Source: an optimization exercise on an open RTL-to-GDS flow (aim: a short achievable clock period and few clock cycles). Production flows keep margins and buffers that such runs may drop.
Where RTL was checked, it was by simulation tests only, not by an equivalence proof against the original.
Some runs may be left out. An edit can pass the tests and still lose a function that they never use.
Only the layout flow was run in runs 5, 6, 9 and 10; the RTL was not checked for function there.
Power is estimated from default activity; no workload was simulated.

==> flow/design.v <==
module state_control(clk, rst, prog_len, program_counter, state);
   input clk;
   input rst;
   input [7:0] prog_len;
   input [7:0] program_counter;
   output reg [2:0] state;
   always @ (posedge clk) begin
      if (rst) begin
         state <= 0;
      end
      else if ((state == 5) && (program_counter < prog_len)) begin
         state <= 0;
      end
      else if (state != 6) begin
         state <= state + 1;
      end
   end
endmodule
module decode(clk, state, instruction, opcode, rs, rt, rd, imm, func, jump_target);
   input clk;
   input [2:0] state;
   input [31:0] instruction;
   output reg [5:0] opcode;
   output reg [4:0] rs;
   output reg [4:0] rt;
   output reg [4:0] rd;
   output reg [15:0] imm;
   output reg [5:0] func;
   output reg [25:0] jump_target;
   always @ (posedge clk) begin
      if (state == 1) begin
         opcode <= instruction[31:26];
         rs <= instruction[25:21];
         imm <= instruction[15:0];
         func <= instruction[5:0];
         jump_target <= instruction[25:0];
         rd <= instruction[15:11];
         if (instruction[31:26] == 6'b000011) begin
            rt <= 31;
         end
         else begin
            rt <= instruction[20:16];
         end
      end
   end
endmodule
module execute(clk, rst, state, opcode, rsv, rtv, imm, func, jump_target, program_counter, data_addr, result, instruction_invalid);
   input clk;
   input rst;
   input [2:0] state;
   input [5:0] opcode;
   input [7:0] rsv;
   input [7:0] rtv;
   input [15:0] imm;
   input [5:0] func;
   input [25:0] jump_target;
   output reg [7:0] program_counter;
   output reg [7:0] data_addr;
   output reg [7:0] result;
   output reg instruction_invalid;
   always @ (posedge clk) begin
      if (rst) begin
         program_counter <= 0;
      end
      else if (state == 0) begin
         program_counter <= program_counter + 1;
      end
      else if (state == 3) begin
         if ((opcode == 6'b000000) && (func == 6'b001000)) begin
            program_counter <= rsv;
         end
         else if (opcode == 6'b000100) begin
            if (rsv == rtv) begin
               program_counter <= program_counter + imm[7:0] - 1;
            end
         end
         else if (opcode == 6'b000101) begin
            if (rsv != rtv) begin
               program_counter <= program_counter + imm[7:0] - 1;
            end
         end
         else if (opcode == 6'b000011) begin
            program_counter <= imm[7:0];
         end
      end
   end
   always @ (posedge clk) begin
      if (rst) begin
         instruction_invalid <= 1;
         data_addr <= 0;
      end
      else if (state == 3) begin
         if ((opcode == 6'b000000) && (func == 6'b100001)) begin
            result <= rsv + rtv;
            instruction_invalid <= 0;
         end
         else if ((opcode == 6'b000000) && (func == 6'b101010)) begin
            result <= {7'b0, $signed(rsv) < $signed(rtv)};
            instruction_invalid <= 0;
         end
         else if ((opcode == 6'b000000) && (func == 6'b001000)) begin
            instruction_invalid <= 1;
         end
         else if ((opcode == 6'b000100) || (opcode == 6'b000101)) begin
            instruction_invalid <= 0;
         end
         else if (opcode == 6'b000011) begin
            result <= program_counter;
            instruction_invalid <= 0;
         end
         else if (opcode == 6'b010111) begin
            data_addr <= rsv + imm[7:0];
            instruction_invalid <= 0;
         end
         else if (opcode == 6'b001001) begin
            result <= rsv + imm[7:0];
            instruction_invalid <= 0;
         end
         else begin
            instruction_invalid <= 1;
         end
      end
   end
endmodule
module register_file(clk, rst, state, rs, rt, rd, result, instruction_invalid, rsv, rtv, done, wb_en);
   input clk;
   input rst;
   input [2:0] state;
   input [4:0] rs;
   input [4:0] rt;
   input [4:0] rd;
   input [7:0] result;
   input instruction_invalid;
   output reg [7:0] rsv;
   output reg [7:0] rtv;
   output reg done;
   output wb_en;
   reg [7:0] regfile [0:31];
   integer i;
   assign wb_en = (state == 5) && (rd != 0) && (instruction_invalid == 0);
   always @ (posedge clk) begin
      if (rst) begin
         for (i = 0; i < 32; i = i + 1) begin
            regfile[i] <= 0;
         end
      end
      else if (wb_en) begin
         regfile[rd] <= result;
      end
   end
   always @ (posedge clk) begin
      if (rst) begin
         done <= 0;
      end
      else if (state == 2) begin
         rsv <= regfile[rs];
         rtv <= regfile[rt];
      end
      else if (state == 6) begin
         rsv <= regfile[2];
         done <= 1;
      end
   end
endmodule
module mips8_cpu(clk, rst, prog_len, imem_addr, imem_rdata, dmem_addr, dmem_rdata,
                 wb_en, wb_addr, wb_data, done, result);
   input clk;
   input rst;
   input [7:0] prog_len;
   output [7:0] imem_addr;
   input [31:0] imem_rdata;
   output [7:0] dmem_addr;
   input [7:0] dmem_rdata;
   output wb_en;
   output [4:0] wb_addr;
   output [7:0] wb_data;
   output done;
   output [7:0] result;
   wire [7:0] PC;
   wire [2:0] state;
   wire [5:0] opcode;
   wire [4:0] rs;
   wire [4:0] rt;
   wire [4:0] rd;
   wire [15:0] imm;
   wire [5:0] func;
   wire [25:0] jump_target;
   wire [7:0] alu_result;
   wire instruction_invalid;
   wire [7:0] rsv;
   wire [7:0] rtv;
   wire [7:0] data_addr;
   assign wb_addr = (opcode == 6'b000000) ? rd : (((opcode == 6'b000100) || (opcode == 6'b000101)) ? 5'b0 : rt);
   assign wb_data = (opcode == 6'b010111) ? dmem_rdata : alu_result;
   assign imem_addr = PC;
   assign dmem_addr = data_addr;
   assign result = rsv;
   state_control SC(clk, rst, prog_len, PC, state);
   decode ID(clk, state, imem_rdata, opcode, rs, rt, rd, imm, func, jump_target);
   register_file RF(clk, rst, state, rs, rt, wb_addr, wb_data, instruction_invalid, rsv, rtv, done, wb_en);
   execute EX(clk, rst, state, opcode, rsv, rtv, imm, func, jump_target, PC, data_addr, alu_result, instruction_invalid);
endmodule
==> flow/run.sh <==
#!/bin/bash
# synth_recipe.tcl (not shown) runs the flow's synth.tcl, then flattens the netlist and writes it again
# the make line also repeats each setting of config.mk as NAME=value (left out here)
make -C /OpenROAD-flow-scripts/flow DESIGN_CONFIG=/design/flow/config.mk WORK_HOME=/design/flow/orfs CLKGATE_MAP_FILE= SYNTH_SCRIPT=/design/flow/synth_recipe.tcl finish
==> flow/config.mk <==
export PLATFORM = sky130hd
export DESIGN_NAME = mips8_cpu
export DESIGN_NICKNAME = mips8_cpu
export VERILOG_FILES = /design/flow/design.v
export SDC_FILE = /design/flow/constraint.sdc
export NUM_CORES = 4
export LEC_CHECK = 0
export CAP_MARGIN = 20
export CORE_MARGIN = 2
export CORE_UTILIZATION = 40
export PLACE_DENSITY = 0.6
export SLEW_MARGIN = 20
==> flow/constraint.sdc <==
create_clock -name core_clock -period 5.0 [get_ports {clk}]
set_input_delay 1.0000 -clock core_clock [delete_from_list [all_inputs] [get_ports {clk}]]
set_output_delay 1.0000 -clock core_clock [all_outputs]
set_load 0.01 [all_outputs]
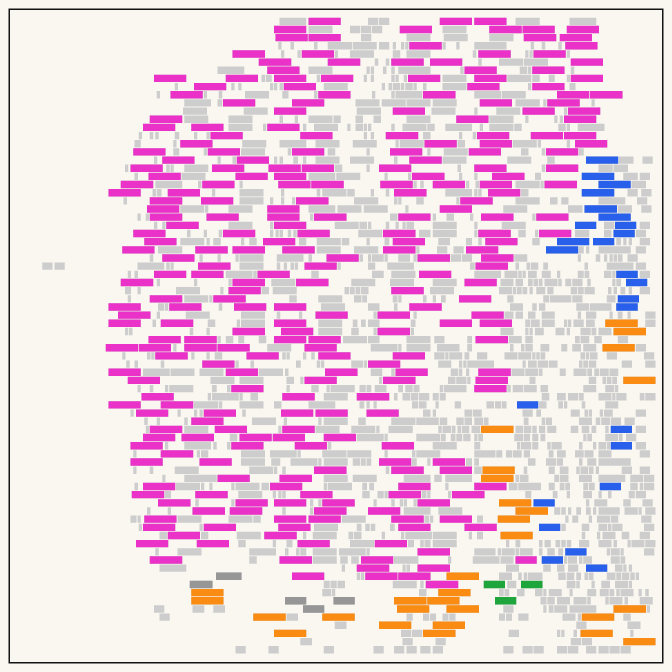
(run_1/by_instance.png)
Other sequential cells in the stronger grey, the rest of the logic in the fainter grey.
- green: SC (flops 3)
- orange: ID (flops 29)
- magenta: RF (flops 273)
- blue: EX (flops 25)

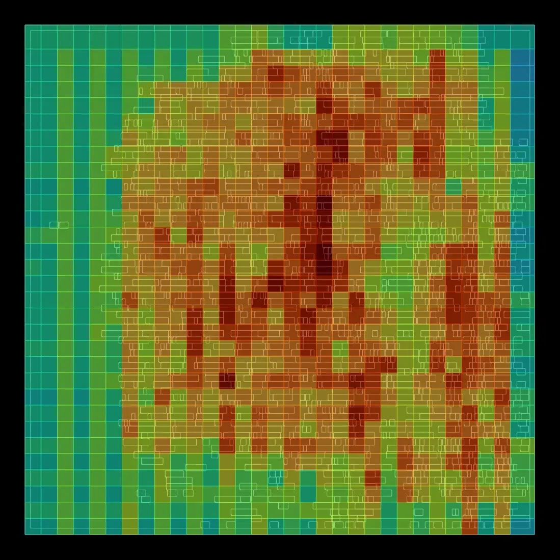
(run_1/congestion.png)
met3 Use GR: 0.0475
gr usage total: 0.243
met2 usage: 0.400

==> impl_metrics.csv, run 1 <==
group,metric,value,unit
outcome,status,"no timing/DRC/antenna violations",
global_route,globalRouteOverflowTotal,0,
detailed_routing,drc,0,
die,num_rows,78,
clock_network,cts_tree,"done",
pwr,p_leak,7.53,nW
timing,setup_total_negative_slack,0,ns
timing,holdWs,0.456,ns
min_path,hold_class,"flip-flop to flip-flop",
die,die_area,0.0472,sq mm
detailed_routing,dr.pass1.iters,7,
timing,fin_crit_sh,0.922,
clock_network,postCtsSetupBuffers,0,
critical_path,critPathSlowestCell,"and2_0",
synthesis,synth_area,0.0182,sq mm
final_layout,area_delta_synth_final,15.5,%
clock_network,clkTransAtPathRegs,0.06,ns
final_layout,fill_cells,4023,
critical_path,slowest_delay,0.80,ns
critical_path,path_max_fanout,15,
min_path,hp-start,"EX.data_addr[0]",
final_layout,regArea,0.00980,sq mm
critical_path,critPathCaptureType,"primary output",
global_route,busiest_layer,"met2",
synthesis,synth_enable_flop_cells,309,
job,maxCapViolations,0,
synthesis,synth_top_cell_area_share,0.510,
synthesis,syn_avg_cell_area,13.2,sq um
critical_path,crit_arrival,3.61,ns
critical_path,critPathKind,"flip-flop to primary output",
synthesis,synthCells,1383,
synthesis,ys_ff_latch,335,
pwr,vdd_ir_drop_max,0.000224,V
detailed_routing,ant_nets,0,
clock_network,holdBufCountCts,0,
critical_path,cp.required,4.00,ns
timing,rsz0062_at_grt,"false",
clock_network,cts.sinks,335,
timing,final.setup.worst_slack,0.391,ns
global_route,use_met1,0.318,
die,die_h,217,um
min_path,whs_endpoint,"EX.data_addr[0]",
global_route,grt_pass1_wl,82.8,mm
detailed_routing,drt_wl_total,56.6,mm
detailed_routing,via_per_inst,5.98,
critical_path,r2r_start,"ID.opcode[3]",
pwr,power_density,372,mW/mm^2
clock_network,cts_buffers,37,
pwr,p_total,7.81,mW
min_path,worstHoldPathCells,2,
clock_network,htree_levels,2,
timing,period_needed,4.61,ns
timing,finalHoldViolations,0,
die,start_util,0.403,
final_layout,multi_input_area,0.00787,sq mm
final_layout,num_antenna_cells,0,
detailed_routing,drt-initial-drc-count,1712,
placed_design,port_buffers,85,
clock_network,cts_root_buffer,"clkbuf_16",
final_layout,layout-drive-gt1-share,0.197,
timing,final-setup-viol-count,0,
placed_design,pre_cts_ws,0.831,ns
timing,maxSlewViolCount,0,
synthesis,ys_seq_area_frac,0.539,
global_route,first_global_vias,12400,
synthesis,async_flop_share,0,
critical_path,crit_path_cell_trace,"nor4_4, buf_4, and2_0, a22oi_4, a211oi_1, clkdlybuf4s50_1",
Testbench counts for the RTL of run 1, summed over its fixed seeds: cycles 146,610.
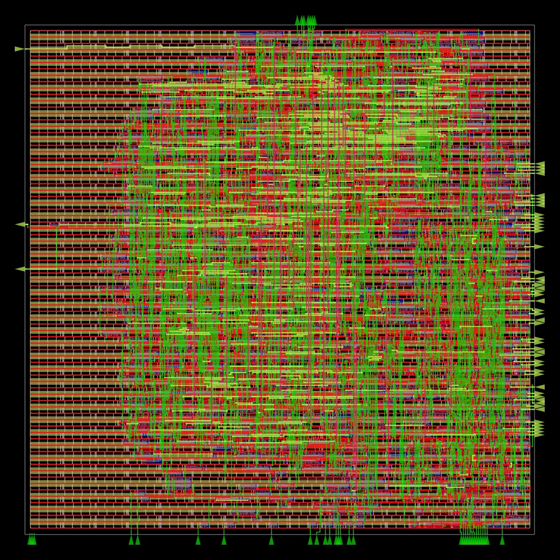
(run_1/routing.png)
WL met3: 5.65 mm
Vias: 12,500
wire length on met1: 21.4 mm
met2 wire length: 27.3 mm
drt wl/cell: 27.1 um

## run 1: how the worst max path moves through the flow
stage               cells after the start                 to    startpoint  slack, ns
finish                                  6              wb_en  ID.opcode[3]       0.39
CTS                                     6              wb_en  ID.opcode[3]       0.36
global placement                        7  RF.regfile[24][1]  ID.opcode[3]       0.95
global route                            6              wb_en  ID.opcode[3]       0.15
floorplan                               8   RF.regfile[8][0]  ID.opcode[3]       2.03
detailed placement                      7  RF.regfile[24][4]  ID.opcode[3]       0.83
## run 1: worst max-delay path, delay by kind of cell (launching register included)
family	cells	cell delay (ns)
AND/OR/NAND/NOR	2	1.11
buffers and inverters	2	0.81
AO/OA/AOI/OAI	2	0.64
flip-flops	1	0.51
## run 1: metrics by stage
step	std cells	cell area (sq um)
4_1_cts	2093	21000
5_1_grt	2093	21000
3_5_place_dp	2025	19800
2_1_floorplan	1390	18200
6_report	2093	21000
3_3_place_gp	2025	19800
## run 1: layout make-up
cell class / instances / area share
inverter: 65 / 0.0116
sequential: 335 / 0.466
multi-input combinational: 907 / 0.374
clock buffer: 44 / 0.0473
clock inverter: 24 / 0.0120
tap: 600 / 0.0357
timing repair buffer: 118 / 0.0526
## run 1: registers in the layout, indices dropped and copies added, names as in the netlist, 3 cells and up, named ones only
register / cells
EX.data_addr: 8
EX.program_counter: 8
EX.result: 8
ID.func: 5
ID.imm: 3
ID.opcode: 6
ID.rd: 5
ID.rs: 5
ID.rt: 5
RF.regfile: 256
RF.rsv: 8
RF.rtv: 8
SC.state: 3
## run 1: Yosys cell counts, types with 7 or more instances
library cell	instances
edfxtp_1	309
nor2_1	279
mux4_2	144
nand2_1	80
inv_1	64
clkbuf_1	59
ha_1	48
a21oi_1	39
a22oi_1	35
o21ai_0	27
dfxtp_1	26
nand2b_1	20
xnor2_1	18
mux2i_1	16
a21o_1	14
buf_1	13
mux2_2	13
nor3_1	13
o21bai_1	13
nand3_1	12
a211oi_1	9
or2_2	8
nor2b_1	7
## run 1: kinds of logic (layout without fill, tap and decap cells)
group / Yosys count / count (layout) / synth area share
and+or+nand+nor: 468 / 468 / 0.115
DFF: 335 / 335 / 0.539
AOI/OAI and AO/OA: 184 / 184 / 0.0711
muxes: 173 / 173 / 0.195
buffers and inverters: 148 / 251 / 0.0328
adders and majority gates: 51 / 51 / 0.0363
xor gates and xnor gates: 23 / 23 / 0.0111
other: 1 / 8 / 0.000206
## run 1: cell usage in the layout (no fill, tap or decap), types with 9 or more instances in the layout
cell type        count
edfxtp_1           309
nor2_1             279
mux4_2             144
clkdlybuf4s50_1     84
nand2_1             80
inv_1               64
ha_1                48
a21oi_1             39
clkbuf_16           39
a22oi_1             35
buf_4               32
o21ai_0             27
dfxtp_1             24
nand2b_1            20
xnor2_1             18
a21o_1              14
o21bai_1            13
mux2_2              13
nand3_1             12
nor3_1              12
clkinv_2            10
a211oi_1             9
## run 1: power by group
group / switching [mW] / leakage [nW] / internal (mW)
registers: 0.189 / 3.34 / 3.21
clock network: 1.14 / 0.613 / 1.69
logic: 0.880 / 3.57 / 0.701
total: 2.21 / 7.53 / 5.60
## run 1: layer usage
layer  share of wire  vias to the layer above
li1                -                     5405
met1            0.38                     6330
met2            0.48                      671
met3            0.10                      108
met4           0.040                        0
met5               0                        -
==> run 2: a larger rewrite; changed files in full <==
==> flow/design.v <==
module mips8_cpu(clk, rst, prog_len, imem_addr, imem_rdata, dmem_addr, dmem_rdata,
                 wb_en, wb_addr, wb_data, done, result);
   input clk;
   input rst;
   input [7:0] prog_len;
   output [7:0] imem_addr;
   input [31:0] imem_rdata;
   output [7:0] dmem_addr;
   input [7:0] dmem_rdata;
   output wb_en;
   output [4:0] wb_addr;
   output [7:0] wb_data;
   output done;
   output [7:0] result;
   localparam NB = 8;
   integer i;
   reg [7:0] len_r;
   always @(posedge clk) len_r <= prog_len;
   reg [7:0] rf [1:31];
   reg [7:0] A;
   reg       fv;
   reg       halted;
   reg [7:0] pcI;
   reg       vI;
   reg       predI;
   reg [2:0] idxI;
   reg [31:0] IR;
   reg [7:0] pcD;
   reg       vD;
   reg       predD;
   reg [2:0] idxD;
   reg       vE;
   reg [7:0] opA, opB, pcE, pc1E, tgtE;
   reg       tgt_geE, pc1_geE;
   reg       sltE, jrE, beqE, bneE, jalE, lwE, wenE;
   reg [4:0] destE;
   reg       predE;
   reg [2:0] idxE;
   reg       mV, mLoad;
   reg [4:0] mDest;
   reg [7:0] mRes;
   reg [7:0] dA;
   reg       wV, wLoad;
   reg [4:0] wDest;
   reg [7:0] wRes;
   reg       oV;
   reg [4:0] oDest;
   reg [7:0] oData;
   reg       done_r;
   reg       bv [0:NB-1];
   reg [7:0] btag [0:NB-1];
   reg [7:0] btgt [0:NB-1];
   reg [2:0] brr;
   wire [7:0] sum = opA + opB;
   wire       lt  = $signed(opA) < $signed(opB);
   wire [7:0] resE = sltE ? {7'b0, lt} : sum;
   wire       eq  = (opA == opB);
   wire       takenE = jalE | (beqE & eq) | (bneE & ~eq);
   wire       jr_geE = (opA >= len_r);
   wire       haltE = jrE ? jr_geE : (takenE ? tgt_geE : pc1_geE);
   wire       redirE = vE & (jrE | (takenE != predE) | haltE);
   wire [7:0] nextE = jrE ? opA : (takenE ? tgtE : pc1E);
   wire       brE = beqE | bneE | jalE;
   wire [5:0] opD = IR[31:26];
   wire [5:0] fnD = IR[5:0];
   wire [4:0] rsD = IR[25:21];
   wire [4:0] rtD = IR[20:16];
   wire [4:0] rdD = IR[15:11];
   wire [7:0] immD = IR[7:0];
   wire rformD = (opD == 6'b000000);
   wire adduD  = rformD & (fnD == 6'b100001);
   wire sltD   = rformD & (fnD == 6'b101010);
   wire jrD    = rformD & (fnD == 6'b001000);
   wire beqD   = (opD == 6'b000100);
   wire bneD   = (opD == 6'b000101);
   wire jalD   = (opD == 6'b000011);
   wire lwD    = (opD == 6'b010111);
   wire addiuD = (opD == 6'b001001);
   wire [4:0] destD = (adduD | sltD) ? rdD : (jalD ? 5'd31 : rtD);
   wire wenD = (adduD | sltD | jalD | lwD | addiuD) & (destD != 5'd0);
   wire useRsD = adduD | sltD | jrD | beqD | bneD | lwD | addiuD;
   wire useRtD = adduD | sltD | beqD | bneD;
   wire [7:0] wdata = wLoad ? dmem_rdata : wRes;
   function [7:0] fwd;
      input [4:0] r;
      begin
         if (r == 5'd0) fwd = 8'd0;
         else if (vE & wenE & (destE == r)) fwd = resE;
         else if (mV & (mDest == r)) fwd = mRes;
         else if (wV & (wDest == r)) fwd = wdata;
         else if (oV & (oDest == r)) fwd = oData;
         else fwd = rf[r];
      end
   endfunction
   wire [7:0] rsv = fwd(rsD);
   wire [7:0] rtv = fwd(rtD);
   wire hazE = vE & wenE & lwE & ((useRsD & (destE == rsD)) | (useRtD & (destE == rtD)));
   wire hazM = mV & mLoad & ((useRsD & (mDest == rsD)) | (useRtD & (mDest == rtD)));
   wire stallD = vD & (hazE | hazM);
   wire replay = stallD & vI & ~redirE;
   wire [7:0] pc1D = pcD + 8'd1;
   wire [7:0] tgtD = jalD ? immD : (pcD + immD);
   reg       hitF;
   reg [2:0] idxF;
   reg [7:0] btF;
   always @(*) begin
      hitF = 1'b0;
      idxF = 3'd0;
      btF  = 8'd0;
      for (i = 0; i < NB; i = i + 1) begin
         if (bv[i] && (btag[i] == A)) begin
            hitF = 1'b1;
            idxF = i;
            btF  = btF | btgt[i];
         end
      end
   end
   wire haltnow = vE & haltE;
   always @(posedge clk) begin
      if (rst) begin
         A <= 8'd0;
         fv <= 1'b1;
         halted <= 1'b0;
         vI <= 1'b0;
         vD <= 1'b0;
         vE <= 1'b0;
         mV <= 1'b0;
         wV <= 1'b0;
         oV <= 1'b0;
         done_r <= 1'b0;
         brr <= 3'd0;
         for (i = 0; i < NB; i = i + 1) bv[i] <= 1'b0;
         for (i = 1; i < 32; i = i + 1) rf[i] <= 8'd0;
      end else begin
         if (redirE) begin
            A <= nextE;
            fv <= ~haltE;
         end else if (replay) begin
            A <= pcI;
         end else if (hitF) begin
            A <= btF;
         end else begin
            A <= A + 8'd1;
         end
         if (haltnow) halted <= 1'b1;
         pcI <= A;
         predI <= hitF;
         idxI <= idxF;
         vI <= fv & ~redirE & ~replay & ~halted;
         if (~stallD) begin
            IR <= imem_rdata;
            pcD <= pcI;
            predD <= predI;
            idxD <= idxI;
            vD <= vI & ~redirE;
         end else if (redirE) begin
            vD <= 1'b0;
         end
         vE <= vD & ~stallD & ~redirE;
         opA <= jalD ? pc1D : rsv;
         opB <= (addiuD | lwD) ? immD : (jalD ? 8'd0 : rtv);
         pcE <= pcD;
         pc1E <= pc1D;
         tgtE <= tgtD;
         tgt_geE <= (tgtD >= len_r);
         pc1_geE <= (pc1D >= len_r);
         sltE <= sltD;
         jrE <= jrD;
         beqE <= beqD;
         bneE <= bneD;
         jalE <= jalD;
         lwE <= lwD;
         wenE <= wenD;
         destE <= destD;
         predE <= predD;
         idxE <= idxD;
         if (vE & brE & ~jrE) begin
            if (takenE & ~predE) begin
               bv[brr] <= 1'b1;
               btag[brr] <= pcE;
               btgt[brr] <= tgtE;
               brr <= brr + 3'd1;
            end else if (~takenE & predE) begin
               bv[idxE] <= 1'b0;
            end
         end
         mV <= vE & wenE;
         mLoad <= lwE;
         mDest <= destE;
         mRes <= resE;
         dA <= sum;
         wV <= mV;
         wLoad <= mLoad;
         wDest <= mDest;
         wRes <= mRes;
         oV <= wV;
         oDest <= wDest;
         oData <= wdata;
         if (oV) rf[oDest] <= oData;
         done_r <= (halted | haltnow) & ~(vE & wenE) & ~mV & ~wV;
      end
   end
   assign imem_addr = A;
   assign dmem_addr = dA;
   assign wb_en = oV;
   assign wb_addr = oDest;
   assign wb_data = oData;
   assign done = done_r;
   assign result = rf[2];
endmodule
==> flow/config.mk <==
export PLATFORM = sky130hd
export DESIGN_NAME = mips8_cpu
export DESIGN_NICKNAME = mips8_cpu
export VERILOG_FILES = /design/flow/design.v
export SDC_FILE = /design/flow/constraint.sdc
export NUM_CORES = 4
export LEC_CHECK = 0
export ABC_CLOCK_PERIOD_IN_PS = 2000
export CAP_MARGIN = 20
export CORE_MARGIN = 2
export CORE_UTILIZATION = 40
export PLACE_DENSITY = 0.6
export SETUP_SLACK_MARGIN = 2
export SLEW_MARGIN = 20
==> impl_metrics.csv, run 2 <==
group,metric,value,unit
outcome,status,"no timing/DRC/antenna violations",
synthesis,yosysMostFrequentCell,"edfxtp_1",
detailed_routing,drt_wl_total,81.7,mm
timing,holdWs,0.394,ns
detailed_routing,drc,0,
die,num_rows,98,
synthesis,yosysWarnings,1,
synthesis,synthCells,1987,
timing,fin_crit_sh,0.618,
pwr,power_density,358,mW/mm^2
synthesis,async_flop_share,0,
detailed_routing,ant_nets,0,
pwr,p_sw_frac,0.258,
timing,maxSlewViolCount,0,
global_route,grt_max_degree,66,
die,die_x,273,um
timing,setup_total_negative_slack,0,ns
synthesis,synth_top_cell_area_share,0.573,
global_route,first_global_vias,18400,
final_layout,largest_registers,"rf: 256 flops, btag: 64 flops, btgt: 64 flops",
clock_network,cts_root_buffer,"clkbuf_16",
placed_design,placed_area,0.0311,sq mm
global_route,gr-usage-all-layers,0.220,
final_layout,fill_cells,6065,
timing,period_needed,3.09,ns
critical_path,path_max_fanout,8,
detailed_routing,dr.pass1.iters,5,
synthesis,synth.top_cells.by_count,"edfxtp_1, and2_1, mux4_2",
final_layout,layout_commonest_cell,"edfxtp_1",
placed_design,port_buffers,85,
final_layout,fin_cells,3169,
pwr,p_leak,12.3,nW
job,maxCapViolations,0,
clock_network,clk_latency,0.62,ns
synthesis,yosysTopAreaCell,"edfxtp_1",
die,die_h,273,um
die,die_area,0.0744,sq mm
die,core-area,0.0715,sq mm
placed_design,gp_congestion,0.912,
final_layout,layout_common_cells,"edfxtp_1, and2_1, mux4_2, buf_4, nor2_1",
detailed_routing,wl_per_cell,25.8,um
critical_path,crit_arrival,3.42,ns
global_route,antenna_found_initial,2,
final_layout,largest_register_ffs,256,
final_layout,layout-drive-gt1-share,0.234,
pwr,internal_power,9.18,mW
clock_network,cts_buffers,68,
final_layout,finalNetCount,2267,
final_layout,regMostFlops,"rf",
clock_network,cts_buffer_depth,3,
critical_path,critPathKind,"flip-flop to flip-flop",
placed_design,placedCellCount,2965,
pwr,vdd_ir_drop_max,0.000310,V
synthesis,ys_seq_area_frac,0.600,
die,start_util,0.404,
critical_path,critPathCaptureType,"flip-flop",
clock_network,holdBufCountCts,0,
timing,max_freq,324,MHz
min_path,hp-start,"idxD[0]",
timing,tightest_slew,1.08,ns
pwr,p_clk_frac,0.395,
timing,finalHoldViolations,0,
pwr,combPwrFrac,0.126,
final_layout,area_delta_synth_final,19.5,%
timing,slew_headroom,0.279,
final_layout,fin_area,0.0346,sq mm
die,io_pins,89,
critical_path,start_kind,"flip-flop",
pwr,p_switching,3.19,mW
synthesis,ys_ff_latch,590,
min_path,hold_class,"flip-flop to flip-flop",
clock_network,htree_levels,3,
synthesis,synth_area,0.0289,sq mm
global_route,grt_pass1_wl,121,mm
synthesis,synthDistinctLibCells,76,
final_layout,regArea,0.0174,sq mm
critical_path,crit_start,"opA[2]",
clock_network,cts.sinks,590,
synthesis,syn_avg_cell_area,14.5,sq um
detailed_routing,vias,18100,
detailed_routing,via_per_inst,5.70,
synthesis,yosys_most_used_dff,"edfxtp_1",
global_route,globalRouteOverflowTotal,0,
critical_path,r2r_start,"opA[2]",
pwr,power_frac_seq,0.479,
synthesis,ys_top_cells_by_area,"edfxtp_1, mux4_2, and2_1, dfxtp_1, ha_1",
timing,clock_skew,0.0323,ns
pwr,p_total,12.4,mW
timing,final-setup-viol-count,0,
timing,rsz0062_at_grt,"true",
detailed_routing,drt-initial-drc-count,1809,
synthesis,synth_enable_flop_cells,552,
placed_design,hpwl,54.6,mm
clock_network,clkTransAtPathRegs,0.06,ns
final_layout,multi_input_area,0.0113,sq mm
clock_network,cts_tree,"done",
critical_path,cp.required,5.33,ns
Testbench counts for the RTL of run 2, summed over its fixed seeds: cycles 29,368.
[run 2: power groups by stage]
| stage | Combinational (mW) | Clock (mW) | Sequential [mW] |
|---|---|---|---|
| 6_report | 1.55 | 4.89 | 5.92 |
| 2_1_floorplan | 0.917 | 0 | 5.89 |
| 4_1_cts | 1.51 | 4.96 | 5.92 |
| 3_3_place_gp | 1.34 | 0 | 6.05 |
| 3_5_place_dp | 1.35 | 0 | 6.06 |
| 5_1_grt | 1.65 | 5.15 | 5.95 |
[run 2: final cells by class]
class | count | area share
Clock buffer | 84 | 0.0513
Antenna cell | 1 | 0.0000724
Sequential cell | 590 | 0.502
Inverter | 43 | 0.00503
Clock inverter | 40 | 0.0119
Multi-Input combinational cell | 1233 | 0.328
Timing Repair Buffer | 228 | 0.0670
Tap cell | 950 | 0.0344
[run 2: layer usage]
layer	vias up	track usage	wire length, um
met5	-	0	21
met4	4	0.0626	2060
met3	121	0.0381	5530
met2	722	0.367	39600
met1	9238	0.296	34500
li1	7967	-	-
[run 2: timing repair]
| item | in CTS | in global routing |
|---|---|---|
| resized for setup | 68 | 51 |
| buffers inserted | 67 | 9 |
| pin swaps | 26 | 11 |
| gates cloned | 3 | 0 |
| setup endpoints to repair | 331 | 395 |
[run 2: per-stage QoR]
step	utilization	setup WS (ns)
after floorplan	-	1.91
after CTS	0.480	1.93
final	0.483	1.91
after detailed placement	0.435	1.28
after global placement	0.435	1.35
after global routing	0.483	1.86
[run 2: worst max-delay path: stages (launching register included)]
cell       delay (ns)
edfxtp_1         0.44
ha_4             0.30
and4_4           0.26
a311o_1          0.20
o31a_1           0.29
ha_4             0.19
nand4bb_4        0.12
or4_4            0.46
buf_6            0.15
nor2_4           0.20
buf_16           0.18
[run 2: path summary, 6_finish.rpt]
kind	endpoint	slack (ns)	cells past startpoint
hold reg to reg	idxE[0]	0.39	0
hold / removal	idxE[0]	0.39	0
setup reg to reg	btgt[0][1]	1.91	10
setup / recovery	btgt[0][1]	1.91	10
[run 2: cell families (layout without fill, tap and decap cells)]
logic type / after synthesis / count (layout) / synth area share
flip-flops: 590 / 590 / 0.600
multiplexers: 205 / 205 / 0.140
AND/OR/NAND/NOR: 607 / 608 / 0.116
other: 0 / 1 / 0
buffers and inverters: 165 / 395 / 0.0247
adder cells (fa/ha/maj): 53 / 53 / 0.0235
XOR/XNOR: 131 / 131 / 0.0399
AO/OA/AOI/OAI: 236 / 236 / 0.0560
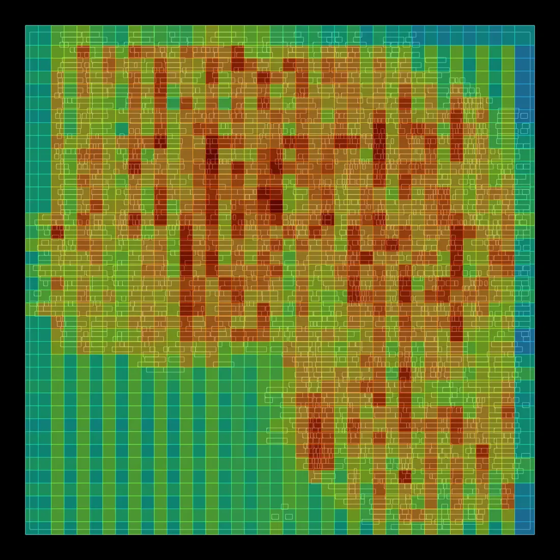
(run_2/congestion.png)
met1 usage: 0.296
met3 Use GR: 0.0381
Layout Utilization: 0.483

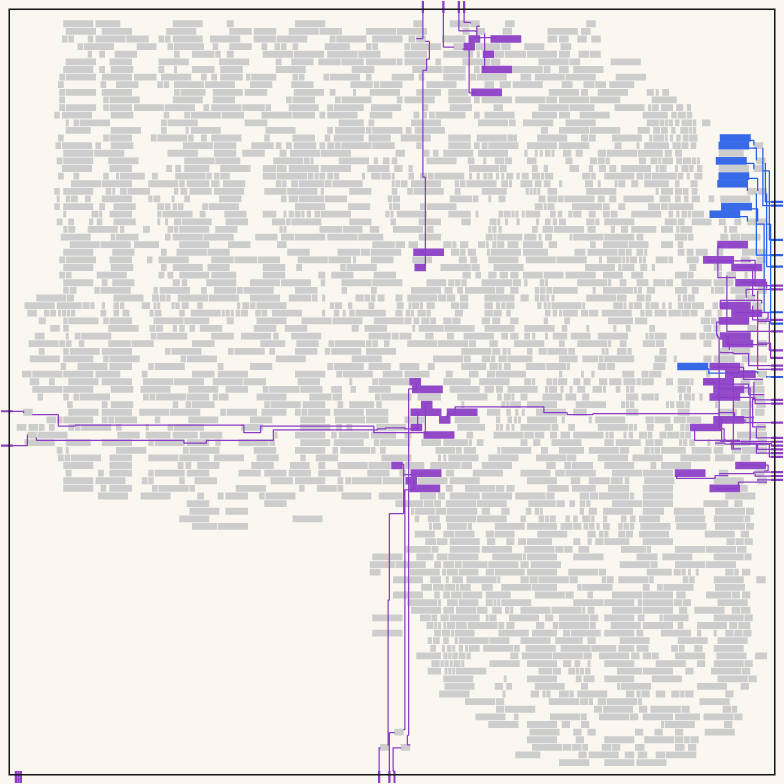
(run_2/io_fan.png)
- purple: imem_rdata (bits 32; direction input; end cells 39; buffers 29; wire 1,740 um)
- blue: dmem_addr (bits 8; direction output; end cells 8; buffers 8; wire 260 um)

==> run 3: changes to the inputs <==
--- a/flow/config.mk
+++ b/flow/config.mk
@@ -10,5 +10,5 @@
 export CORE_MARGIN = 2
 export CORE_UTILIZATION = 40
 export PLACE_DENSITY = 0.6
-export SETUP_SLACK_MARGIN = 2
+export SETUP_SLACK_MARGIN = 3
 export SLEW_MARGIN = 20
==> impl_metrics.csv, run 3 <==
group,metric,value,unit
min_path,hp-start,"predD",
placed_design,placed_area,0.0313,sq mm
timing,clock_skew,0.0441,ns
final_layout,layout_commonest_cell,"edfxtp_1",
synthesis,synth_area,0.0289,sq mm
synthesis,synth_top_cell_area_share,0.573,
global_route,gr-usage-all-layers,0.245,
final_layout,area_delta_synth_final,31.7,%
synthesis,async_flop_share,0,
synthesis,yosysTopAreaCell,"edfxtp_1",
die,die_x,273,um
critical_path,cp.required,5.56,ns
critical_path,path_max_fanout,4,
final_layout,largest_registers,"rf: 256 flops, btag: 64 flops, btgt: 64 flops",
final_layout,fill_cells,5676,
synthesis,syn_avg_cell_area,14.5,sq um
critical_path,critPathKind,"flip-flop to flip-flop",
detailed_routing,via_per_inst,5.88,
pwr,power_frac_seq,0.450,
pwr,power_density,345,mW/mm^2
global_route,antenna_found_initial,3,
timing,rsz0062_at_grt,"true",
detailed_routing,vias,19600,
final_layout,multi_input_area,0.0126,sq mm
die,io_pins,89,
pwr,p_sw_frac,0.259,
final_layout,num_antenna_cells,0,
min_path,worstHoldPathCells,0,
final_layout,layout-drive-gt1-share,0.375,
min_path,whs_endpoint,"predE",
synthesis,ys_top_cells_by_area,"edfxtp_1, mux4_2, and2_1, dfxtp_1, ha_1",
placed_design,gp_congestion,0.854,
pwr,p_leak,13.9,nW
final_layout,regMostFlops,"rf",
detailed_routing,dr.pass1.iters,7,
clock_network,htree_levels,3,
critical_path,reg2reg_slack,1.96,ns
pwr,internal_power,9.75,mW
timing,finalHoldViolations,0,
pwr,vdd_ir_drop_max,0.000302,V
die,die_area,0.0744,sq mm
critical_path,ff2ff_path_depth,13,
synthesis,ys_seq_area_frac,0.600,
placed_design,hpwl,55.0,mm
final_layout,fin_area,0.0381,sq mm
timing,slew_headroom,0.226,
global_route,grt_pass1_wl,132,mm
detailed_routing,wl_per_cell,27.7,um
synthesis,yosysWarnings,1,
die,start_util,0.404,
outcome,status,"no timing/DRC/antenna violations",
clock_network,cts_root_buffer,"clkbuf_16",
clock_network,clk_latency,0.63,ns
synthesis,synthDistinctLibCells,76,
synthesis,synthCells,1987,
clock_network,clkTransAtPathRegs,0.06,ns
die,core-area,0.0715,sq mm
final_layout,regArea,0.0174,sq mm
pwr,combPwrFrac,0.154,
min_path,hold_class,"flip-flop to flip-flop",
placed_design,port_buffers,85,
clock_network,cts_buffer_depth,3,
synthesis,yosys_most_used_dff,"edfxtp_1",
timing,final.setup.worst_slack,1.96,ns
global_route,globalRouteOverflowTotal,0,
critical_path,r2r_start,"opA[5]",
detailed_routing,drt-initial-drc-count,2284,
placed_design,pre_cts_ws,0.918,ns
timing,max_freq,329,MHz
synthesis,ys_ff_latch,590,
critical_path,regToRegEndpoint,"A[5]",
[run 3: power by group through the flow]
stage,Combinational (mW),Clock [mW],Sequential [mW]
floorplan,0.961,0,5.89
global placement,1.36,0,6.05
detailed placement,1.38,0,6.06
CTS,1.88,5.25,5.91
global route,2.12,5.44,5.94
finish,2.03,5.20,5.92
[run 3: cell type report]
| cell class | instances | area share |
|---|---|---|
| multi-input combinational | 1235 | 0.330 |
| clock inverter | 32 | 0.0120 |
| tap | 950 | 0.0312 |
| timing repair buffer | 401 | 0.116 |
| inverter | 43 | 0.00466 |
| clock buffer | 86 | 0.0497 |
| timing repair inverter | 2 | 0.000460 |
| sequential | 590 | 0.456 |
[run 3: stage by stage]
| step | hold WS [ns] | cells | total power, mW | util |
|---|---|---|---|---|
| floorplan | 0.400 | 1987 | 6.85 | - |
| global placement | 0.407 | 2935 | 7.41 | 0.438 |
| detailed placement | 0.405 | 2935 | 7.44 | 0.438 |
| CTS | 0.423 | 3270 | 13.0 | 0.518 |
| global route | 0.440 | 3339 | 13.5 | 0.533 |
| finish | 0.420 | 3339 | 13.2 | 0.533 |
[run 3: critical path, cell delays in order (launching register included)]
cell and delay (ns):
edfxtp_1 0.47, ha_4 0.26, and3_4 0.19, a311o_1 0.36, o31a_1 0.13, buf_8 0.14, ha_4 0.28, nand2b_4 0.08
nor2_4 0.13, o311ai_4 0.12, o311ai_4 0.10, and2_4 0.20, nor3b_4 0.29, a221o_1 0.23
[run 3: kinds of logic (layout without fill, tap and decap cells)]
kind of cell	count (synthesis)	count (layout)	share of synthesized area
xor gates and xnor gates	131	131	0.0399
and+or+nand+nor	607	610	0.116
buffers and inverters	165	564	0.0247
DFF	590	590	0.600
muxes	205	205	0.140
AOI/OAI and AO/OA	236	236	0.0560
adders and majority gates	53	53	0.0235
[run 3: how the worst max path moves through the flow]
| stage | start | to | slack, ns | cells after the start |
|---|---|---|---|---|
| 3_3_place_gp | rst | rf[0][1] | 1.00 | 5 |
| 2_1_floorplan | opA[6] | btag[0][0] | 2.01 | 10 |
| 6_report | opA[5] | A[5] | 1.96 | 13 |
| 3_5_place_dp | rst | rf[0][7] | 0.92 | 5 |
| 4_1_cts | opA[6] | A[5] | 2.00 | 13 |
| 5_1_grt | opA[7] | bv[7] | 1.86 | 14 |
[run 3: layer usage]
layer  vias up  share of wire  GRT usage
met3       194           0.10     0.0618
met2      1077           0.47      0.391
met4         4          0.034     0.0782
met5         -        0.00028          0
li1       8354              -          -
met1     10000           0.40      0.328
[run 3: repair_timing]
action,CTS,global route
pin swaps,98,64
setup buffers,197,65
gates resized for setup,447,100
cloned,20,4
setup endpoints to repair,874,551
hold buffers,0,0
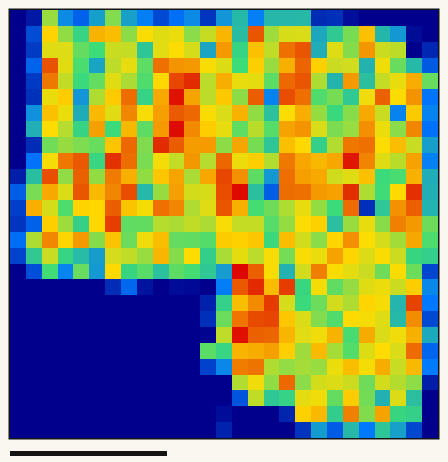
(run_3/cell_density.png)
Scale bar: 100 um. 27 x 27 tiles, from dark blue (low) to red (high), 0 to 100% covered.
- emptiest ninth of the die: bottom left
- tiles over 75% full: 26%
- fullest tile: 99%
- mean over tiles: 50%
- nearly empty tiles: 21%

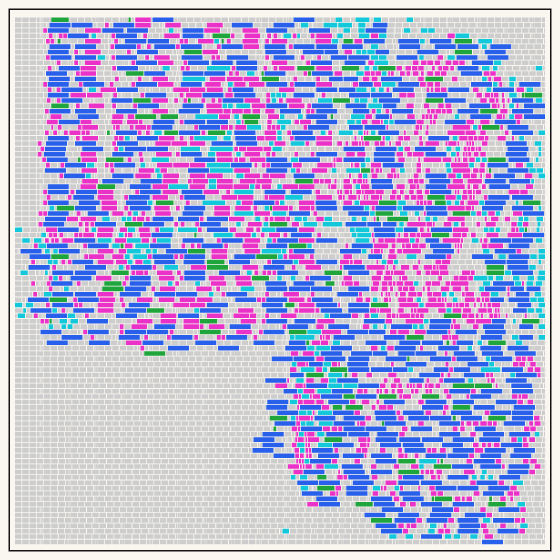
(run_3/placement_by_type.png)
Fill, decap, tap and diode cells in grey.
- magenta: combinational and other logic (cells 1,280)
- green: clock drivers and dummy loads (cells 118)
- blue: sequential cells (cells 590)
- cyan: remaining buffers and delay cells (cells 401)

==> run 4: changes to the inputs <==
--- a/flow/config.mk
+++ b/flow/config.mk
@@ -5,10 +5,8 @@
 export SDC_FILE = /design/flow/constraint.sdc
 export NUM_CORES = 4
 export LEC_CHECK = 0
-export ABC_CLOCK_PERIOD_IN_PS = 2000
 export CAP_MARGIN = 20
 export CORE_MARGIN = 2
 export CORE_UTILIZATION = 40
 export PLACE_DENSITY = 0.6
-export SETUP_SLACK_MARGIN = 3
 export SLEW_MARGIN = 20
==> impl_metrics.csv, run 4 <==
group,metric,value,unit
die,core-area,0.0715,sq mm
clock_network,cts_buffers,66,
global_route,first_global_vias,17700,
synthesis,synth.top_cells.by_count,"edfxtp_1, and2_1, mux4_2",
clock_network,htree_levels,3,
pwr,p_leak,11.8,nW
pwr,p_switching,3.05,mW
critical_path,r2r_start,"opA[6]",
timing,tightest_slew,1.07,ns
timing,setup_total_negative_slack,0,ns
critical_path,cp.required,5.55,ns
die,die_h,273,um
final_layout,fin_cells,3089,
detailed_routing,via_per_inst,5.70,
timing,clock_skew,0.0239,ns
die,die_area,0.0744,sq mm
synthesis,syn_avg_cell_area,14.5,sq um
pwr,power_density,367,mW/mm^2
final_layout,layout-drive-gt1-share,0.171,
timing,final-setup-viol-count,0,
global_route,grt_pass1_wl,116,mm
clock_network,clkTransAtPathRegs,0.06,ns
detailed_routing,dr.pass1.iters,5,
detailed_routing,drt_wl_total,78.5,mm
final_layout,largest_registers,"rf: 256 flops, btag: 64 flops, btgt: 64 flops",
pwr,p_clk_frac,0.399,
pwr,vdd_ir_drop_max,0.000260,V
pwr,internal_power,9.10,mW
detailed_routing,drc,0,
global_route,globalRouteOverflowTotal,0,
pwr,p_sw_frac,0.251,
timing,finalHoldViolations,0,
global_route,antenna_found_initial,1,
clock_network,postCtsSetupBuffers,0,
synthesis,synth_enable_flop_cells,552,
global_route,grt_max_degree,65,
timing,max_freq,259,MHz
synthesis,synth_area,0.0289,sq mm
critical_path,start_kind,"flip-flop",
min_path,hold_class,"flip-flop to flip-flop",
final_layout,fill_cells,6202,
clock_network,cts.sinks,590,
critical_path,critPathCaptureType,"flip-flop",
synthesis,synthCells,1987,
final_layout,largest_register_ffs,256,
pwr,combPwrFrac,0.111,
timing,fin_crit_sh,0.772,
final_layout,num_antenna_cells,0,
detailed_routing,drt-initial-drc-count,1707,
detailed_routing,ant_nets,0,
final_layout,layout_common_cells,"edfxtp_1, and2_1, mux4_2, nor2_1, clkdlybuf4s50_1",
synthesis,synthDistinctLibCells,76,
clock_network,cts-resized-gates,0,
synthesis,yosys_most_used_dff,"edfxtp_1",
synthesis,async_flop_share,0,
clock_network,cts_root_buffer,"clkbuf_16",
die,io_pins,89,
placed_design,hpwl,54.8,mm
final_layout,area_delta_synth_final,14.6,%
clock_network,cts_tree,"done",
final_layout,layout_commonest_cell,"edfxtp_1",
critical_path,path_max_fanout,8,
timing,maxSlewViolCount,0,
synthesis,ys_top_cells_by_area,"edfxtp_1, mux4_2, and2_1, dfxtp_1, ha_1",
critical_path,critPathKind,"flip-flop to flip-flop",
min_path,hp-start,"idxI[2]",
clock_network,holdBufCountCts,0,
placed_design,gp_congestion,0.909,
synthesis,ys_ff_latch,590,
min_path,worstHoldPathCells,0,
die,num_rows,98,
min_path,whs_endpoint,"idxD[2]",
timing,rsz0062_at_grt,"false",
detailed_routing,vias,17600,
critical_path,reg2reg_slack,1.14,ns
synthesis,yosysTopAreaCell,"edfxtp_1",
placed_design,placedCellCount,2973,
critical_path,ff2ff_path_depth,10,
final_layout,regMostFlops,"rf",
die,die_x,273,um
synthesis,yosysMostFrequentCell,"edfxtp_1",
synthesis,ys_seq_area_frac,0.600,
placed_design,port_buffers,85,
job,maxCapViolations,0,
timing,slew_headroom,0.286,
synthesis,synth_top_cell_area_share,0.573,
clock_network,clk_latency,0.61,ns
critical_path,regToRegEndpoint,"A[5]",
die,start_util,0.404,
timing,period_needed,3.86,ns
outcome,status,"no timing/DRC/antenna violations",
synthesis,yosysWarnings,1,
critical_path,crit_arrival,4.41,ns
final_layout,finalNetCount,2194,
pwr,power_frac_seq,0.490,
clock_network,cts_buffer_depth,3,
-- run 4: cell counts after synthesis --
Identical to the previous run, type by type.
-- run 4: metrics by stage --
| step | hold WS [ns] | area, sq um | setup slack, ns | power, mW | utilization |
|---|---|---|---|---|---|
| detailed placement | 0.408 | 31000 | 1.19 | 7.40 | 0.434 |
| finish | 0.412 | 33100 | 1.14 | 12.2 | 0.464 |
| global route | 0.416 | 33100 | 0.948 | 12.6 | 0.464 |
| floorplan | 0.400 | 28900 | 0.692 | 6.80 | - |
| global placement | 0.407 | 31000 | 1.28 | 7.37 | 0.434 |
| CTS | 0.412 | 33100 | 1.21 | 12.2 | 0.464 |
-- run 4: power groups by stage --
stage               combinational [mW]  sequential [mW]  clock, mW
floorplan                        0.904             5.89          0
global placement                  1.32             6.05          0
detailed placement                1.34             6.06          0
CTS                               1.35             5.96       4.92
global route                      1.45             5.99       5.13
finish                            1.35             5.96       4.84
-- run 4: cells by family after synthesis --
group	synth area share
muxes	0.140
buffers and inverters	0.0247
DFF	0.600
and+or+nand+nor	0.116
xor gates and xnor gates	0.0399
adders and majority gates	0.0235
AOI/OAI and AO/OA	0.0560
-- run 4: routing by layer --
metal  track usage  vias up  routed length [um]
li1              -     7817                   -
met1         0.284     8969               32700
met2         0.338      684               37100
met3        0.0475      131                6310
met4        0.0720        0                2440
met5             0        -                   0
-- run 4: how the worst max path moves through the flow --
stage	cells after the start	endpoint	slack, ns	from
global placement	6	rf[8][5]	1.28	rst
floorplan	4	rf[17][0]	0.69	rst
detailed placement	6	rf[24][2]	1.19	rst
CTS	11	bv[7]	1.21	opA[6]
global route	12	A[5]	0.95	opA[6]
finish	10	A[5]	1.14	opA[6]
-- run 4: critical path: stages (launching register included) --
cell	delay, ns
edfxtp_1	0.54
ha_1	0.51
and3_1	0.35
nand3_1	0.14
o31a_1	0.31
ha_1	0.30
nand2b_1	0.09
o311ai_1	0.49
and2_1	0.35
nor3b_1	0.49
a221o_1	0.24
-- run 4: layout make-up --
type                       count  area [sq um]  area share
inverter                      43           166     0.00502
tap                          950          1190      0.0359
clock inverter                34           364      0.0110
clock buffer                  82          1770      0.0535
sequential                   590         17300       0.524
multi-input combinational   1232         10900       0.328
timing repair buffer         158          1440      0.0433
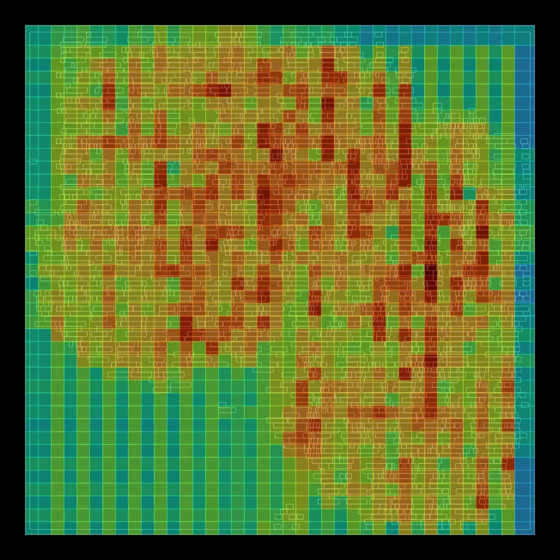
(run_4/congestion.png)
gr usage total: 0.211
drt wl/cell: 25.4 um
met1 usage: 0.284
met3 Use GR: 0.0475

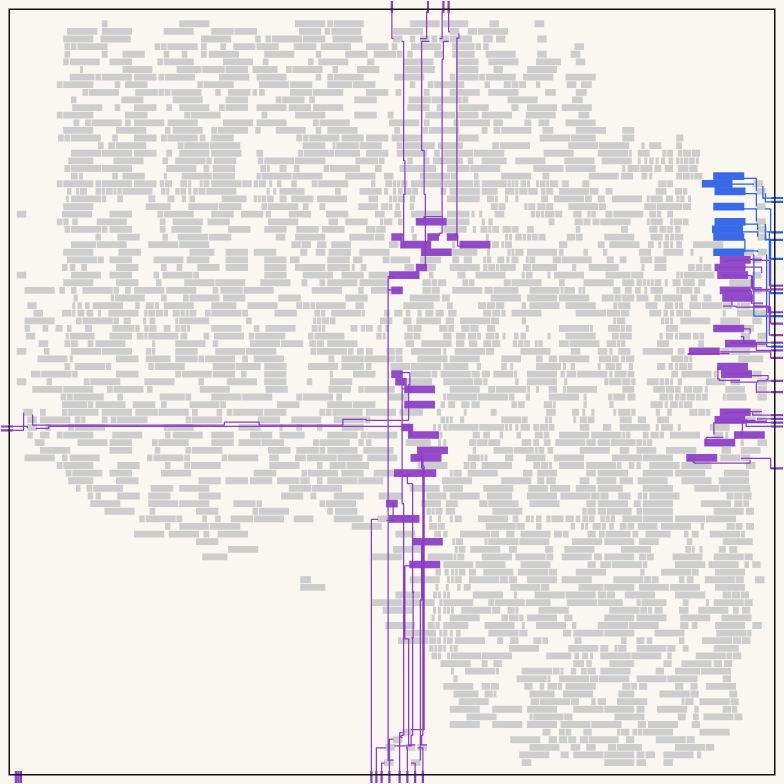
(run_4/io_fan.png)
- purple: imem_rdata (bits 32; direction input; end cells 39; buffers 29; wire 2,080 um)
- blue: dmem_addr (bits 8; direction output; end cells 8; buffers 8; wire 190 um)

## Run 5: files that changed since run 4, shown whole
==> flow/design.v <==
module mips8_cpu(clk, rst, prog_len, imem_addr, imem_rdata, dmem_addr, dmem_rdata,
                 wb_en, wb_addr, wb_data, done, result);
   input clk;
   input rst;
   input [7:0] prog_len;
   output [7:0] imem_addr;
   input [31:0] imem_rdata;
   output [7:0] dmem_addr;
   input [7:0] dmem_rdata;
   output wb_en;
   output [4:0] wb_addr;
   output [7:0] wb_data;
   output done;
   output [7:0] result;
   localparam NB = 8;
   localparam SP = 1;    
   integer i, ia, ib;
   reg [7:0] len_r;
   always @(posedge clk) len_r <= prog_len;
   reg [7:0] rf [1:31];
   reg [7:0] A;
   reg       halted;
   reg       jrchk;
   reg       hitS, seqS;
   reg [NB-1:0] idxF;
   reg [7:0] btF;
   reg [7:0] pcD;
   reg       vD;
   reg       predD;    
   reg [NB-1:0] idxD;
   reg       vE;
   reg [7:0] opA, opB, pcE, pc1E, tgtE;
   reg       pc1_geE;
   reg       tk_eqE, tk_neE;
   reg       sltE, jrE, brE, lwE, wenE;
   reg [4:0] destE;
   reg       predE;    
   reg       btbE;     
   reg [NB-1:0] idxE;
   reg       mV, mLoad;
   reg [4:0] mDest;
   reg [7:0] mRes;
   reg [7:0] dA;
   reg       wV, wLoad;
   reg [4:0] wDest;
   reg [7:0] wRes;
   reg       oV;
   reg [4:0] oDest;
   reg [7:0] oData;
   reg       done_r;
   reg       bv [0:NB-1];
   reg [7:0] btag [0:NB-1];    
   reg [7:0] btgt [0:NB-1];
   reg [2:0] brr;
   reg       uAlloc, uInval;
   reg [7:0] uPc, uTgt;
   reg [NB-1:0] uIdx;
   wire [7:0] sum = opA + opB;
   wire       lt  = $signed(opA) < $signed(opB);
   wire [7:0] resE = sltE ? {7'b0, lt} : sum;
   wire       eq  = (opA == opB);
   wire       tgt_geE = (tgtE >= len_r);
   wire       takenE = eq ? tk_eqE : tk_neE;
   wire       haltE  = vE & ~jrE & (takenE ? tgt_geE : pc1_geE);
   wire       redirE = vE & (jrE | (takenE ? (~predE | tgt_geE) : (predE | pc1_geE)));
   wire [7:0] nextE  = jrE ? opA : (takenE ? tgtE : pc1E);
   wire [31:0] ins = imem_rdata;
   wire [5:0] opD = ins[31:26];
   wire [5:0] fnD = ins[5:0];
   wire rformD = (opD == 6'b000000);
   wire adduD  = rformD & (fnD == 6'b100001);
   wire sltD   = rformD & (fnD == 6'b101010);
   wire jrD    = rformD & (fnD == 6'b001000);
   wire beqD   = (opD == 6'b000100);
   wire bneD   = (opD == 6'b000101);
   wire jalD   = (opD == 6'b000011);
   wire lwD    = (opD == 6'b010111);
   wire addiuD = (opD == 6'b001001);
   wire [4:0] rsD = ins[25:21];
   wire [4:0] rtD = ins[20:16];
   wire [7:0] immD = ins[7:0];
   wire [4:0] destD = (adduD | sltD) ? ins[15:11] : (jalD ? 5'd31 : rtD);
   wire wenD = (adduD | sltD | jalD | lwD | addiuD) & (destD != 5'd0);
   wire useRsD = adduD | sltD | jrD | beqD | bneD | lwD | addiuD;
   wire useRtD = adduD | sltD | beqD | bneD;
   wire [7:0] pc1D = pcD + 8'd1;
   wire [7:0] tgtD = jalD ? immD : (pcD + immD);
   wire [7:0] wdata = wLoad ? dmem_rdata : wRes;
   function [7:0] rdrf;
      input [4:0] r;
      integer k;
      begin
         rdrf = 8'd0;
         for (k = 1; k < 32; k = k + 1)
            rdrf = rdrf | ((r == k) ? rf[k] : 8'd0);
      end
   endfunction
   function [7:0] fwd;
      input [4:0] r;
      reg mE, mM, mW, mO;
      begin
         mE = vE & wenE & (destE == r);
         mM = mV & (mDest == r);
         mW = wV & (wDest == r);
         mO = oV & (oDest == r);
         fwd = (mE ? resE : 8'd0)
             | ((~mE & mM) ? mRes : 8'd0)
             | ((~mE & ~mM & mW) ? wdata : 8'd0)
             | ((~mE & ~mM & ~mW & mO) ? oData : 8'd0)
             | ((~mE & ~mM & ~mW & ~mO) ? rdrf(r) : 8'd0);
      end
   endfunction
   wire [7:0] rsv = fwd(rsD);
   wire [7:0] rtv = fwd(rtD);
   wire hzE = vE & wenE & lwE & ((useRsD & (destE == rsD)) | (useRtD & (destE == rtD)));
   wire hzM = mV & mLoad & ((useRsD & (mDest == rsD)) | (useRtD & (mDest == rtD)));
   wire stallD = vD & (hzE | hzM);
   wire spD = (SP != 0) & vD & ~predD & ~stallD & (jalD | ((beqD | bneD) & immD[7]));
   wire [7:0] Aseq = A + 8'd1;
   reg [NB-1:0] ohN;
   reg [7:0] btN;
   always @(*) begin
      btN  = 8'd0;
      for (ib = 0; ib < NB; ib = ib + 1) begin
         ohN[ib] = bv[ib] && (btag[ib] == A);
         btN  = btN | (ohN[ib] ? btgt[ib] : 8'd0);
      end
   end
   wire hitF = hitS & seqS;
   wire haltF = jrchk;    
   wire [7:0] Apred = stallD ? pcD : (spD ? tgtD : (hitF ? btF : Aseq));
   wire [7:0] Anext = redirE ? nextE : Apred;
   always @(posedge clk) begin
      A <= Anext;
      pcD <= A;
      predD <= hitF;
      idxD <= idxF;
      hitS <= |ohN;
      idxF <= ohN;
      btF <= btN;
      opA <= jalD ? pc1D : rsv;
      opB <= (addiuD | lwD) ? immD : (jalD ? 8'd0 : rtv);
      pcE <= pcD;
      pc1E <= pc1D;
      tgtE <= tgtD;
      pc1_geE <= (pc1D >= len_r);
      tk_eqE <= jalD | beqD;
      tk_neE <= jalD | bneD;
      sltE <= sltD;
      jrE <= jrD;
      brE <= beqD | bneD | jalD;
      lwE <= lwD;
      wenE <= wenD;
      destE <= destD;
      predE <= predD | spD;
      btbE <= predD;
      idxE <= idxD;
      mLoad <= lwE;
      mDest <= destE;
      mRes <= resE;
      dA <= sum;
      wLoad <= mLoad;
      wDest <= mDest;
      wRes <= mRes;
      oDest <= wDest;
      oData <= wdata;
      uPc <= pcE;
      uTgt <= tgtE;
      uIdx <= idxE;
      if (uAlloc) begin
         btag[brr] <= uPc - 8'd1;
         btgt[brr] <= uTgt;
      end
      if (rst) begin
         halted <= 1'b0;
         jrchk <= 1'b0;
         seqS <= 1'b0;
         vD <= 1'b0;
         vE <= 1'b0;
         mV <= 1'b0;
         wV <= 1'b0;
         oV <= 1'b0;
         done_r <= 1'b0;
         brr <= 3'd0;
         uAlloc <= 1'b0;
         uInval <= 1'b0;
         A <= 8'd0;
         for (i = 0; i < NB; i = i + 1) bv[i] <= 1'b0;
         for (i = 1; i < 32; i = i + 1) rf[i] <= 8'd0;
      end else begin
         halted <= halted | haltE | haltF;
         jrchk <= vE & jrE & (opA >= len_r);
         seqS <= ~redirE & ~stallD & ~spD & ~hitF;
         vD <= ~halted & ~haltE & ~haltF & ~redirE & ~stallD & ~spD;
         vE <= vD & ~stallD & ~redirE;
         mV <= vE & wenE;
         wV <= mV;
         oV <= wV;
         if (oV) rf[oDest] <= oData;
         done_r <= (halted | haltE | haltF) & ~(vE & wenE) & ~mV & ~wV;
         uAlloc <= vE & brE & takenE & ~btbE;
         uInval <= vE & brE & ~takenE & btbE;
         if (uAlloc) begin
            bv[brr] <= 1'b1;
            brr <= brr + 3'd1;
         end else if (uInval) begin
            for (i = 0; i < NB; i = i + 1)
               if (uIdx[i]) bv[i] <= 1'b0;
         end
      end
   end
   assign imem_addr = A;
   assign dmem_addr = dA;
   assign wb_en = oV;
   assign wb_addr = oDest;
   assign wb_data = oData;
   assign done = done_r;
   assign result = rf[2];
endmodule
==> flow/config.mk <==
export PLATFORM = sky130hd
export DESIGN_NAME = mips8_cpu
export DESIGN_NICKNAME = mips8_cpu
export VERILOG_FILES = /design/flow/design.v
export SDC_FILE = /design/flow/constraint.sdc
export NUM_CORES = 4
export LEC_CHECK = 0
export ABC_CLOCK_PERIOD_IN_PS = 2000
export CAP_MARGIN = 20
export CORE_MARGIN = 2
export CORE_UTILIZATION = 40
export PLACE_DENSITY = 0.6
export SETUP_SLACK_MARGIN = 3
export SLEW_MARGIN = 20
==> impl_metrics.csv, run 5 <==
group,metric,value,unit
outcome,status,"no timing/DRC/antenna violations",
clock_network,cts_tree,"done",
global_route,first_global_vias,21300,
timing,max_freq,374,MHz
detailed_routing,drt_wl_total,133,mm
final_layout,fin_cells,3611,
synthesis,yosys_most_used_dff,"edfxtp_1",
synthesis,async_flop_share,0,
placed_design,pre_cts_ws,0.510,ns
die,start_util,0.405,
placed_design,gp_congestion,1.02,
final_layout,largest_register_ffs,248,
critical_path,crit_arrival,3.22,ns
timing,setup_total_negative_slack,0,ns
min_path,hold_class,"flip-flop to flip-flop",
global_route,grt_max_degree,34,
clock_network,clk_latency,0.67,ns
synthesis,ys_top_cells_by_area,"edfxtp_1, dfxtp_1, a22oi_1, and2_1, nor2_1",
critical_path,path_max_fanout,6,
clock_network,holdBufCountCts,0,
synthesis,synthDistinctLibCells,79,
detailed_routing,drc,0,
synthesis,ys_seq_area_frac,0.592,
synthesis,syn_avg_cell_area,11.6,sq um
clock_network,htree_levels,2,
timing,holdWs,0.323,ns
synthesis,synthCells,2255,
final_layout,fill_cells,5270,
detailed_routing,dr.pass1.iters,8,
timing,rsz0062_at_grt,"true",
final_layout,multi_input_area,0.0127,sq mm
die,die_x,259,um
global_route,grt_pass1_wl,178,mm
final_layout,area_delta_synth_final,39.6,%
pwr,p_leak,13.7,nW
detailed_routing,vias,21900,
global_route,antenna_found_initial,8,
final_layout,layout_commonest_cell,"edfxtp_1",
placed_design,hpwl,93.6,mm
timing,slew_headroom,0.339,
synthesis,synth_area,0.0261,sq mm
synthesis,synth.top_cells.by_count,"edfxtp_1, and2_1, a22oi_1",
timing,fin_crit_sh,0.535,
timing,finalHoldViolations,0,
pwr,power_density,350,mW/mm^2
critical_path,start_kind,"primary input",
critical_path,critPathSlowestCell,"dlygate4sd2_1",
timing,tightest_slew,0.990,ns
pwr,vdd_ir_drop_max,0.000361,V
die,num_rows,93,
final_layout,regMostFlops,"rf",
placed_design,placedCellCount,3219,
timing,final.setup.worst_slack,2.33,ns
critical_path,crit_path_cell_trace,"dlygate4sd2_1, nand3_1, a211o_4, a221o_1, o22ai_4, buf_12, mux2_4, mux2i_1, o22ai_1",
critical_path,critPathCaptureType,"flip-flop",
synthesis,synth_enable_flop_cells,376,
final_layout,layout-drive-gt1-share,0.372,
job,maxCapViolations,0,
synthesis,ys_ff_latch,584,
critical_path,slowest_delay,0.43,ns
clock_network,cts_root_buffer,"clkbuf_16",
synthesis,synth_top_cell_area_share,0.433,
synthesis,yosysMostFrequentCell,"edfxtp_1",
clock_network,clkTransAtPathRegs,0.06,ns
detailed_routing,via_per_inst,6.08,
critical_path,cp.required,5.54,ns
[run 5: cells by family (layout without fill, tap and decap cells)]
group           Yosys count  in the layout  synth area share
xor+xnor                133            133            0.0446
compound gates          465            466             0.129
mux                      28             28            0.0113
other cells               0              2                 0
flops                   584            584             0.592
fa+ha+maj                52             52            0.0255
simple gates            856            858             0.177
buf+inv                 137            633            0.0209
[run 5: critical path: cells and delay by family]
family                 cells  cell delay [ns]
AOI/OAI and AO/OA          4             0.93
buffers and inverters      2             0.58
muxes                      2             0.47
and+or+nand+nor            1             0.22
[run 5: report_power, final]
group | switching [mW] | total [mW] | internal, mW
logic | 1.46 | 2.38 | 0.926
registers | 0.404 | 5.90 | 5.50
clock network | 2.00 | 4.48 | 2.48
[run 5: timing repair]
action                     4_1_cts  5_1_grt
setup buffers                  202       65
cloned                           8        3
setup endpoints to repair      619      183
pin swaps                      179      114
gates resized for setup        772      132
[run 5: worst paths after layout]
check / end / from / cells after the start / slack, ns
max: A[5] / imem_rdata[7] / 9 / 2.33
min: idxD[3] / idxF[3] / 0 / 0.32
max reg2reg: A[4] / tgtE[0] / 11 / 2.46
min reg2reg: idxD[3] / idxF[3] / 0 / 0.32
[run 5: cell type report]
| type | count | area share |
|---|---|---|
| antenna | 2 | 0.000137 |
| multi-input combinational | 1537 | 0.349 |
| clock inverter | 26 | 0.00732 |
| clock buffer | 86 | 0.0466 |
| inverter | 48 | 0.00512 |
| timing repair buffer | 473 | 0.134 |
| sequential | 584 | 0.428 |
| tap | 855 | 0.0294 |
[run 5: per-layer routing]
layer / share of wire / vias to the layer above / global-route usage
li1: - / 9264 / -
met1: 0.37 / 11100 / 0.461
met2: 0.47 / 1186 / 0.646
met3: 0.071 / 396 / 0.0721
met4: 0.091 / 6 / 0.278
met5: 0.00030 / - / 0
[run 5: stage by stage]
stage                     power, mW  area, sq um   util
after global routing           13.1        36400  0.565
after detailed placement       7.73        29400  0.456
final                          12.8        36400  0.565
after floorplan                6.58        27200      -
after CTS                      12.6        35300  0.547
after global placement         7.71        29400  0.456
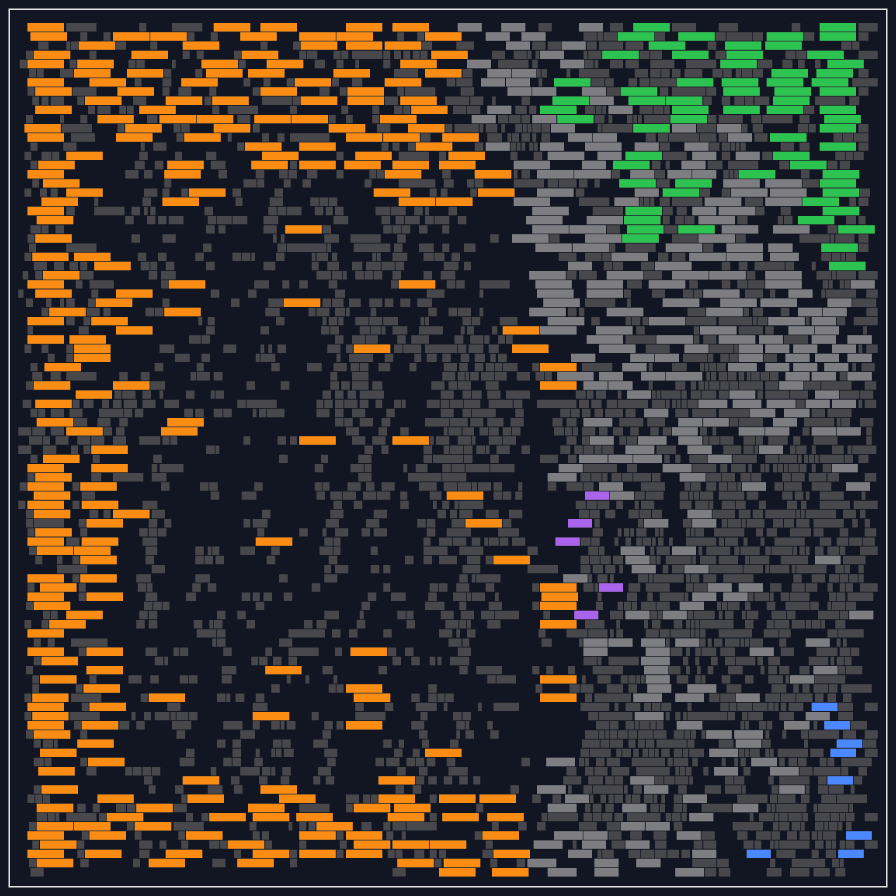
(run_5/flops_by_reg.png)
Other sequential cells in the stronger grey, the rest of the logic in the fainter grey.
- purple: mDest (flops 5)
- orange: rf (flops 248)
- green: btag (flops 64; where top right)
- blue: dA (flops 8; where bottom right)
- not coloured: 259

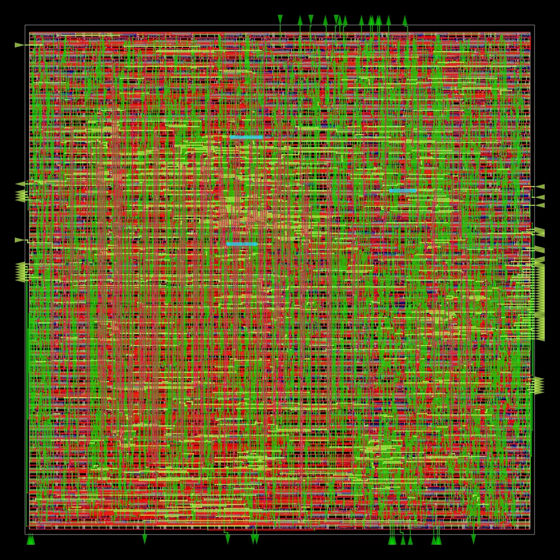
(run_5/routing.png)
gr usage total: 0.392
WL met3: 9.50 mm

==> run 6: changes to the inputs <==
--- a/flow/design.v
+++ b/flow/design.v
@@ -48,6 +48,7 @@
    reg [4:0] oDest;
    reg [7:0] oData;
    reg       done_r;
+   reg [7:0] res_r;    
    reg       bv [0:NB-1];
    reg [7:0] btag [0:NB-1];    
    reg [7:0] btgt [0:NB-1];
@@ -86,6 +87,8 @@
    wire [7:0] pc1D = pcD + 8'd1;
    wire [7:0] tgtD = jalD ? immD : (pcD + immD);
    wire [7:0] wdata = wLoad ? dmem_rdata : wRes;
+   wire skipM = mV & ~mLoad & ~wV;
+   wire skipE = vE & wenE & ~lwE & ~mV & ~wV;
    function [7:0] rdrf;
       input [4:0] r;
       integer k;
@@ -162,8 +165,8 @@
       wLoad <= mLoad;
       wDest <= mDest;
       wRes <= mRes;
-      oDest <= wDest;
-      oData <= wdata;
+      oDest <= wV ? wDest : (mV ? mDest : destE);
+      oData <= wV ? wdata : (mV ? mRes : resE);
       uPc <= pcE;
       uTgt <= tgtE;
       uIdx <= idxE;
@@ -187,16 +190,18 @@
          A <= 8'd0;
          for (i = 0; i < NB; i = i + 1) bv[i] <= 1'b0;
          for (i = 1; i < 32; i = i + 1) rf[i] <= 8'd0;
+         res_r <= 8'd0;
       end else begin
          halted <= halted | haltE | haltF;
          jrchk <= vE & jrE & (opA >= len_r);
          seqS <= ~redirE & ~stallD & ~spD & ~hitF;
          vD <= ~halted & ~haltE & ~haltF & ~redirE & ~stallD & ~spD;
          vE <= vD & ~stallD & ~redirE;
-         mV <= vE & wenE;
-         wV <= mV;
-         oV <= wV;
+         mV <= vE & wenE & ~skipE;
+         wV <= mV & ~skipM;
+         oV <= wV | skipM | skipE;
          if (oV) rf[oDest] <= oData;
+         res_r <= (oV & (oDest == 5'd2)) ? oData : rf[2];
          done_r <= (halted | haltE | haltF) & ~(vE & wenE) & ~mV & ~wV;
          uAlloc <= vE & brE & takenE & ~btbE;
          uInval <= vE & brE & ~takenE & btbE;
@@ -215,5 +220,5 @@
    assign wb_addr = oDest;
    assign wb_data = oData;
    assign done = done_r;
-   assign result = rf[2];
+   assign result = res_r;
 endmodule
==> impl_metrics.csv, run 6 <==
group,metric,value,unit
outcome,status,"no timing/DRC/antenna violations",
die,num_rows,94,
placed_design,port_buffers,85,
pwr,combPwrFrac,0.207,
final_layout,layout_common_cells,"edfxtp_1, and2_1, buf_4, a22oi_1, dfxtp_1",
timing,tightest_slew,0.977,ns
synthesis,synth_area,0.0265,sq mm
timing,period_needed,2.79,ns
timing,fin_crit_sh,0.557,
critical_path,cp.required,5.54,ns
synthesis,synth_top_family_by_area,"simple AND/OR/NAND/NOR gates",
die,io_pins,89,
clock_network,clk_latency,0.64,ns
critical_path,crit_arrival,3.33,ns
global_route,grt_pass1_wl,176,mm
final_layout,layout-drive-gt1-share,0.371,
pwr,p_sw_frac,0.299,
synthesis,yosysMostFrequentCell,"edfxtp_1",
clock_network,holdBufCountCts,0,
detailed_routing,drt-initial-drc-count,2404,
die,die_area,0.0683,sq mm
synthesis,synthDistinctLibCells,68,
synthesis,syn_avg_cell_area,11.5,sq um
job,maxCapViolations,0,
synthesis,async_flop_share,0,
final_layout,fin_area,0.0376,sq mm
min_path,worstHoldPathCells,0,
final_layout,layout_commonest_cell,"edfxtp_1",
timing,clock_skew,0.0216,ns
placed_design,hpwl,89.0,mm
pwr,vdd_ir_drop_max,0.000263,V
synthesis,synthMuxAreaShare,0.0152,
final_layout,largest_register_ffs,248,
synthesis,yosys_most_used_dff,"edfxtp_1",
critical_path,slowest_delay,0.36,ns
global_route,antenna_found_initial,10,
clock_network,cts_tree,"done",
critical_path,critPathSlowestCell,"dfxtp_2",
placed_design,placed_area,0.0297,sq mm
global_route,first_global_vias,21800,
pwr,p_clk_frac,0.370,
synthesis,synth_top_cell_area_share,0.426,
final_layout,regMostFlops,"rf",
critical_path,start_kind,"flip-flop",
synthesis,synth_xor_area_frac,0.0440,
pwr,p_leak,14.3,nW
pwr,internal_power,9.74,mW
pwr,power_density,369,mW/mm^2
critical_path,crit_buf_inv,2,
final_layout,area_delta_synth_final,42.1,%
pwr,p_switching,4.14,mW
clock_network,cts_root_buffer,"clkbuf_16",
critical_path,cp_top_family,"compound AO/OA/AOI/OAI gates",
critical_path,ff2ff_path_depth,11,
clock_network,cts_buffers,67,
timing,finalHoldViolations,0,
synthesis,synth_enable_flop_cells,376,
die,start_util,0.403,
synthesis,yosysWarnings,1,
synthesis,synth_compound_area_frac,0.133,
clock_network,clkTransAtPathRegs,0.06,ns
detailed_routing,drt_wl_total,132,mm
detailed_routing,dr.pass1.iters,8,
critical_path,crit_cells,11,
timing,maxSlewViolCount,0,
timing,setup_total_negative_slack,0,ns
detailed_routing,vias,22500,
die,die_x,261,um
synthesis,ys_ff_latch,592,
timing,max_freq,359,MHz
critical_path,critPathCaptureType,"flip-flop",
-- run 6: cell count changes after synthesis, moves of 15 or more --
cell and delta:
a21oi_1 -15, nand2_1 +31, nor2_1 -15, nor3_1 +29
xnor2_1 +15, xor2_1 -15
-- run 6: power groups by stage --
stage               registers, mW  logic, mW  clock network (mW)
finish                       5.87       2.88                5.14
global route                 5.88       2.97                5.36
CTS                          5.84       2.61                5.17
detailed placement           5.90       1.74                   0
global placement             5.89       1.73                   0
floorplan                    5.81      0.844                   0
-- run 6: layer usage --
metal	up-vias	wire, um	GRT usage
li1	9533	-	-
met1	11400	49200	0.455
met2	1190	62800	0.632
met3	382	9690	0.0719
met4	6	10800	0.249
met5	-	35	0
-- run 6: worst register-to-register path, delay by kind of cell, from the launching register on --
family | cells | cell delay, ns
AO/OA/AOI/OAI | 3 | 0.81
flip-flops | 1 | 0.36
adder cells (fa/ha/maj) | 1 | 0.27
multiplexers | 2 | 0.41
AND/OR/NAND/NOR | 3 | 0.64
buffers and inverters | 2 | 0.21
-- run 6: through the flow --
stage	worst slack, ns	total power, mW	instances
floorplan	2.08	6.65	2311
global placement	0.660	7.62	3262
detailed placement	0.621	7.64	3263
CTS	2.22	13.6	3598
global route	2.13	14.2	3686
finish	2.21	13.9	3690
-- run 6: timing repair --
item,4_1_cts,5_1_grt
gates resized for setup,742,208
endpoints found under the setup margin,538,245
gates cloned,13,4
pin swaps,171,161
setup buffers,198,83
-- run 6: final timing paths --
check                           slack, ns       to  startpoint
worst max-delay path                 2.21     A[5]      opA[0]
worst min-delay path                 0.32  uIdx[3]     idxE[3]
worst min register to register       0.32  uIdx[3]     idxE[3]
worst max register to register       2.21     A[5]      opA[0]
-- run 6: logic make-up (layout without fill, tap and decap cells) --
kind of cell             Yosys count  count (layout)
multiplexers                      37              37
AO/OA/AOI/OAI                    485             486
flip-flops                       592             592
AND/OR/NAND/NOR                  872             876
XOR/XNOR                         133             133
other                              0               5
buffers and inverters            140             645
adder cells (fa/ha/maj)           52              52
-- run 6: cell type report --
cell class,instances,area (sq um)
Fill cell,5270,28000
Multi-Input combinational cell,1584,13100
Inverter,44,165
Clock buffer,96,2000
Clock inverter,28,327
Tap cell,864,1080
Antenna cell,5,12.5
Timing Repair Buffer,477,5180
Sequential cell,592,15700
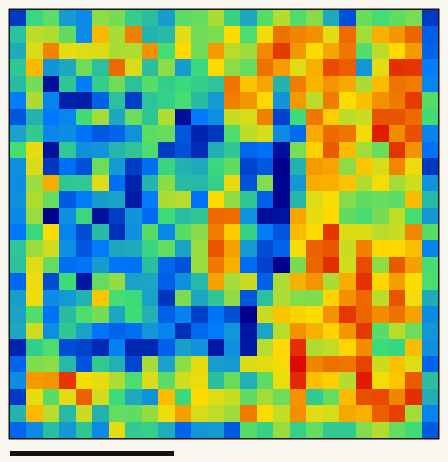
(run_6/cell_density.png)
Scale bar: 100 um. 26 x 26 tiles, from dark blue (low) to red (high), 0 to 100% covered.
- emptiest ninth of the die: left middle
- tiles over 75% full: 24%
- nearly empty tiles: 0.90%
- mean over tiles: 54%

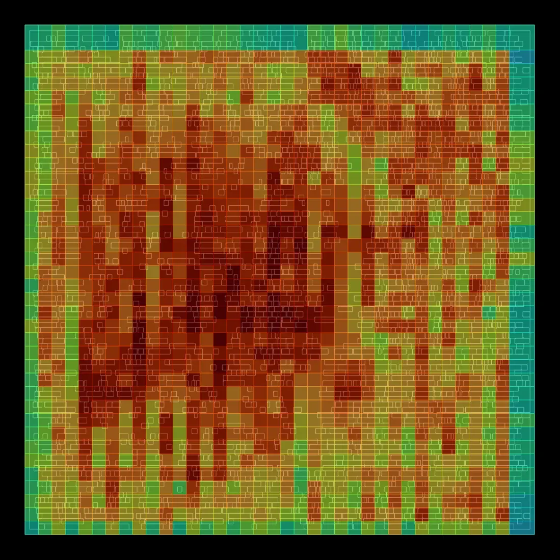
(run_6/congestion.png)
met2 usage: 0.632
Layout Utilization: 0.573
gr usage total: 0.381
drt wl/cell: 35.9 um
met3 Use GR: 0.0719

--- run 7 (changed files replaced; the others as in run 6) ---
==> flow/design.v <==
module mips8_cpu(clk, rst, prog_len, imem_addr, imem_rdata, dmem_addr, dmem_rdata,
                 wb_en, wb_addr, wb_data, done, result);
   input clk;
   input rst;
   input [7:0] prog_len;
   output [7:0] imem_addr;
   input [31:0] imem_rdata;
   output [7:0] dmem_addr;
   input [7:0] dmem_rdata;
   output wb_en;
   output [4:0] wb_addr;
   output [7:0] wb_data;
   output done;
   output [7:0] result;
   localparam NB = 8;
   integer i;
   reg [7:0] len_r;
   always @(posedge clk) len_r <= prog_len;
   reg [7:0] rf [1:31];
   reg [7:0] A;
   reg       halted;
   reg       jrchk;
   reg [7:0] pcI;
   reg       vI;
   reg       predI;
   reg [2:0] idxI;
   reg       vD;
   reg [4:0] rsD, rtD, destD;
   reg [31:1] rsohD, rtohD;
   reg [7:0] immD, pcD, pc1D, tgtD;
   reg       adduD, sltD, jrD, beqD, bneD, jalD, lwD, addiuD, wenD, useRsD, useRtD;
   reg       pc1_geD;
   reg       predD;
   reg [2:0] idxD;
   reg       vE;
   reg [7:0] opA, opB, pcE, tgtE, next_eqE, next_neE;
   reg       redir_eqE, redir_neE, halt_eqE, halt_neE, tk_eqE, tk_neE;
   reg       sltE, jrE, brE, lwE, wenE;
   reg [4:0] destE;
   reg       predE;
   reg [2:0] idxE;
   reg       mV, mLoad;
   reg [4:0] mDest;
   reg [7:0] mRes;
   reg [7:0] dA;
   reg       wV, wLoad;
   reg [4:0] wDest;
   reg [7:0] wRes;
   reg       oV;
   reg [4:0] oDest;
   reg [7:0] oData;
   reg       done_r;
   reg       bv [0:NB-1];
   reg [7:0] btag [0:NB-1];
   reg [7:0] btgt [0:NB-1];
   reg [2:0] brr;
   reg       uAlloc, uInval;
   reg [7:0] uPc, uTgt;
   reg [2:0] uIdx;
   wire [7:0] sum = opA + opB;
   wire       lt  = $signed(opA) < $signed(opB);
   wire [7:0] resE = sltE ? {7'b0, lt} : sum;
   wire       eq  = (opA == opB);
   wire       redirE = vE & (eq ? redir_eqE : redir_neE);
   wire       haltE  = vE & (eq ? halt_eqE : halt_neE);
   wire       takenE = eq ? tk_eqE : tk_neE;
   wire [7:0] wdata = wLoad ? dmem_rdata : wRes;
   function [7:0] rdrf;
      input [31:1] oh;
      integer k;
      begin
         rdrf = 8'd0;
         for (k = 1; k < 32; k = k + 1)
            rdrf = rdrf | (oh[k] ? rf[k] : 8'd0);
      end
   endfunction
   function [7:0] fwd;
      input [4:0] r;
      input [7:0] rfv;
      reg mE, mM, mW, mO;
      begin
         mE = vE & wenE & (destE == r);
         mM = mV & (mDest == r);
         mW = wV & (wDest == r);
         mO = oV & (oDest == r);
         fwd = (mE ? resE : 8'd0)
             | ((~mE & mM) ? mRes : 8'd0)
             | ((~mE & ~mM & mW) ? wdata : 8'd0)
             | ((~mE & ~mM & ~mW & mO) ? oData : 8'd0)
             | ((~mE & ~mM & ~mW & ~mO) ? rfv : 8'd0);
      end
   endfunction
   wire [7:0] rsv = fwd(rsD, rdrf(rsohD));
   wire [7:0] rtv = fwd(rtD, rdrf(rtohD));
   wire hazE = vE & wenE & lwE & ((useRsD & (destE == rsD)) | (useRtD & (destE == rtD)));
   wire hazM = mV & mLoad & ((useRsD & (mDest == rsD)) | (useRtD & (mDest == rtD)));
   wire stallD = vD & (hazE | hazM);
   wire replayD = stallD & vI;
   wire tgt_geD = (tgtD >= len_r);
   wire tk_eqD = jalD | beqD;
   wire tk_neD = jalD | bneD;
   wire redir_eqD = jrD | (tk_eqD ? (~predD | tgt_geD) : (predD | pc1_geD));
   wire redir_neD = jrD | (tk_neD ? (~predD | tgt_geD) : (predD | pc1_geD));
   wire halt_eqD = ~jrD & (tk_eqD ? tgt_geD : pc1_geD);
   wire halt_neD = ~jrD & (tk_neD ? tgt_geD : pc1_geD);
   wire [31:0] ins = imem_rdata;
   wire [5:0] opI = ins[31:26];
   wire [5:0] fnI = ins[5:0];
   wire rformI = (opI == 6'b000000);
   wire adduI  = rformI & (fnI == 6'b100001);
   wire sltI   = rformI & (fnI == 6'b101010);
   wire jrI    = rformI & (fnI == 6'b001000);
   wire beqI   = (opI == 6'b000100);
   wire bneI   = (opI == 6'b000101);
   wire jalI   = (opI == 6'b000011);
   wire lwI    = (opI == 6'b010111);
   wire addiuI = (opI == 6'b001001);
   wire [4:0] rsI = ins[25:21];
   wire [4:0] rtI = ins[20:16];
   wire [4:0] destI = (adduI | sltI) ? ins[15:11] : (jalI ? 5'd31 : rtI);
   wire wenI = (adduI | sltI | jalI | lwI | addiuI) & (destI != 5'd0);
   wire [7:0] pc1I = pcI + 8'd1;
   wire [7:0] tgtI = jalI ? ins[7:0] : (pcI + ins[7:0]);
   reg [31:1] rsohI, rtohI;
   always @(*) begin
      for (i = 1; i < 32; i = i + 1) begin
         rsohI[i] = (rsI == i);
         rtohI[i] = (rtI == i);
      end
   end
   reg       hitF;
   reg [2:0] idxF;
   reg [7:0] btF;
   always @(*) begin
      hitF = 1'b0;
      idxF = 3'd0;
      btF  = 8'd0;
      for (i = 0; i < NB; i = i + 1) begin
         if (bv[i] && (btag[i] == A)) begin
            hitF = 1'b1;
            idxF = i;
            btF  = btF | btgt[i];
         end
      end
   end
   wire haltF = jrchk & (A >= len_r);
   wire [7:0] Apred = replayD ? pcI : (hitF ? btF : A + 8'd1);
   wire [7:0] Xeq = (vE & redir_eqE) ? (jrE ? opA : next_eqE) : Apred;
   wire [7:0] Xne = (vE & redir_neE) ? (jrE ? opA : next_neE) : Apred;
   wire [7:0] Anext = eq ? Xeq : Xne;
   always @(posedge clk) begin
      A <= Anext;
      pcI <= A;
      predI <= hitF;
      idxI <= idxF;
      if (~stallD) begin
         rsD <= rsI;
         rtD <= rtI;
         destD <= destI;
         rsohD <= rsohI;
         rtohD <= rtohI;
         immD <= ins[7:0];
         pcD <= pcI;
         pc1D <= pc1I;
         tgtD <= tgtI;
         pc1_geD <= (pc1I >= len_r);
         adduD <= adduI;
         sltD <= sltI;
         jrD <= jrI;
         beqD <= beqI;
         bneD <= bneI;
         jalD <= jalI;
         lwD <= lwI;
         addiuD <= addiuI;
         wenD <= wenI;
         useRsD <= adduI | sltI | jrI | beqI | bneI | lwI | addiuI;
         useRtD <= adduI | sltI | beqI | bneI;
         predD <= predI;
         idxD <= idxI;
      end
      opA <= jalD ? pc1D : rsv;
      opB <= (addiuD | lwD) ? immD : (jalD ? 8'd0 : rtv);
      pcE <= pcD;
      tgtE <= tgtD;
      next_eqE <= tk_eqD ? tgtD : pc1D;
      next_neE <= tk_neD ? tgtD : pc1D;
      redir_eqE <= redir_eqD;
      redir_neE <= redir_neD;
      halt_eqE <= halt_eqD;
      halt_neE <= halt_neD;
      tk_eqE <= tk_eqD;
      tk_neE <= tk_neD;
      sltE <= sltD;
      jrE <= jrD;
      brE <= beqD | bneD | jalD;
      lwE <= lwD;
      wenE <= wenD;
      destE <= destD;
      predE <= predD;
      idxE <= idxD;
      mLoad <= lwE;
      mDest <= destE;
      mRes <= resE;
      dA <= sum;
      wLoad <= mLoad;
      wDest <= mDest;
      wRes <= mRes;
      oDest <= wDest;
      oData <= wdata;
      uPc <= pcE;
      uTgt <= tgtE;
      uIdx <= idxE;
      if (uAlloc) begin
         btag[brr] <= uPc;
         btgt[brr] <= uTgt;
      end
      if (rst) begin
         halted <= 1'b0;
         jrchk <= 1'b0;
         vI <= 1'b0;
         vD <= 1'b0;
         vE <= 1'b0;
         mV <= 1'b0;
         wV <= 1'b0;
         oV <= 1'b0;
         done_r <= 1'b0;
         brr <= 3'd0;
         uAlloc <= 1'b0;
         uInval <= 1'b0;
         A <= 8'd0;
         for (i = 0; i < NB; i = i + 1) bv[i] <= 1'b0;
         for (i = 1; i < 32; i = i + 1) rf[i] <= 8'd0;
      end else begin
         halted <= halted | haltE | haltF;
         jrchk <= vE & jrE;
         vI <= ~halted & ~haltE & ~haltF & ~redirE & ~replayD;
         if (redirE) vD <= 1'b0;
         else if (~stallD) vD <= vI;
         vE <= vD & ~stallD & ~redirE;
         mV <= vE & wenE;
         wV <= mV;
         oV <= wV;
         if (oV) rf[oDest] <= oData;
         done_r <= (halted | haltE | haltF) & ~(vE & wenE) & ~mV & ~wV;
         uAlloc <= vE & brE & takenE & ~predE;
         uInval <= vE & brE & ~takenE & predE;
         if (uAlloc) begin
            bv[brr] <= 1'b1;
            brr <= brr + 3'd1;
         end else if (uInval) begin
            bv[uIdx] <= 1'b0;
         end
      end
   end
   assign imem_addr = A;
   assign dmem_addr = dA;
   assign wb_en = oV;
   assign wb_addr = oDest;
   assign wb_data = oData;
   assign done = done_r;
   assign result = rf[2];
endmodule
==> flow/config.mk <==
export PLATFORM = sky130hd
export DESIGN_NAME = mips8_cpu
export DESIGN_NICKNAME = mips8_cpu
export VERILOG_FILES = /design/flow/design.v
export SDC_FILE = /design/flow/constraint.sdc
export NUM_CORES = 4
export LEC_CHECK = 0
export ABC_CLOCK_PERIOD_IN_PS = 1500
export CAP_MARGIN = 20
export CORE_MARGIN = 2
export CORE_UTILIZATION = 30
export PLACE_DENSITY = 0.5
export SETUP_SLACK_MARGIN = 3.5
export SLEW_MARGIN = 20
==> impl_metrics.csv, run 7 <==
group,metric,value,unit
outcome,status,"no timing/DRC/antenna violations",
die,num_rows,115,
min_path,hp-start,"idxE[0]",
detailed_routing,ant_nets,0,
pwr,vdd_ir_drop_max,0.000253,V
synthesis,yosysMostFrequentCell,"edfxtp_1",
critical_path,critPathSlowestCell,"a222oi_1",
global_route,grt_pass1_wl,188,mm
clock_network,cts_buffers,78,
global_route,grt_max_degree,34,
detailed_routing,drt_wl_total,140,mm
critical_path,start_kind,"flip-flop",
global_route,globalRouteOverflowTotal,0,
timing,finalHoldViolations,0,
synthesis,async_flop_share,0,
timing,final-setup-viol-count,0,
placed_design,pre_cts_ws,1.57,ns
pwr,power_density,360,mW/mm^2
final_layout,layout-drive-gt1-share,0.447,
synthesis,synthCells,2357,
timing,final.setup.worst_slack,2.42,ns
timing,period_needed,2.58,ns
critical_path,crit_path_cell_trace,"a222oi_1, nand4_1, nor3_4, o22ai_1, a221o_1, mux2_2",
critical_path,r2r_start,"rsohD[8]",
final_layout,post-route-util,0.434,
final_layout,regArea,0.0190,sq mm
timing,maxSlewViolCount,0,
global_route,antenna_found_initial,6,
timing,tightest_slew,0.931,ns
placed_design,placed_area,0.0330,sq mm
placed_design,placedCellCount,3611,
global_route,first_global_vias,22600,
critical_path,cp_top_family,"compound AO/OA/AOI/OAI gates",
synthesis,yosysWarnings,1,
critical_path,critPathKind,"flip-flop to flip-flop",
pwr,p_leak,16.2,nW
detailed_routing,drc,0,
synthesis,synthDistinctLibCells,77,
synthesis,ys_top_cells_by_area,"edfxtp_1, dfxtp_1, and2_1, a22oi_1, xnor2_1",
critical_path,crit_start,"rsohD[8]",
final_layout,regMostFlops,"rf",
clock_network,clk_latency,0.68,ns
timing,max_freq,388,MHz
detailed_routing,dr.pass1.iters,8,
final_layout,largest_register_ffs,248,
final_layout,fill_cells,8889,
placed_design,gp_congestion,1.02,
clock_network,cts.sinks,686,
die,io_pins,89,
critical_path,path_max_fanout,3,
critical_path,critPathCaptureType,"flip-flop",
detailed_routing,drt-initial-drc-count,2981,
detailed_routing,vias,23400,
clock_network,clkTransAtPathRegs,0.06,ns
clock_network,holdBufCountCts,0,
final_layout,largest_registers,"rf: 248 flops, btag: 64 flops, btgt: 64 flops",
global_route,gr-usage-all-layers,0.266,
final_layout,area_delta_synth_final,42.9,%
final_layout,fin_cells,4215,
clock_network,cts_tree,"done",
synthesis,yosys_most_used_dff,"edfxtp_1",
min_path,hold_class,"flip-flop to flip-flop",
timing,holdWs,0.325,ns
placed_design,hpwl,91.2,mm
timing,fin_crit_sh,0.516,
die,die_h,320,um
final_layout,fin_area,0.0428,sq mm
die,core-area,0.0987,sq mm
final_layout,layout_common_cells,"edfxtp_1, buf_4, buf_6, and2_1, dfxtp_1",
synthesis,synth_top_cell_area_share,0.509,
final_layout,finalNetCount,2964,
critical_path,cp.required,5.56,ns
die,die_x,320,um
timing,clock_skew,0.0284,ns
synthesis,synth.top_cells.by_count,"edfxtp_1, and2_1, dfxtp_1",
synthesis,ys_seq_area_frac,0.628,
critical_path,crit_arrival,3.14,ns
die,die_area,0.102,sq mm
critical_path,slowest_delay,0.72,ns
final_layout,multi_input_area,0.0136,sq mm
critical_path,crit_buf_inv,0,
final_layout,num_antenna_cells,0,
clock_network,htree_levels,3,
timing,slew_headroom,0.379,
timing,setup_total_negative_slack,0,ns
pwr,p_total,15.4,mW
placed_design,port_buffers,85,
clock_network,cts_buffer_depth,3,
synthesis,ys_ff_latch,686,
synthesis,synth_area,0.0299,sq mm
synthesis,synth_enable_flop_cells,508,
clock_network,cts_root_buffer,"clkbuf_16",
timing,rsz0062_at_grt,"true",
detailed_routing,wl_per_cell,33.1,um
detailed_routing,via_per_inst,5.55,
final_layout,layout_commonest_cell,"edfxtp_1",
job,maxCapViolations,0,
synthesis,yosysTopAreaCell,"edfxtp_1",
synthesis,syn_avg_cell_area,12.7,sq um
die,start_util,0.303,
Testbench counts for the RTL of run 7, summed over its fixed seeds: cycles 29,391.
-- run 7: cell count changes after synthesis, moves of 38 or more --
cell | previous run | this run
a22o_1 | 15 | 83
edfxtp_1 | 376 | 508
dfxtp_1 | 216 | 178
a221oi_1 | 20 | 76
clkbuf_1 | 73 | 127
a22oi_1 | 235 | 121
nand2_1 | 142 | 63
-- run 7: logic make-up (layout without fill, tap and decap cells) --
group           count (synthesis)  after routing  share of synthesized area
buf+inv                       191            747                     0.0281
compound gates                463            464                      0.121
mux                            45             45                     0.0163
xor+xnor                      131            131                     0.0402
fa+ha+maj                      51             51                     0.0218
simple gates                  790            804                      0.144
flops                         686            686                      0.628
-- run 7: timing repair --
item                                    4_1_cts  5_1_grt
endpoints found under the hold margin         0        0
gates cloned                                 10        8
pin swaps                                   227      130
buffers inserted                            375       66
resized for setup                           755      265
endpoints found under the setup margin      963      826
-- run 7: worst register-to-register path: cells and delay by family (launching register included) --
| kind | cells | cell delay, ns |
|---|---|---|
| compound gates | 3 | 1.16 |
| flops | 1 | 0.54 |
| mux | 1 | 0.27 |
| simple gates | 2 | 0.49 |
-- run 7: final cells by class --
cell class                 instances  share of cell area
sequential                       686               0.443
multi-input combinational       1495               0.318
timing repair buffer             563               0.135
clock buffer                     104              0.0520
tap                             1287              0.0376
clock inverter                    41              0.0107
inverter                          39             0.00368
-- run 7: path summary, 6_finish.rpt --
| kind | end | slack (ns) | cells after the start |
|---|---|---|---|
| worst max-delay path | opA[5] | 2.42 | 6 |
| worst min-delay path | uIdx[0] | 0.32 | 0 |
| worst max register to register | opA[5] | 2.42 | 6 |
| worst min register to register | uIdx[0] | 0.32 | 0 |
-- run 7: power breakdown --
| group | internal (mW) | switching, mW | total, mW |
|---|---|---|---|
| sequential | 6.55 | 0.534 | 7.08 |
| combinational | 0.983 | 1.38 | 2.37 |
| clock | 3.43 | 2.52 | 5.95 |
-- run 7: metal layers --
layer	wire, um	track usage	vias to the layer above
li1	-	-	9901
met1	59200	0.359	12000
met2	60400	0.398	1146
met3	10600	0.0529	329
met4	9240	0.150	2
met5	13	0	-
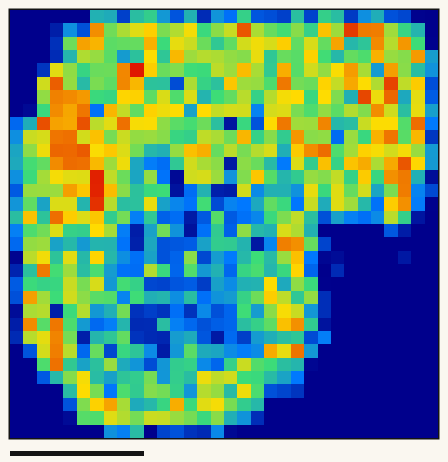
(run_7/cell_density.png)
Scale bar: 100 um. 32 x 32 tiles, from dark blue (low) to red (high), 0 to 100% covered.
- emptiest ninth of the die: bottom right
- mean over tiles: 40%
- tiles over 75% full: 12%
- fullest tile: 97%

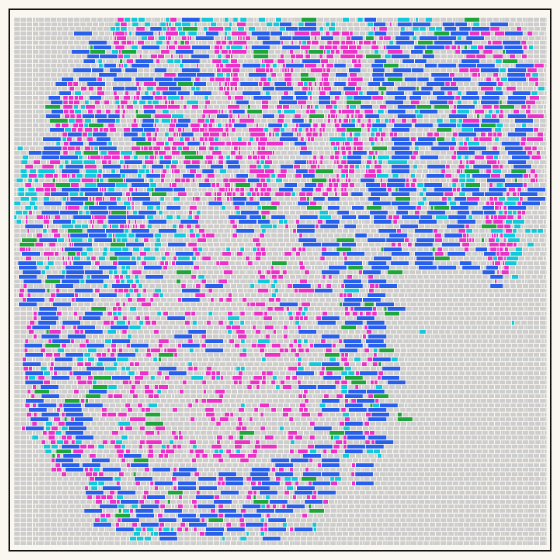
(run_7/placement_by_type.png)
Fill, decap, tap and diode cells in grey.
- cyan: remaining buffers and delay cells (cells 563)
- green: clock drivers and dummy loads (cells 145)
- blue: sequential cells (cells 686)
- magenta: combinational and other logic (cells 1,534)

==> run 8: changes to the inputs <==
==> flow/config.mk (replaced) <==
export PLATFORM = sky130hd
export DESIGN_NAME = mips8_cpu
export DESIGN_NICKNAME = mips8_cpu
export VERILOG_FILES = /design/flow/design.v
export SDC_FILE = /design/flow/constraint.sdc
export NUM_CORES = 4
export LEC_CHECK = 0
export ABC_CLOCK_PERIOD_IN_PS = 2000
export CAP_MARGIN = 20
export CORE_MARGIN = 2
export CORE_UTILIZATION = 40
export PLACE_DENSITY = 0.6
export SETUP_SLACK_MARGIN = 3
export SLEW_MARGIN = 20
==> impl_metrics.csv, run 8 <==
group,metric,value,unit
timing,setup_total_negative_slack,0,ns
synthesis,synth_xor_area_frac,0.0402,
timing,slew_headroom,0.324,
final_layout,fin_area,0.0404,sq mm
clock_network,holdBufCountCts,0,
final_layout,fin_cells,3829,
detailed_routing,route.met2.wl,56.8,mm
timing,maxSlewViolCount,0,
timing,period_needed,2.51,ns
critical_path,critPathCaptureType,"flip-flop",
min_path,worstHoldPathCells,0,
detailed_routing,drt_wl_total,131,mm
timing,finalHoldViolations,0,
critical_path,reg2reg_slack,2.49,ns
global_route,grt_max_degree,40,
die,core-area,0.0743,sq mm
clock_network,cts_buffer_depth,3,
critical_path,ff2ff_path_depth,9,
timing,fin_crit_sh,0.503,
critical_path,regToRegEndpoint,"opB[6]",
clock_network,cts_tree,"done",
placed_design,placed_area,0.0322,sq mm
final_layout,finalNetCount,2901,
final_layout,area_delta_synth_final,35.0,%
die,die_x,278,um
final_layout,largest_registers,"rf: 248 flops, btag: 64 flops, btgt: 64 flops",
critical_path,critPathKind,"flip-flop to flip-flop",
clock_network,htree_levels,3,
global_route,gr-usage-all-layers,0.330,
synthesis,synth_top_family_by_area,"simple AND/OR/NAND/NOR gates",
detailed_routing,wl_met3,13.1,mm
synthesis,async_flop_share,0,
final_layout,layout_commonest_cell,"edfxtp_1",
synthesis,synth_top_cell_area_share,0.509,
min_path,whs_endpoint,"uTgt[6]",
final_layout,largest_register_ffs,248,
final_layout,regMostFlops,"rf",
critical_path,path_max_fanout,2,
synthesis,synth_compound_area_frac,0.121,
clock_network,cts.sinks,686,
clock_network,clk_latency,0.64,ns
min_path,hold_class,"flip-flop to flip-flop",
critical_path,crit_arrival,3.04,ns
synthesis,syn_avg_cell_area,12.7,sq um
outcome,status,"no timing/DRC/antenna violations",
final_layout,layout-drive-gt1-share,0.358,
synthesis,synth.top_cells.by_count,"edfxtp_1, and2_1, dfxtp_1",
die,io_pins,89,
die,num_rows,100,
die,die_area,0.0771,sq mm
synthesis,synth_fa_ha_area_frac,0.0218,
detailed_routing,drt-met1-wl,51.1,mm
die,die_h,278,um
detailed_routing,vias,23700,
timing,clock_skew,0.0335,ns
timing,max_freq,398,MHz
placed_design,port_buffers,85,
detailed_routing,drc,0,
job,maxCapViolations,0,
placed_design,hpwl,84.8,mm
detailed_routing,dr.pass1.iters,6,
critical_path,r2r_start,"rtohD[14]",
synthesis,synth_enable_flop_cells,508,
pwr,power_density,369,mW/mm^2
clock_network,clkTransAtPathRegs,0.06,ns
placed_design,placedCellCount,3292,
pwr,p_leak,15.3,nW
die,start_util,0.403,
detailed_routing,ant_nets,0,
synthesis,synth_area,0.0299,sq mm
critical_path,start_kind,"flip-flop",
synthesis,yosysTopAreaCell,"edfxtp_1",
global_route,first_global_vias,22500,
synthesis,synthCells,2357,
detailed_routing,topRoutingLayerUsed,"met5",
global_route,grt_pass1_wl,176,mm
critical_path,cp.required,5.52,ns
pwr,vdd_ir_drop_max,0.000254,V
final_layout,fill_cells,6038,
synthesis,synthMuxAreaShare,0.0163,
synthesis,yosysWarnings,1,
timing,rsz0062_at_grt,"true",
placed_design,gp_congestion,1.03,
detailed_routing,drt-initial-drc-count,3182,
synthesis,yosys.area_share.simple,0.144,
clock_network,cts_buffers,74,
timing,tightest_slew,1.01,ns
clock_network,cts_root_buffer,"clkbuf_16",
synthesis,yosys_most_used_dff,"edfxtp_1",
final_layout,layout_common_cells,"edfxtp_1, buf_4, and2_1, dfxtp_1, nor2_1",
==> run 8: cell counts after synthesis <==
No cell type changed its count.
==> run 8: routing by layer <==
layer	vias to the layer above	GRT usage
met2	1526	0.493
met1	11900	0.438
li1	9805	-
met5	-	0
met3	396	0.0697
met4	2	0.210
==> run 8: repair_timing <==
item	CTS	global route
setup buffers	301	78
gates resized for setup	544	149
pin swaps	160	111
cloned	16	6
endpoints found under the setup margin	685	345
==> run 8: final cells by class <==
| cell class | count | area, sq um | area share |
|---|---|---|---|
| timing repair buffer | 497 | 4730 | 0.117 |
| sequential | 686 | 18900 | 0.469 |
| multi-input combinational | 1502 | 12800 | 0.317 |
| clock buffer | 87 | 1920 | 0.0475 |
| clock inverter | 48 | 644 | 0.0159 |
| inverter | 39 | 148 | 0.00365 |
| tap | 969 | 1210 | 0.0300 |
| antenna | 1 | 2.50 | 0.0000619 |
==> run 8: worst max-delay path by stage <==
stage | startpoint | end | slack (ns)
6_report | rtohD[14] | opB[6] | 2.49
3_3_place_gp | imem_rdata[1] | tgtD[7] | 1.54
2_1_floorplan | imem_rdata[1] | tgtD[7] | 2.39
5_1_grt | rsD[2] | A[1] | 2.38
4_1_cts | rsohD[23] | opA[2] | 2.55
3_5_place_dp | imem_rdata[1] | tgtD[7] | 1.52
==> run 8: logic make-up after synthesis <==
group	count (synthesis)
fa+ha+maj	51
simple gates	790
buf+inv	191
xor+xnor	131
mux	45
flops	686
compound gates	463
==> run 8: metrics by stage <==
stage,hold slack [ns],power [mW],utilization
6_report,0.322,14.9,0.544
2_1_floorplan,0.310,7.71,-
5_1_grt,0.328,15.3,0.544
3_3_place_gp,0.310,8.69,0.433
3_5_place_dp,0.312,8.71,0.433
4_1_cts,0.314,14.7,0.525
==> run 8: where the power goes <==
part / internal, mW / switching, mW
sequential: 6.54 / 0.493
clock: 3.33 / 2.42
combinational: 0.866 / 1.26
total: 10.7 / 4.17
==> run 8: worst max-delay path, stage by stage, from the launching register on <==
cell	delay (ns)
edfxtp_1	0.39
buf_4	0.17
a22o_1	0.22
a221oi_1	0.25
nand4_1	0.20
nor3_4	0.42
a211oi_2	0.14
a211oi_2	0.26
nor3_1	0.07
a221o_1	0.25
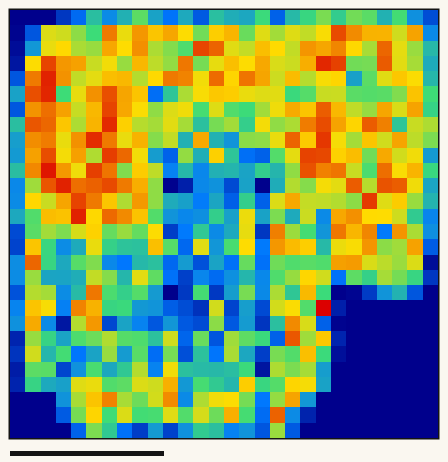
(run_8/cell_density.png)
Scale bar: 100 um. 28 x 28 tiles, from dark blue (low) to red (high), 0 to 100% covered.
- nearly empty tiles: 11%
- mean over tiles: 51%
- tiles over 75% full: 24%
- emptiest ninth of the die: bottom right

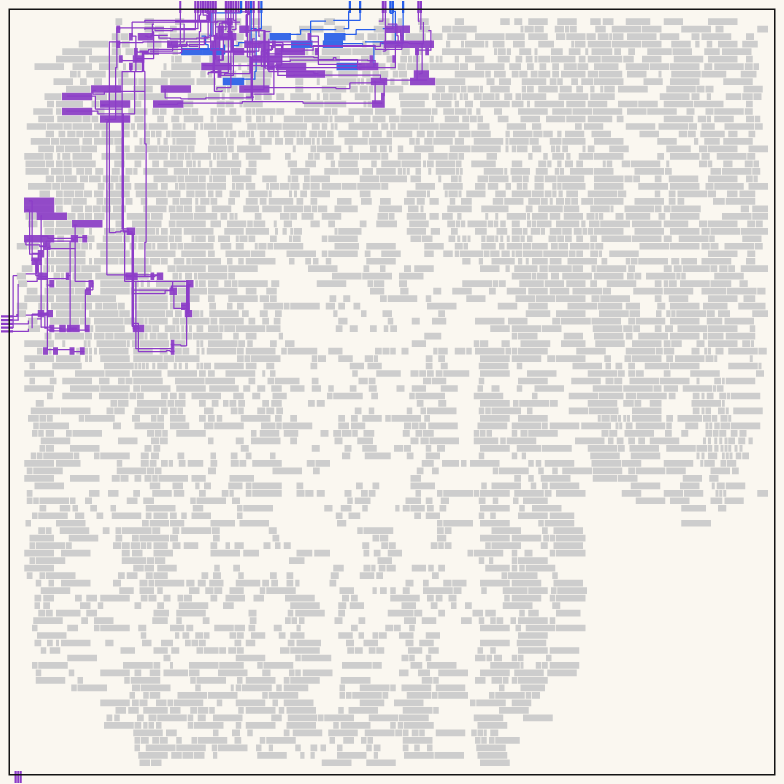
(run_8/io_fan.png)
- purple: imem_rdata (bits 32; direction input; end cells 99; buffers 29; wire 2,900 um)
- blue: dmem_addr (bits 8; direction output; end cells 8; buffers 8; wire 232 um)

==> run 9: changes to the inputs <==
--- a/flow/design.v
+++ b/flow/design.v
@@ -30,6 +30,8 @@
    reg [7:0] immD, pcD, pc1D, tgtD;
    reg       adduD, sltD, jrD, beqD, bneD, jalD, lwD, addiuD, wenD, useRsD, useRtD;
    reg       pc1_geD;
+   reg       sEs, sMs, sWs, sOs, sRs, sEt, sMt, sWt, sOt, sRt;
+   reg       hzE, hzM;
    reg       predD;
    reg [2:0] idxD;
    reg       vE;
@@ -74,27 +76,11 @@
             rdrf = rdrf | (oh[k] ? rf[k] : 8'd0);
       end
    endfunction
-   function [7:0] fwd;
-      input [4:0] r;
-      input [7:0] rfv;
-      reg mE, mM, mW, mO;
-      begin
-         mE = vE & wenE & (destE == r);
-         mM = mV & (mDest == r);
-         mW = wV & (wDest == r);
-         mO = oV & (oDest == r);
-         fwd = (mE ? resE : 8'd0)
-             | ((~mE & mM) ? mRes : 8'd0)
-             | ((~mE & ~mM & mW) ? wdata : 8'd0)
-             | ((~mE & ~mM & ~mW & mO) ? oData : 8'd0)
-             | ((~mE & ~mM & ~mW & ~mO) ? rfv : 8'd0);
-      end
-   endfunction
-   wire [7:0] rsv = fwd(rsD, rdrf(rsohD));
-   wire [7:0] rtv = fwd(rtD, rdrf(rtohD));
-   wire hazE = vE & wenE & lwE & ((useRsD & (destE == rsD)) | (useRtD & (destE == rtD)));
-   wire hazM = mV & mLoad & ((useRsD & (mDest == rsD)) | (useRtD & (mDest == rtD)));
-   wire stallD = vD & (hazE | hazM);
+   wire [7:0] rsv = ({8{sEs}} & resE) | ({8{sMs}} & mRes) | ({8{sWs}} & wdata)
+                  | ({8{sOs}} & oData) | ({8{sRs}} & rdrf(rsohD));
+   wire [7:0] rtv = ({8{sEt}} & resE) | ({8{sMt}} & mRes) | ({8{sWt}} & wdata)
+                  | ({8{sOt}} & oData) | ({8{sRt}} & rdrf(rtohD));
+   wire stallD = vD & (hzE | hzM);
    wire replayD = stallD & vI;
    wire tgt_geD = (tgtD >= len_r);
    wire tk_eqD = jalD | beqD;
@@ -121,6 +107,18 @@
    wire wenI = (adduI | sltI | jalI | lwI | addiuI) & (destI != 5'd0);
    wire [7:0] pc1I = pcI + 8'd1;
    wire [7:0] tgtI = jalI ? ins[7:0] : (pcI + ins[7:0]);
+   wire useRsI = adduI | sltI | jrI | beqI | bneI | lwI | addiuI;
+   wire useRtI = adduI | sltI | beqI | bneI;
+   wire fEs = vD & wenD & (destD == rsI);
+   wire fMs = vE & wenE & (destE == rsI);
+   wire fWs = mV & (mDest == rsI);
+   wire fOs = wV & (wDest == rsI);
+   wire fEt = vD & wenD & (destD == rtI);
+   wire fMt = vE & wenE & (destE == rtI);
+   wire fWt = mV & (mDest == rtI);
+   wire fOt = wV & (wDest == rtI);
+   wire hzEI = vD & wenD & lwD & ((useRsI & (destD == rsI)) | (useRtI & (destD == rtI)));
+   wire hzMI = vE & wenE & lwE & ((useRsI & (destE == rsI)) | (useRtI & (destE == rtI)));
    reg [31:1] rsohI, rtohI;
    always @(*) begin
       for (i = 1; i < 32; i = i + 1) begin
@@ -173,10 +171,27 @@
          lwD <= lwI;
          addiuD <= addiuI;
          wenD <= wenI;
-         useRsD <= adduI | sltI | jrI | beqI | bneI | lwI | addiuI;
-         useRtD <= adduI | sltI | beqI | bneI;
          predD <= predI;
          idxD <= idxI;
+         useRsD <= useRsI;
+         useRtD <= useRtI;
+         sEs <= fEs;
+         sMs <= ~fEs & fMs;
+         sWs <= ~fEs & ~fMs & fWs;
+         sOs <= ~fEs & ~fMs & ~fWs & fOs;
+         sRs <= ~fEs & ~fMs & ~fWs & ~fOs;
+         sEt <= fEt;
+         sMt <= ~fEt & fMt;
+         sWt <= ~fEt & ~fMt & fWt;
+         sOt <= ~fEt & ~fMt & ~fWt & fOt;
+         sRt <= ~fEt & ~fMt & ~fWt & ~fOt;
+         hzE <= hzEI;
+         hzM <= hzMI;
+      end else begin
+         sEs <= 1'b0; sMs <= sEs; sWs <= sMs; sOs <= sWs; sRs <= sRs | sOs;
+         sEt <= 1'b0; sMt <= sEt; sWt <= sMt; sOt <= sWt; sRt <= sRt | sOt;
+         hzE <= 1'b0;
+         hzM <= hzE;
       end
       opA <= jalD ? pc1D : rsv;
       opB <= (addiuD | lwD) ? immD : (jalD ? 8'd0 : rtv);
==> impl_metrics.csv, run 9 <==
group,metric,value,unit
global_route,antenna_found_initial,12,
critical_path,critical_path.most_common_cell,"buf_6",
synthesis,synth_enable_flop_cells,496,
detailed_routing,dr.pass1.iters,8,
critical_path,cp.required,5.53,ns
final_layout,layout_commonest_cell,"edfxtp_1",
global_route,grt_max_degree,48,
synthesis,synth_top_cell_area_share,0.502,
clock_network,cts_buffers,76,
outcome,status,"no timing/DRC/antenna violations",
critical_path,path_max_fanout,6,
pwr,vdd_ir_drop_max,0.000299,V
pwr,power_density,389,mW/mm^2
final_layout,regMostFlops,"rf",
timing,holdWs,0.324,ns
synthesis,synthDistinctLibCells,69,
synthesis,synthCells,2382,
clock_network,cts_tree,"done",
global_route,globalRouteOverflowTotal,0,
pwr,p_leak,14.9,nW
placed_design,pre_cts_ws,1.55,ns
synthesis,syn_avg_cell_area,12.5,sq um
placed_design,placed_area,0.0323,sq mm
synthesis,ys_ff_latch,686,
synthesis,yosysWarnings,1,
detailed_routing,drt_wl_total,138,mm
final_layout,largest_register_ffs,248,
global_route,first_global_vias,22400,
clock_network,clk_latency,0.65,ns
die,num_rows,99,
detailed_routing,vias,23600,
placed_design,hpwl,84.8,mm
final_layout,layout-drive-gt1-share,0.320,
critical_path,crit_path_cell_trace,"buf_8, buf_4, xnor2_2, nand2_2, nor3_4, buf_6, nor4_4, and2_4, inv_6, buf_6, nand4b_1, o211ai_1, o21ai_1",
synthesis,synth.top_cells.by_count,"edfxtp_1, and2_1, dfxtp_1",
pwr,p_total,15.3,mW
synthesis,synth_area,0.0297,sq mm
final_layout,fin_area,0.0394,sq mm
final_layout,fin_cells,3772,
timing,clock_skew,0.0342,ns
die,die_h,276,um
die,die_x,276,um
clock_network,cts.sinks,686,
timing,rsz0062_at_grt,"true",
timing,period_needed,2.37,ns
synthesis,async_flop_share,0,
critical_path,start_kind,"flip-flop",
synthesis,ys_seq_area_frac,0.630,
synthesis,ys_top_cells_by_area,"edfxtp_1, dfxtp_1, and2_1, a221oi_1, a22o_1",
timing,final.setup.worst_slack,2.64,ns
clock_network,cts_buffer_depth,3,
clock_network,holdBufCountCts,0,
critical_path,crit_arrival,2.90,ns
timing,final-setup-viol-count,0,
clock_network,cts_root_buffer,"clkbuf_16",
final_layout,post-route-util,0.538,
die,start_util,0.406,
detailed_routing,ant_nets,0,
detailed_routing,wl_per_cell,36.5,um
timing,setup_total_negative_slack,0,ns
critical_path,critPathCaptureType,"flip-flop",
die,die_area,0.0764,sq mm
critical_path,critPathKind,"flip-flop to flip-flop",
final_layout,fill_cells,6032,
die,core-area,0.0732,sq mm
final_layout,area_delta_synth_final,32.7,%
placed_design,port_buffers,85,
final_layout,layout_common_cells,"edfxtp_1, and2_1, buf_4, dfxtp_1, nor2_1",
timing,slew_headroom,0.0262,
critical_path,slowest_delay,0.40,ns
global_route,gr-usage-all-layers,0.352,
detailed_routing,drt-initial-drc-count,3247,
synthesis,yosysMostFrequentCell,"edfxtp_1",
final_layout,largest_registers,"rf: 248 flops, btag: 64 flops, btgt: 64 flops",
final_layout,finalNetCount,2846,
detailed_routing,drc,0,
clock_network,clkTransAtPathRegs,0.06,ns
job,maxCapViolations,0,
timing,finalHoldViolations,0,
-- run 9: changes by cell type after synthesis, sizes merged, moves of 11 or more --
cell / change
inv: +11
nand2: +26
a221oi: +51
a22oi: -97
nor3: -13
a22o: +37
edfxtp: -12
mux2: -15
o21ai: +37
dfxtp: +12
-- run 9: cell families after synthesis --
logic type,Yosys count,share of synthesized area
AND/OR/NAND/NOR,802,0.146
flip-flops,686,0.630
AO/OA/AOI/OAI,483,0.127
buffers and inverters,207,0.0281
XOR/XNOR,131,0.0386
adder cells (fa/ha/maj),51,0.0220
multiplexers,22,0.00809
-- run 9: path summary, 6_finish.rpt --
path / startpoint / endpoint / slack, ns / cells after the start
max reg2reg: A[1] / A[2] / 2.64 / 13
max: A[1] / A[2] / 2.64 / 13
min reg2reg: tgtE[6] / uTgt[6] / 0.32 / 0
min: tgtE[6] / uTgt[6] / 0.32 / 0
-- run 9: repair_timing --
item	4_1_cts	5_1_grt
endpoints found under the setup margin	687	216
pin swaps	139	133
cloned	8	0
setup buffers	203	64
resized for setup	504	183
-- run 9: per-layer routing --
layer | vias up | part of all wire | track usage
met5 | - | 0.00068 | 0
li1 | 9714 | - | -
met3 | 427 | 0.11 | 0.100
met2 | 1550 | 0.42 | 0.508
met4 | 6 | 0.067 | 0.192
met1 | 11900 | 0.40 | 0.478
-- run 9: report_power, final --
group / switching, mW / leakage, nW / internal, mW
Combinational: 1.42 / 6.93 / 1.14
Sequential: 0.391 / 6.73 / 6.51
Clock: 2.49 / 1.27 / 3.38
Total: 4.30 / 14.9 / 11.0
-- run 9: cell type report --
class	instances	area, sq um	share of cell area
flip-flops and latches	686	18800	0.478
multi-input cells	1490	12100	0.308
repair buffers	441	4410	0.112
clock buffers	95	2010	0.0511
well taps	959	1200	0.0305
clock inverters	45	609	0.0155
inverters	49	193	0.00489
diodes	6	15.0	0.000381
repair inverters	1	7.51	0.000191
-- run 9: worst max-delay path: cells and delay by family, from the launching register on --
| family | cells | cell delay [ns] |
|---|---|---|
| simple gates | 5 | 0.71 |
| flops | 1 | 0.40 |
| compound gates | 2 | 0.34 |
| buf+inv | 5 | 0.63 |
| xor+xnor | 1 | 0.16 |
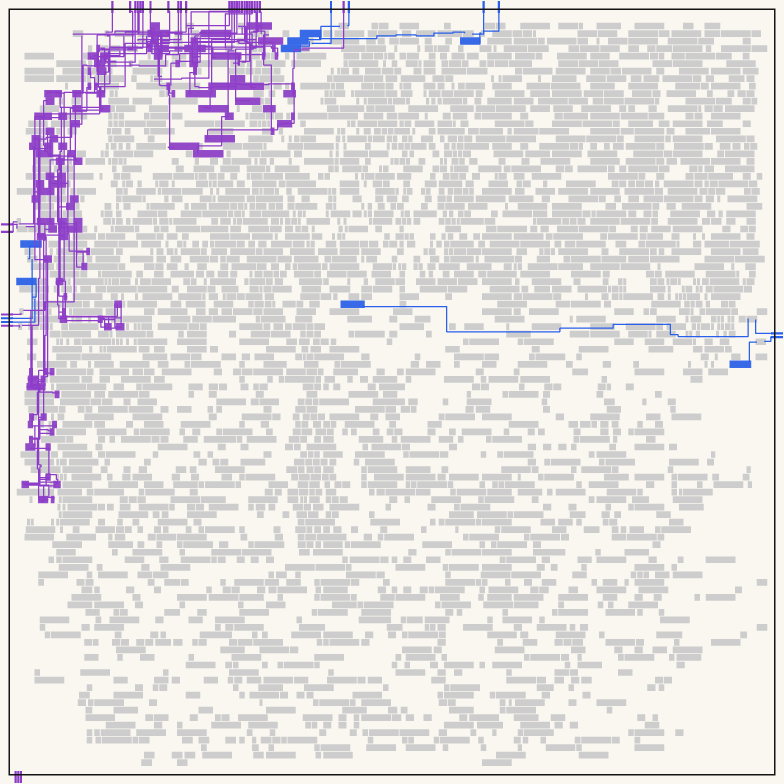
(run_9/io_fan.png)
- blue: dmem_addr (bits 8; direction output; end cells 8; buffers 8; wire 381 um)
- purple: imem_rdata (bits 32; direction input; end cells 132; buffers 30; wire 3,160 um)

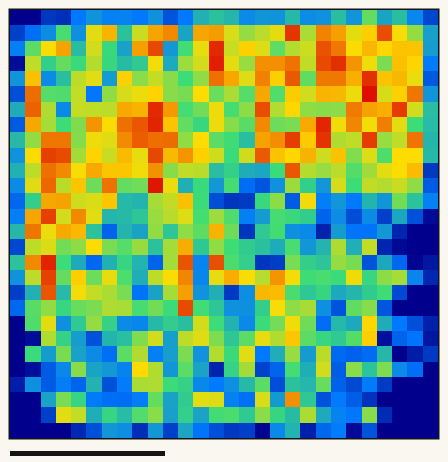
(run_9/cell_density.png)
Scale bar: 100 um. 28 x 28 tiles, from dark blue (low) to red (high), 0 to 100% covered.
- emptiest ninth of the die: bottom right
- tiles over 75% full: 18%
- nearly empty tiles: 5.4%
- fullest tile: 98%
- mean over tiles: 50%

==> run 10: changes to the inputs <==
--- a/flow/design.v
+++ b/flow/design.v
@@ -22,7 +22,7 @@
    reg       jrchk;
    reg [7:0] pcI;
    reg       vI;
-   reg       predI;
+   reg       predI;    
    reg [2:0] idxI;
    reg       vD;
    reg [4:0] rsD, rtD, destD;
@@ -32,7 +32,8 @@
    reg       pc1_geD;
    reg       sEs, sMs, sWs, sOs, sRs, sEt, sMt, sWt, sOt, sRt;
    reg       hzE, hzM;
-   reg       predD;
+   reg       predD;    
+   reg       btbD;     
    reg [2:0] idxD;
    reg       vE;
    reg [7:0] opA, opB, pcE, tgtE, next_eqE, next_neE;
@@ -40,6 +41,7 @@
    reg       sltE, jrE, brE, lwE, wenE;
    reg [4:0] destE;
    reg       predE;
+   reg       btbE;
    reg [2:0] idxE;
    reg       mV, mLoad;
    reg [4:0] mDest;
@@ -142,7 +144,8 @@
       end
    end
    wire haltF = jrchk & (A >= len_r);
-   wire [7:0] Apred = replayD ? pcI : (hitF ? btF : A + 8'd1);
+   wire spI = vI & ~predI & ~stallD & (jalI | ((beqI | bneI) & ins[7]));
+   wire [7:0] Apred = replayD ? pcI : (spI ? tgtI : (hitF ? btF : A + 8'd1));
    wire [7:0] Xeq = (vE & redir_eqE) ? (jrE ? opA : next_eqE) : Apred;
    wire [7:0] Xne = (vE & redir_neE) ? (jrE ? opA : next_neE) : Apred;
    wire [7:0] Anext = eq ? Xeq : Xne;
@@ -171,7 +174,8 @@
          lwD <= lwI;
          addiuD <= addiuI;
          wenD <= wenI;
-         predD <= predI;
+         predD <= predI | spI;
+         btbD <= predI;
          idxD <= idxI;
          useRsD <= useRsI;
          useRtD <= useRtI;
@@ -212,6 +216,7 @@
       wenE <= wenD;
       destE <= destD;
       predE <= predD;
+      btbE <= btbD;
       idxE <= idxD;
       mLoad <= lwE;
       mDest <= destE;
@@ -248,7 +253,7 @@
       end else begin
          halted <= halted | haltE | haltF;
          jrchk <= vE & jrE;
-         vI <= ~halted & ~haltE & ~haltF & ~redirE & ~replayD;
+         vI <= ~halted & ~haltE & ~haltF & ~redirE & ~replayD & ~spI;
          if (redirE) vD <= 1'b0;
          else if (~stallD) vD <= vI;
          vE <= vD & ~stallD & ~redirE;
@@ -257,8 +262,8 @@
          oV <= wV;
          if (oV) rf[oDest] <= oData;
          done_r <= (halted | haltE | haltF) & ~(vE & wenE) & ~mV & ~wV;
-         uAlloc <= vE & brE & takenE & ~predE;
-         uInval <= vE & brE & ~takenE & predE;
+         uAlloc <= vE & brE & takenE & ~btbE;
+         uInval <= vE & brE & ~takenE & btbE;
          if (uAlloc) begin
             bv[brr] <= 1'b1;
             brr <= brr + 3'd1;
==> impl_metrics.csv, run 10 <==
group,metric,value,unit
outcome,status,"no timing/DRC/antenna violations",
synthesis,synthDistinctLibCells,69,
synthesis,yosys_most_used_dff,"edfxtp_1",
detailed_routing,via_per_inst,6.12,
synthesis,ys_ff_latch,687,
global_route,grt_max_degree,72,
clock_network,htree_levels,3,
placed_design,gp_congestion,1.02,
min_path,worstHoldPathCells,0,
timing,slew_headroom,0.146,
timing,holdWs,0.322,ns
final_layout,finalNetCount,2838,
final_layout,regArea,0.0189,sq mm
min_path,hold_class,"flip-flop to flip-flop",
synthesis,ys_seq_area_frac,0.631,
final_layout,multi_input_area,0.0120,sq mm
detailed_routing,drc,0,
critical_path,crit_start,"pcI[0]",
pwr,vdd_ir_drop_max,0.000262,V
placed_design,placed_area,0.0320,sq mm
clock_network,cts_buffers,74,
global_route,busiest_layer,"met2",
final_layout,post-route-util,0.527,
placed_design,hpwl,87.2,mm
synthesis,yosysWarnings,1,
clock_network,holdBufCountCts,0,
critical_path,reg2reg_slack,2.59,ns
pwr,internal_power,10.7,mW
critical_path,r2r_start,"pcI[0]",
timing,tightest_slew,1.28,ns
final_layout,largest_registers,"rf: 248 flops, btag: 64 flops, btgt: 64 flops",
synthesis,async_flop_share,0,
die,core-area,0.0732,sq mm
timing,fin_crit_sh,0.482,
final_layout,fin_cells,3757,
die,num_rows,99,
synthesis,synth.top_cells.by_count,"edfxtp_1, and2_1, dfxtp_1",
global_route,grt_pass1_wl,173,mm
job,maxCapViolations,0,
die,io_pins,89,
critical_path,critPathCaptureType,"flip-flop",
timing,finalHoldViolations,0,
final_layout,largest_register_ffs,248,
global_route,antenna_found_initial,5,
global_route,grtUsageMet2,0.480,
placed_design,port_buffers,85,
synthesis,syn_avg_cell_area,12.4,sq um
final_layout,area_delta_synth_final,30.0,%
die,die_area,0.0764,sq mm
final_layout,layout_common_cells,"edfxtp_1, and2_1, buf_4, dfxtp_1, a22o_1",
timing,final.setup.worst_slack,2.59,ns
detailed_routing,wl_per_cell,33.7,um
timing,period_needed,2.41,ns
pwr,p_leak,14.6,nW
## run 10: changes by cell type after synthesis, moves of 6 or more
cell,before,now
a21oi_1,46,57
a22oi_1,24,13
nand2_1,89,118
nand2b_1,32,22
nand3_1,55,47
nor3_1,42,35
o21a_1,3,10
o31ai_1,10,4
## run 10: how the worst max path moves through the flow
stage                 to  slack (ns)  cells after the start
floorplan           A[4]        2.26                     11
global placement    A[4]        1.13                     11
detailed placement  A[4]        1.14                     11
CTS                 A[4]        2.63                     11
global route        A[4]        2.47                     12
finish              A[4]        2.59                     12
## run 10: cell families (layout without fill, tap and decap cells)
group,after synthesis,count (layout),share of synthesized area
AO/OA/AOI/OAI,503,504,0.131
XOR/XNOR,128,128,0.0377
adder cells (fa/ha/maj),51,51,0.0220
buffers and inverters,206,606,0.0276
flip-flops,687,687,0.631
multiplexers,23,23,0.00826
other,0,2,0
AND/OR/NAND/NOR,797,797,0.143
## run 10: area by class of cell
class | instances | share of cell area
Sequential cell | 687 | 0.488
Multi-Input combinational cell | 1503 | 0.310
Timing Repair Buffer | 414 | 0.0991
Clock buffer | 95 | 0.0516
Tap cell | 959 | 0.0311
Clock inverter | 40 | 0.0133
Inverter | 56 | 0.00632
Timing Repair inverter | 1 | 0.000227
Antenna cell | 2 | 0.000130
## run 10: per-layer routing
metal | part of all wire | vias to the layer above
li1 | - | 9669
met1 | 0.42 | 11700
met2 | 0.43 | 1381
met3 | 0.10 | 292
met4 | 0.055 | 0
met5 | 0 | -
## run 10: repair_timing
| item | in CTS | in global routing |
|---|---|---|
| pin swaps | 111 | 82 |
| cloned | 3 | 0 |
| buffers inserted | 243 | 43 |
| resized for setup | 563 | 125 |
| hold endpoints to repair | 0 | 0 |
| endpoints found under the setup margin | 540 | 185 |
## run 10: power by group through the flow
stage,clock [mW],combinational [mW],sequential (mW)
floorplan,0,0.853,6.89
CTS,5.72,2.10,7.04
finish,5.65,2.28,7.08
detailed placement,0,1.60,7.19
global placement,0,1.58,7.18
global route,5.94,2.38,7.09
## run 10: worst max-delay path: stages, from the launching register on
cell and delay (ns):
dfxtp_4 0.42, ha_4 0.16, inv_2 0.04, fa_2 0.33, nor2b_1 0.12, o21ai_1 0.08, nor3b_2 0.16, o31ai_2 0.21
buf_4 0.16, o22a_1 0.18, o21ai_2 0.09, a221oi_2 0.27, or2_1 0.12
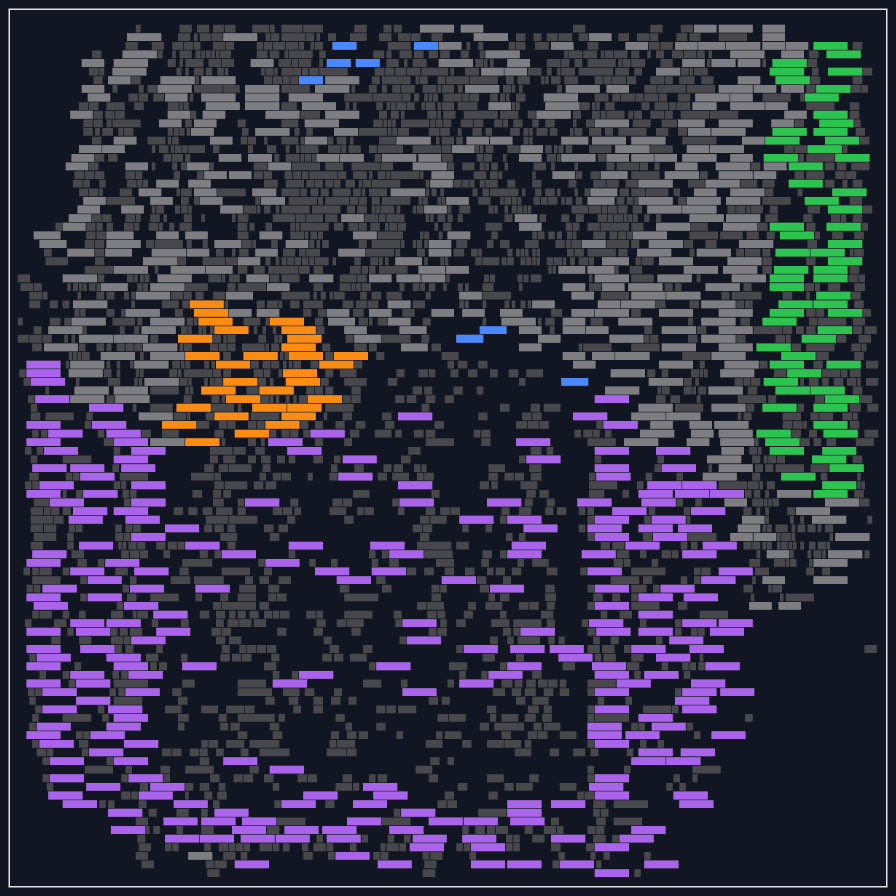
(run_10/flops_by_reg.png)
Other sequential cells in the stronger grey, the rest of the logic in the fainter grey.
- green: btag (flops 64)
- blue: dA (flops 8)
- orange: rtohD (flops 31)
- purple: rf (flops 248)

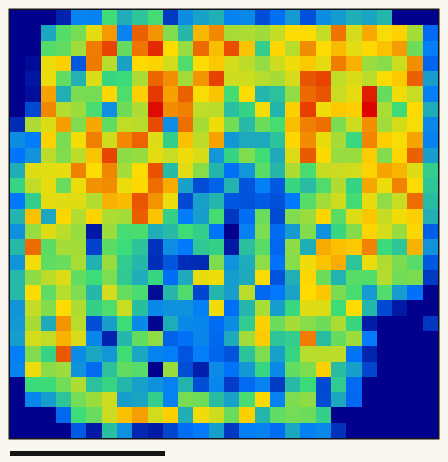
(run_10/cell_density.png)
Scale bar: 100 um. 28 x 28 tiles, from dark blue (low) to red (high), 0 to 100% covered.
- tiles over 75% full: 18%
- fullest tile: 100%
- mean over tiles: 49%
- nearly empty tiles: 8.5%
- emptiest ninth of the die: bottom right


==> layout pictures side by side <==
Wires at chosen ports, followed through buffers.
image #1
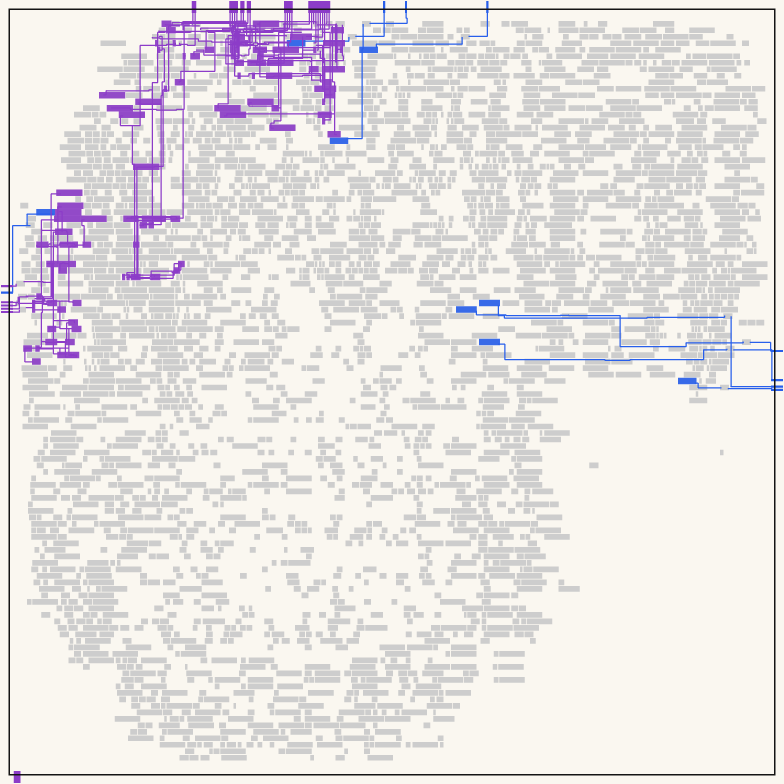
image #2
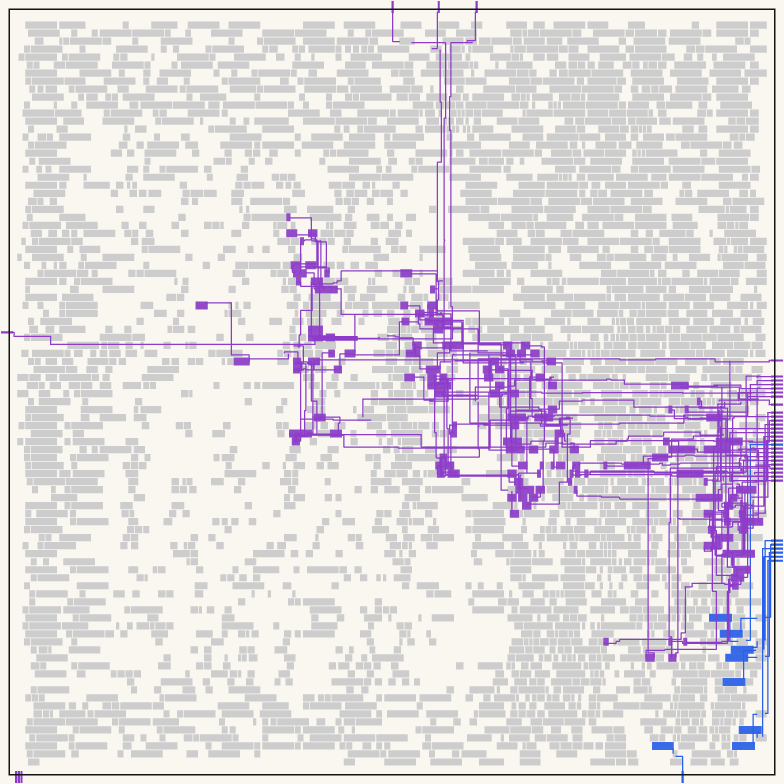
image #3
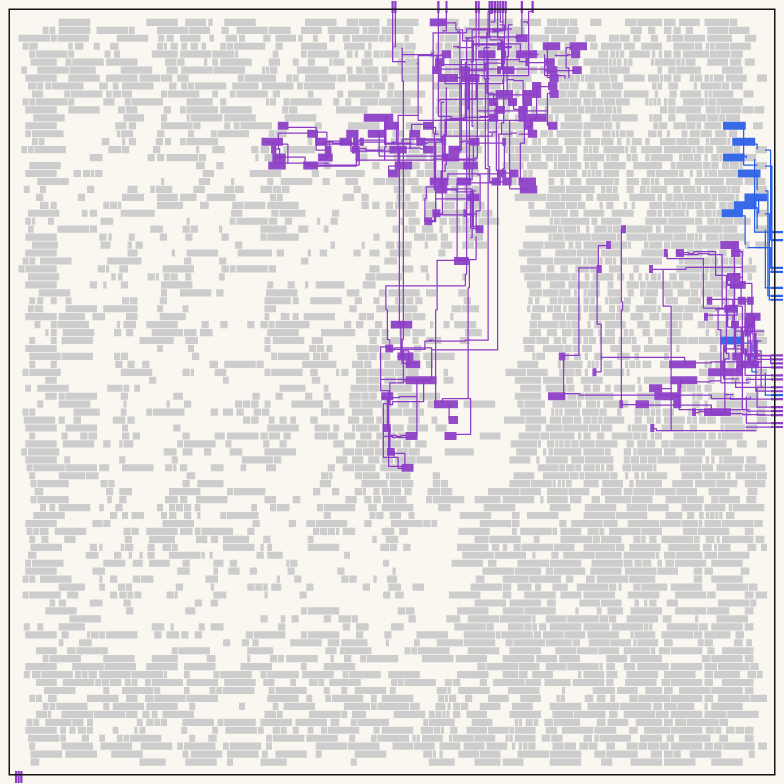
image #4
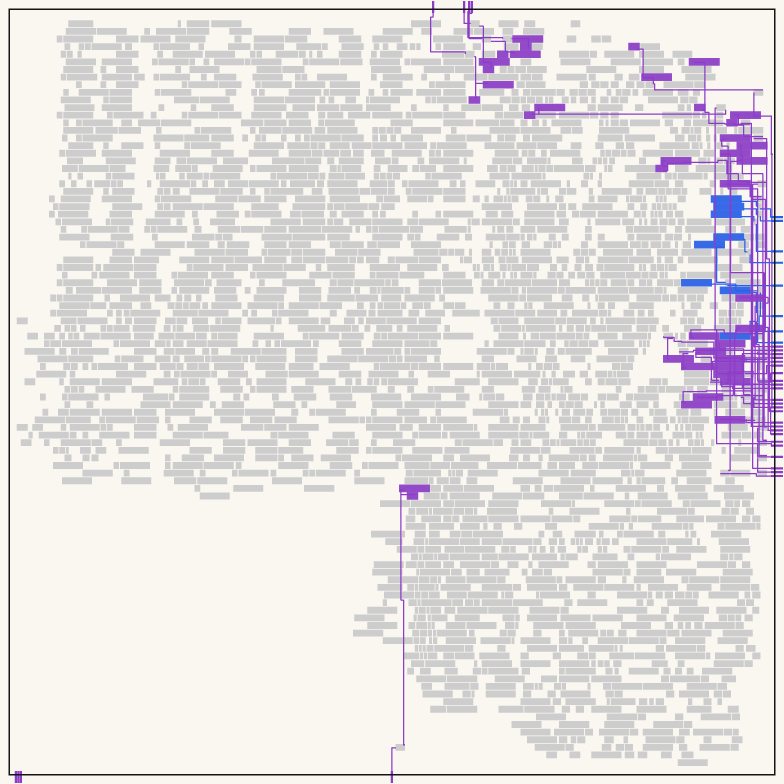
image #5
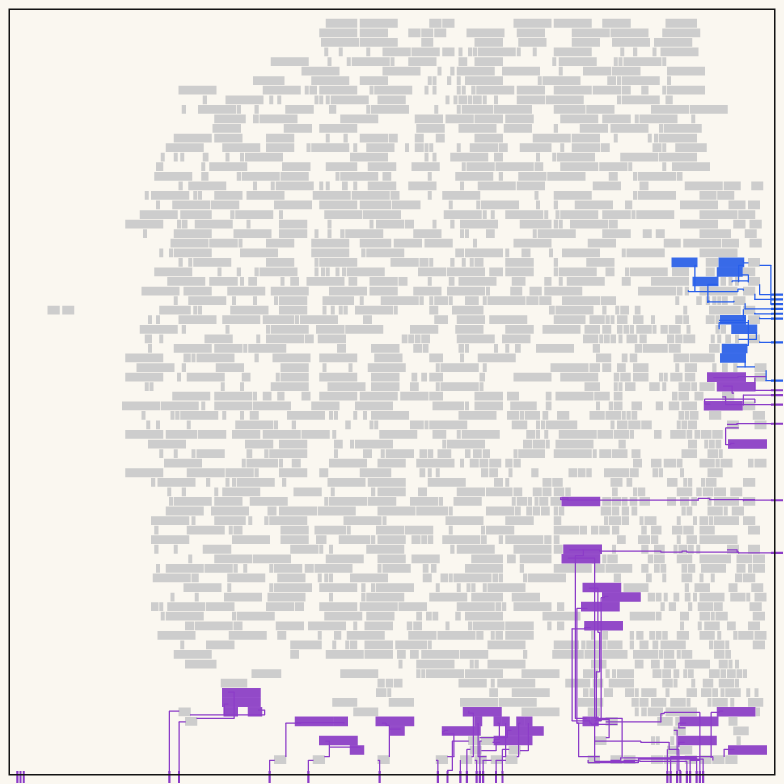
- fewest cells: image #5
image #1 -> run 7
image #2 -> run 5
image #4 -> run 3
image #3 -> run 6
image #5 -> run 1

Key to image #2:
- blue: dmem_addr (bits 8; direction output; end cells 8; buffers 8; wire 399 um)
- purple: imem_rdata (bits 32; direction input; end cells 154; buffers 61; wire 5,920 um)

Re-timed with assumed drivers on the ports (clkbuf_16 on the clock, buf_2 on other inputs), run 10 has 2.575 ns of setup slack against 2.590 ns with ideal ports, and 1.888 ns once port delays also move by the mid clock arrival of 0.703 ns.
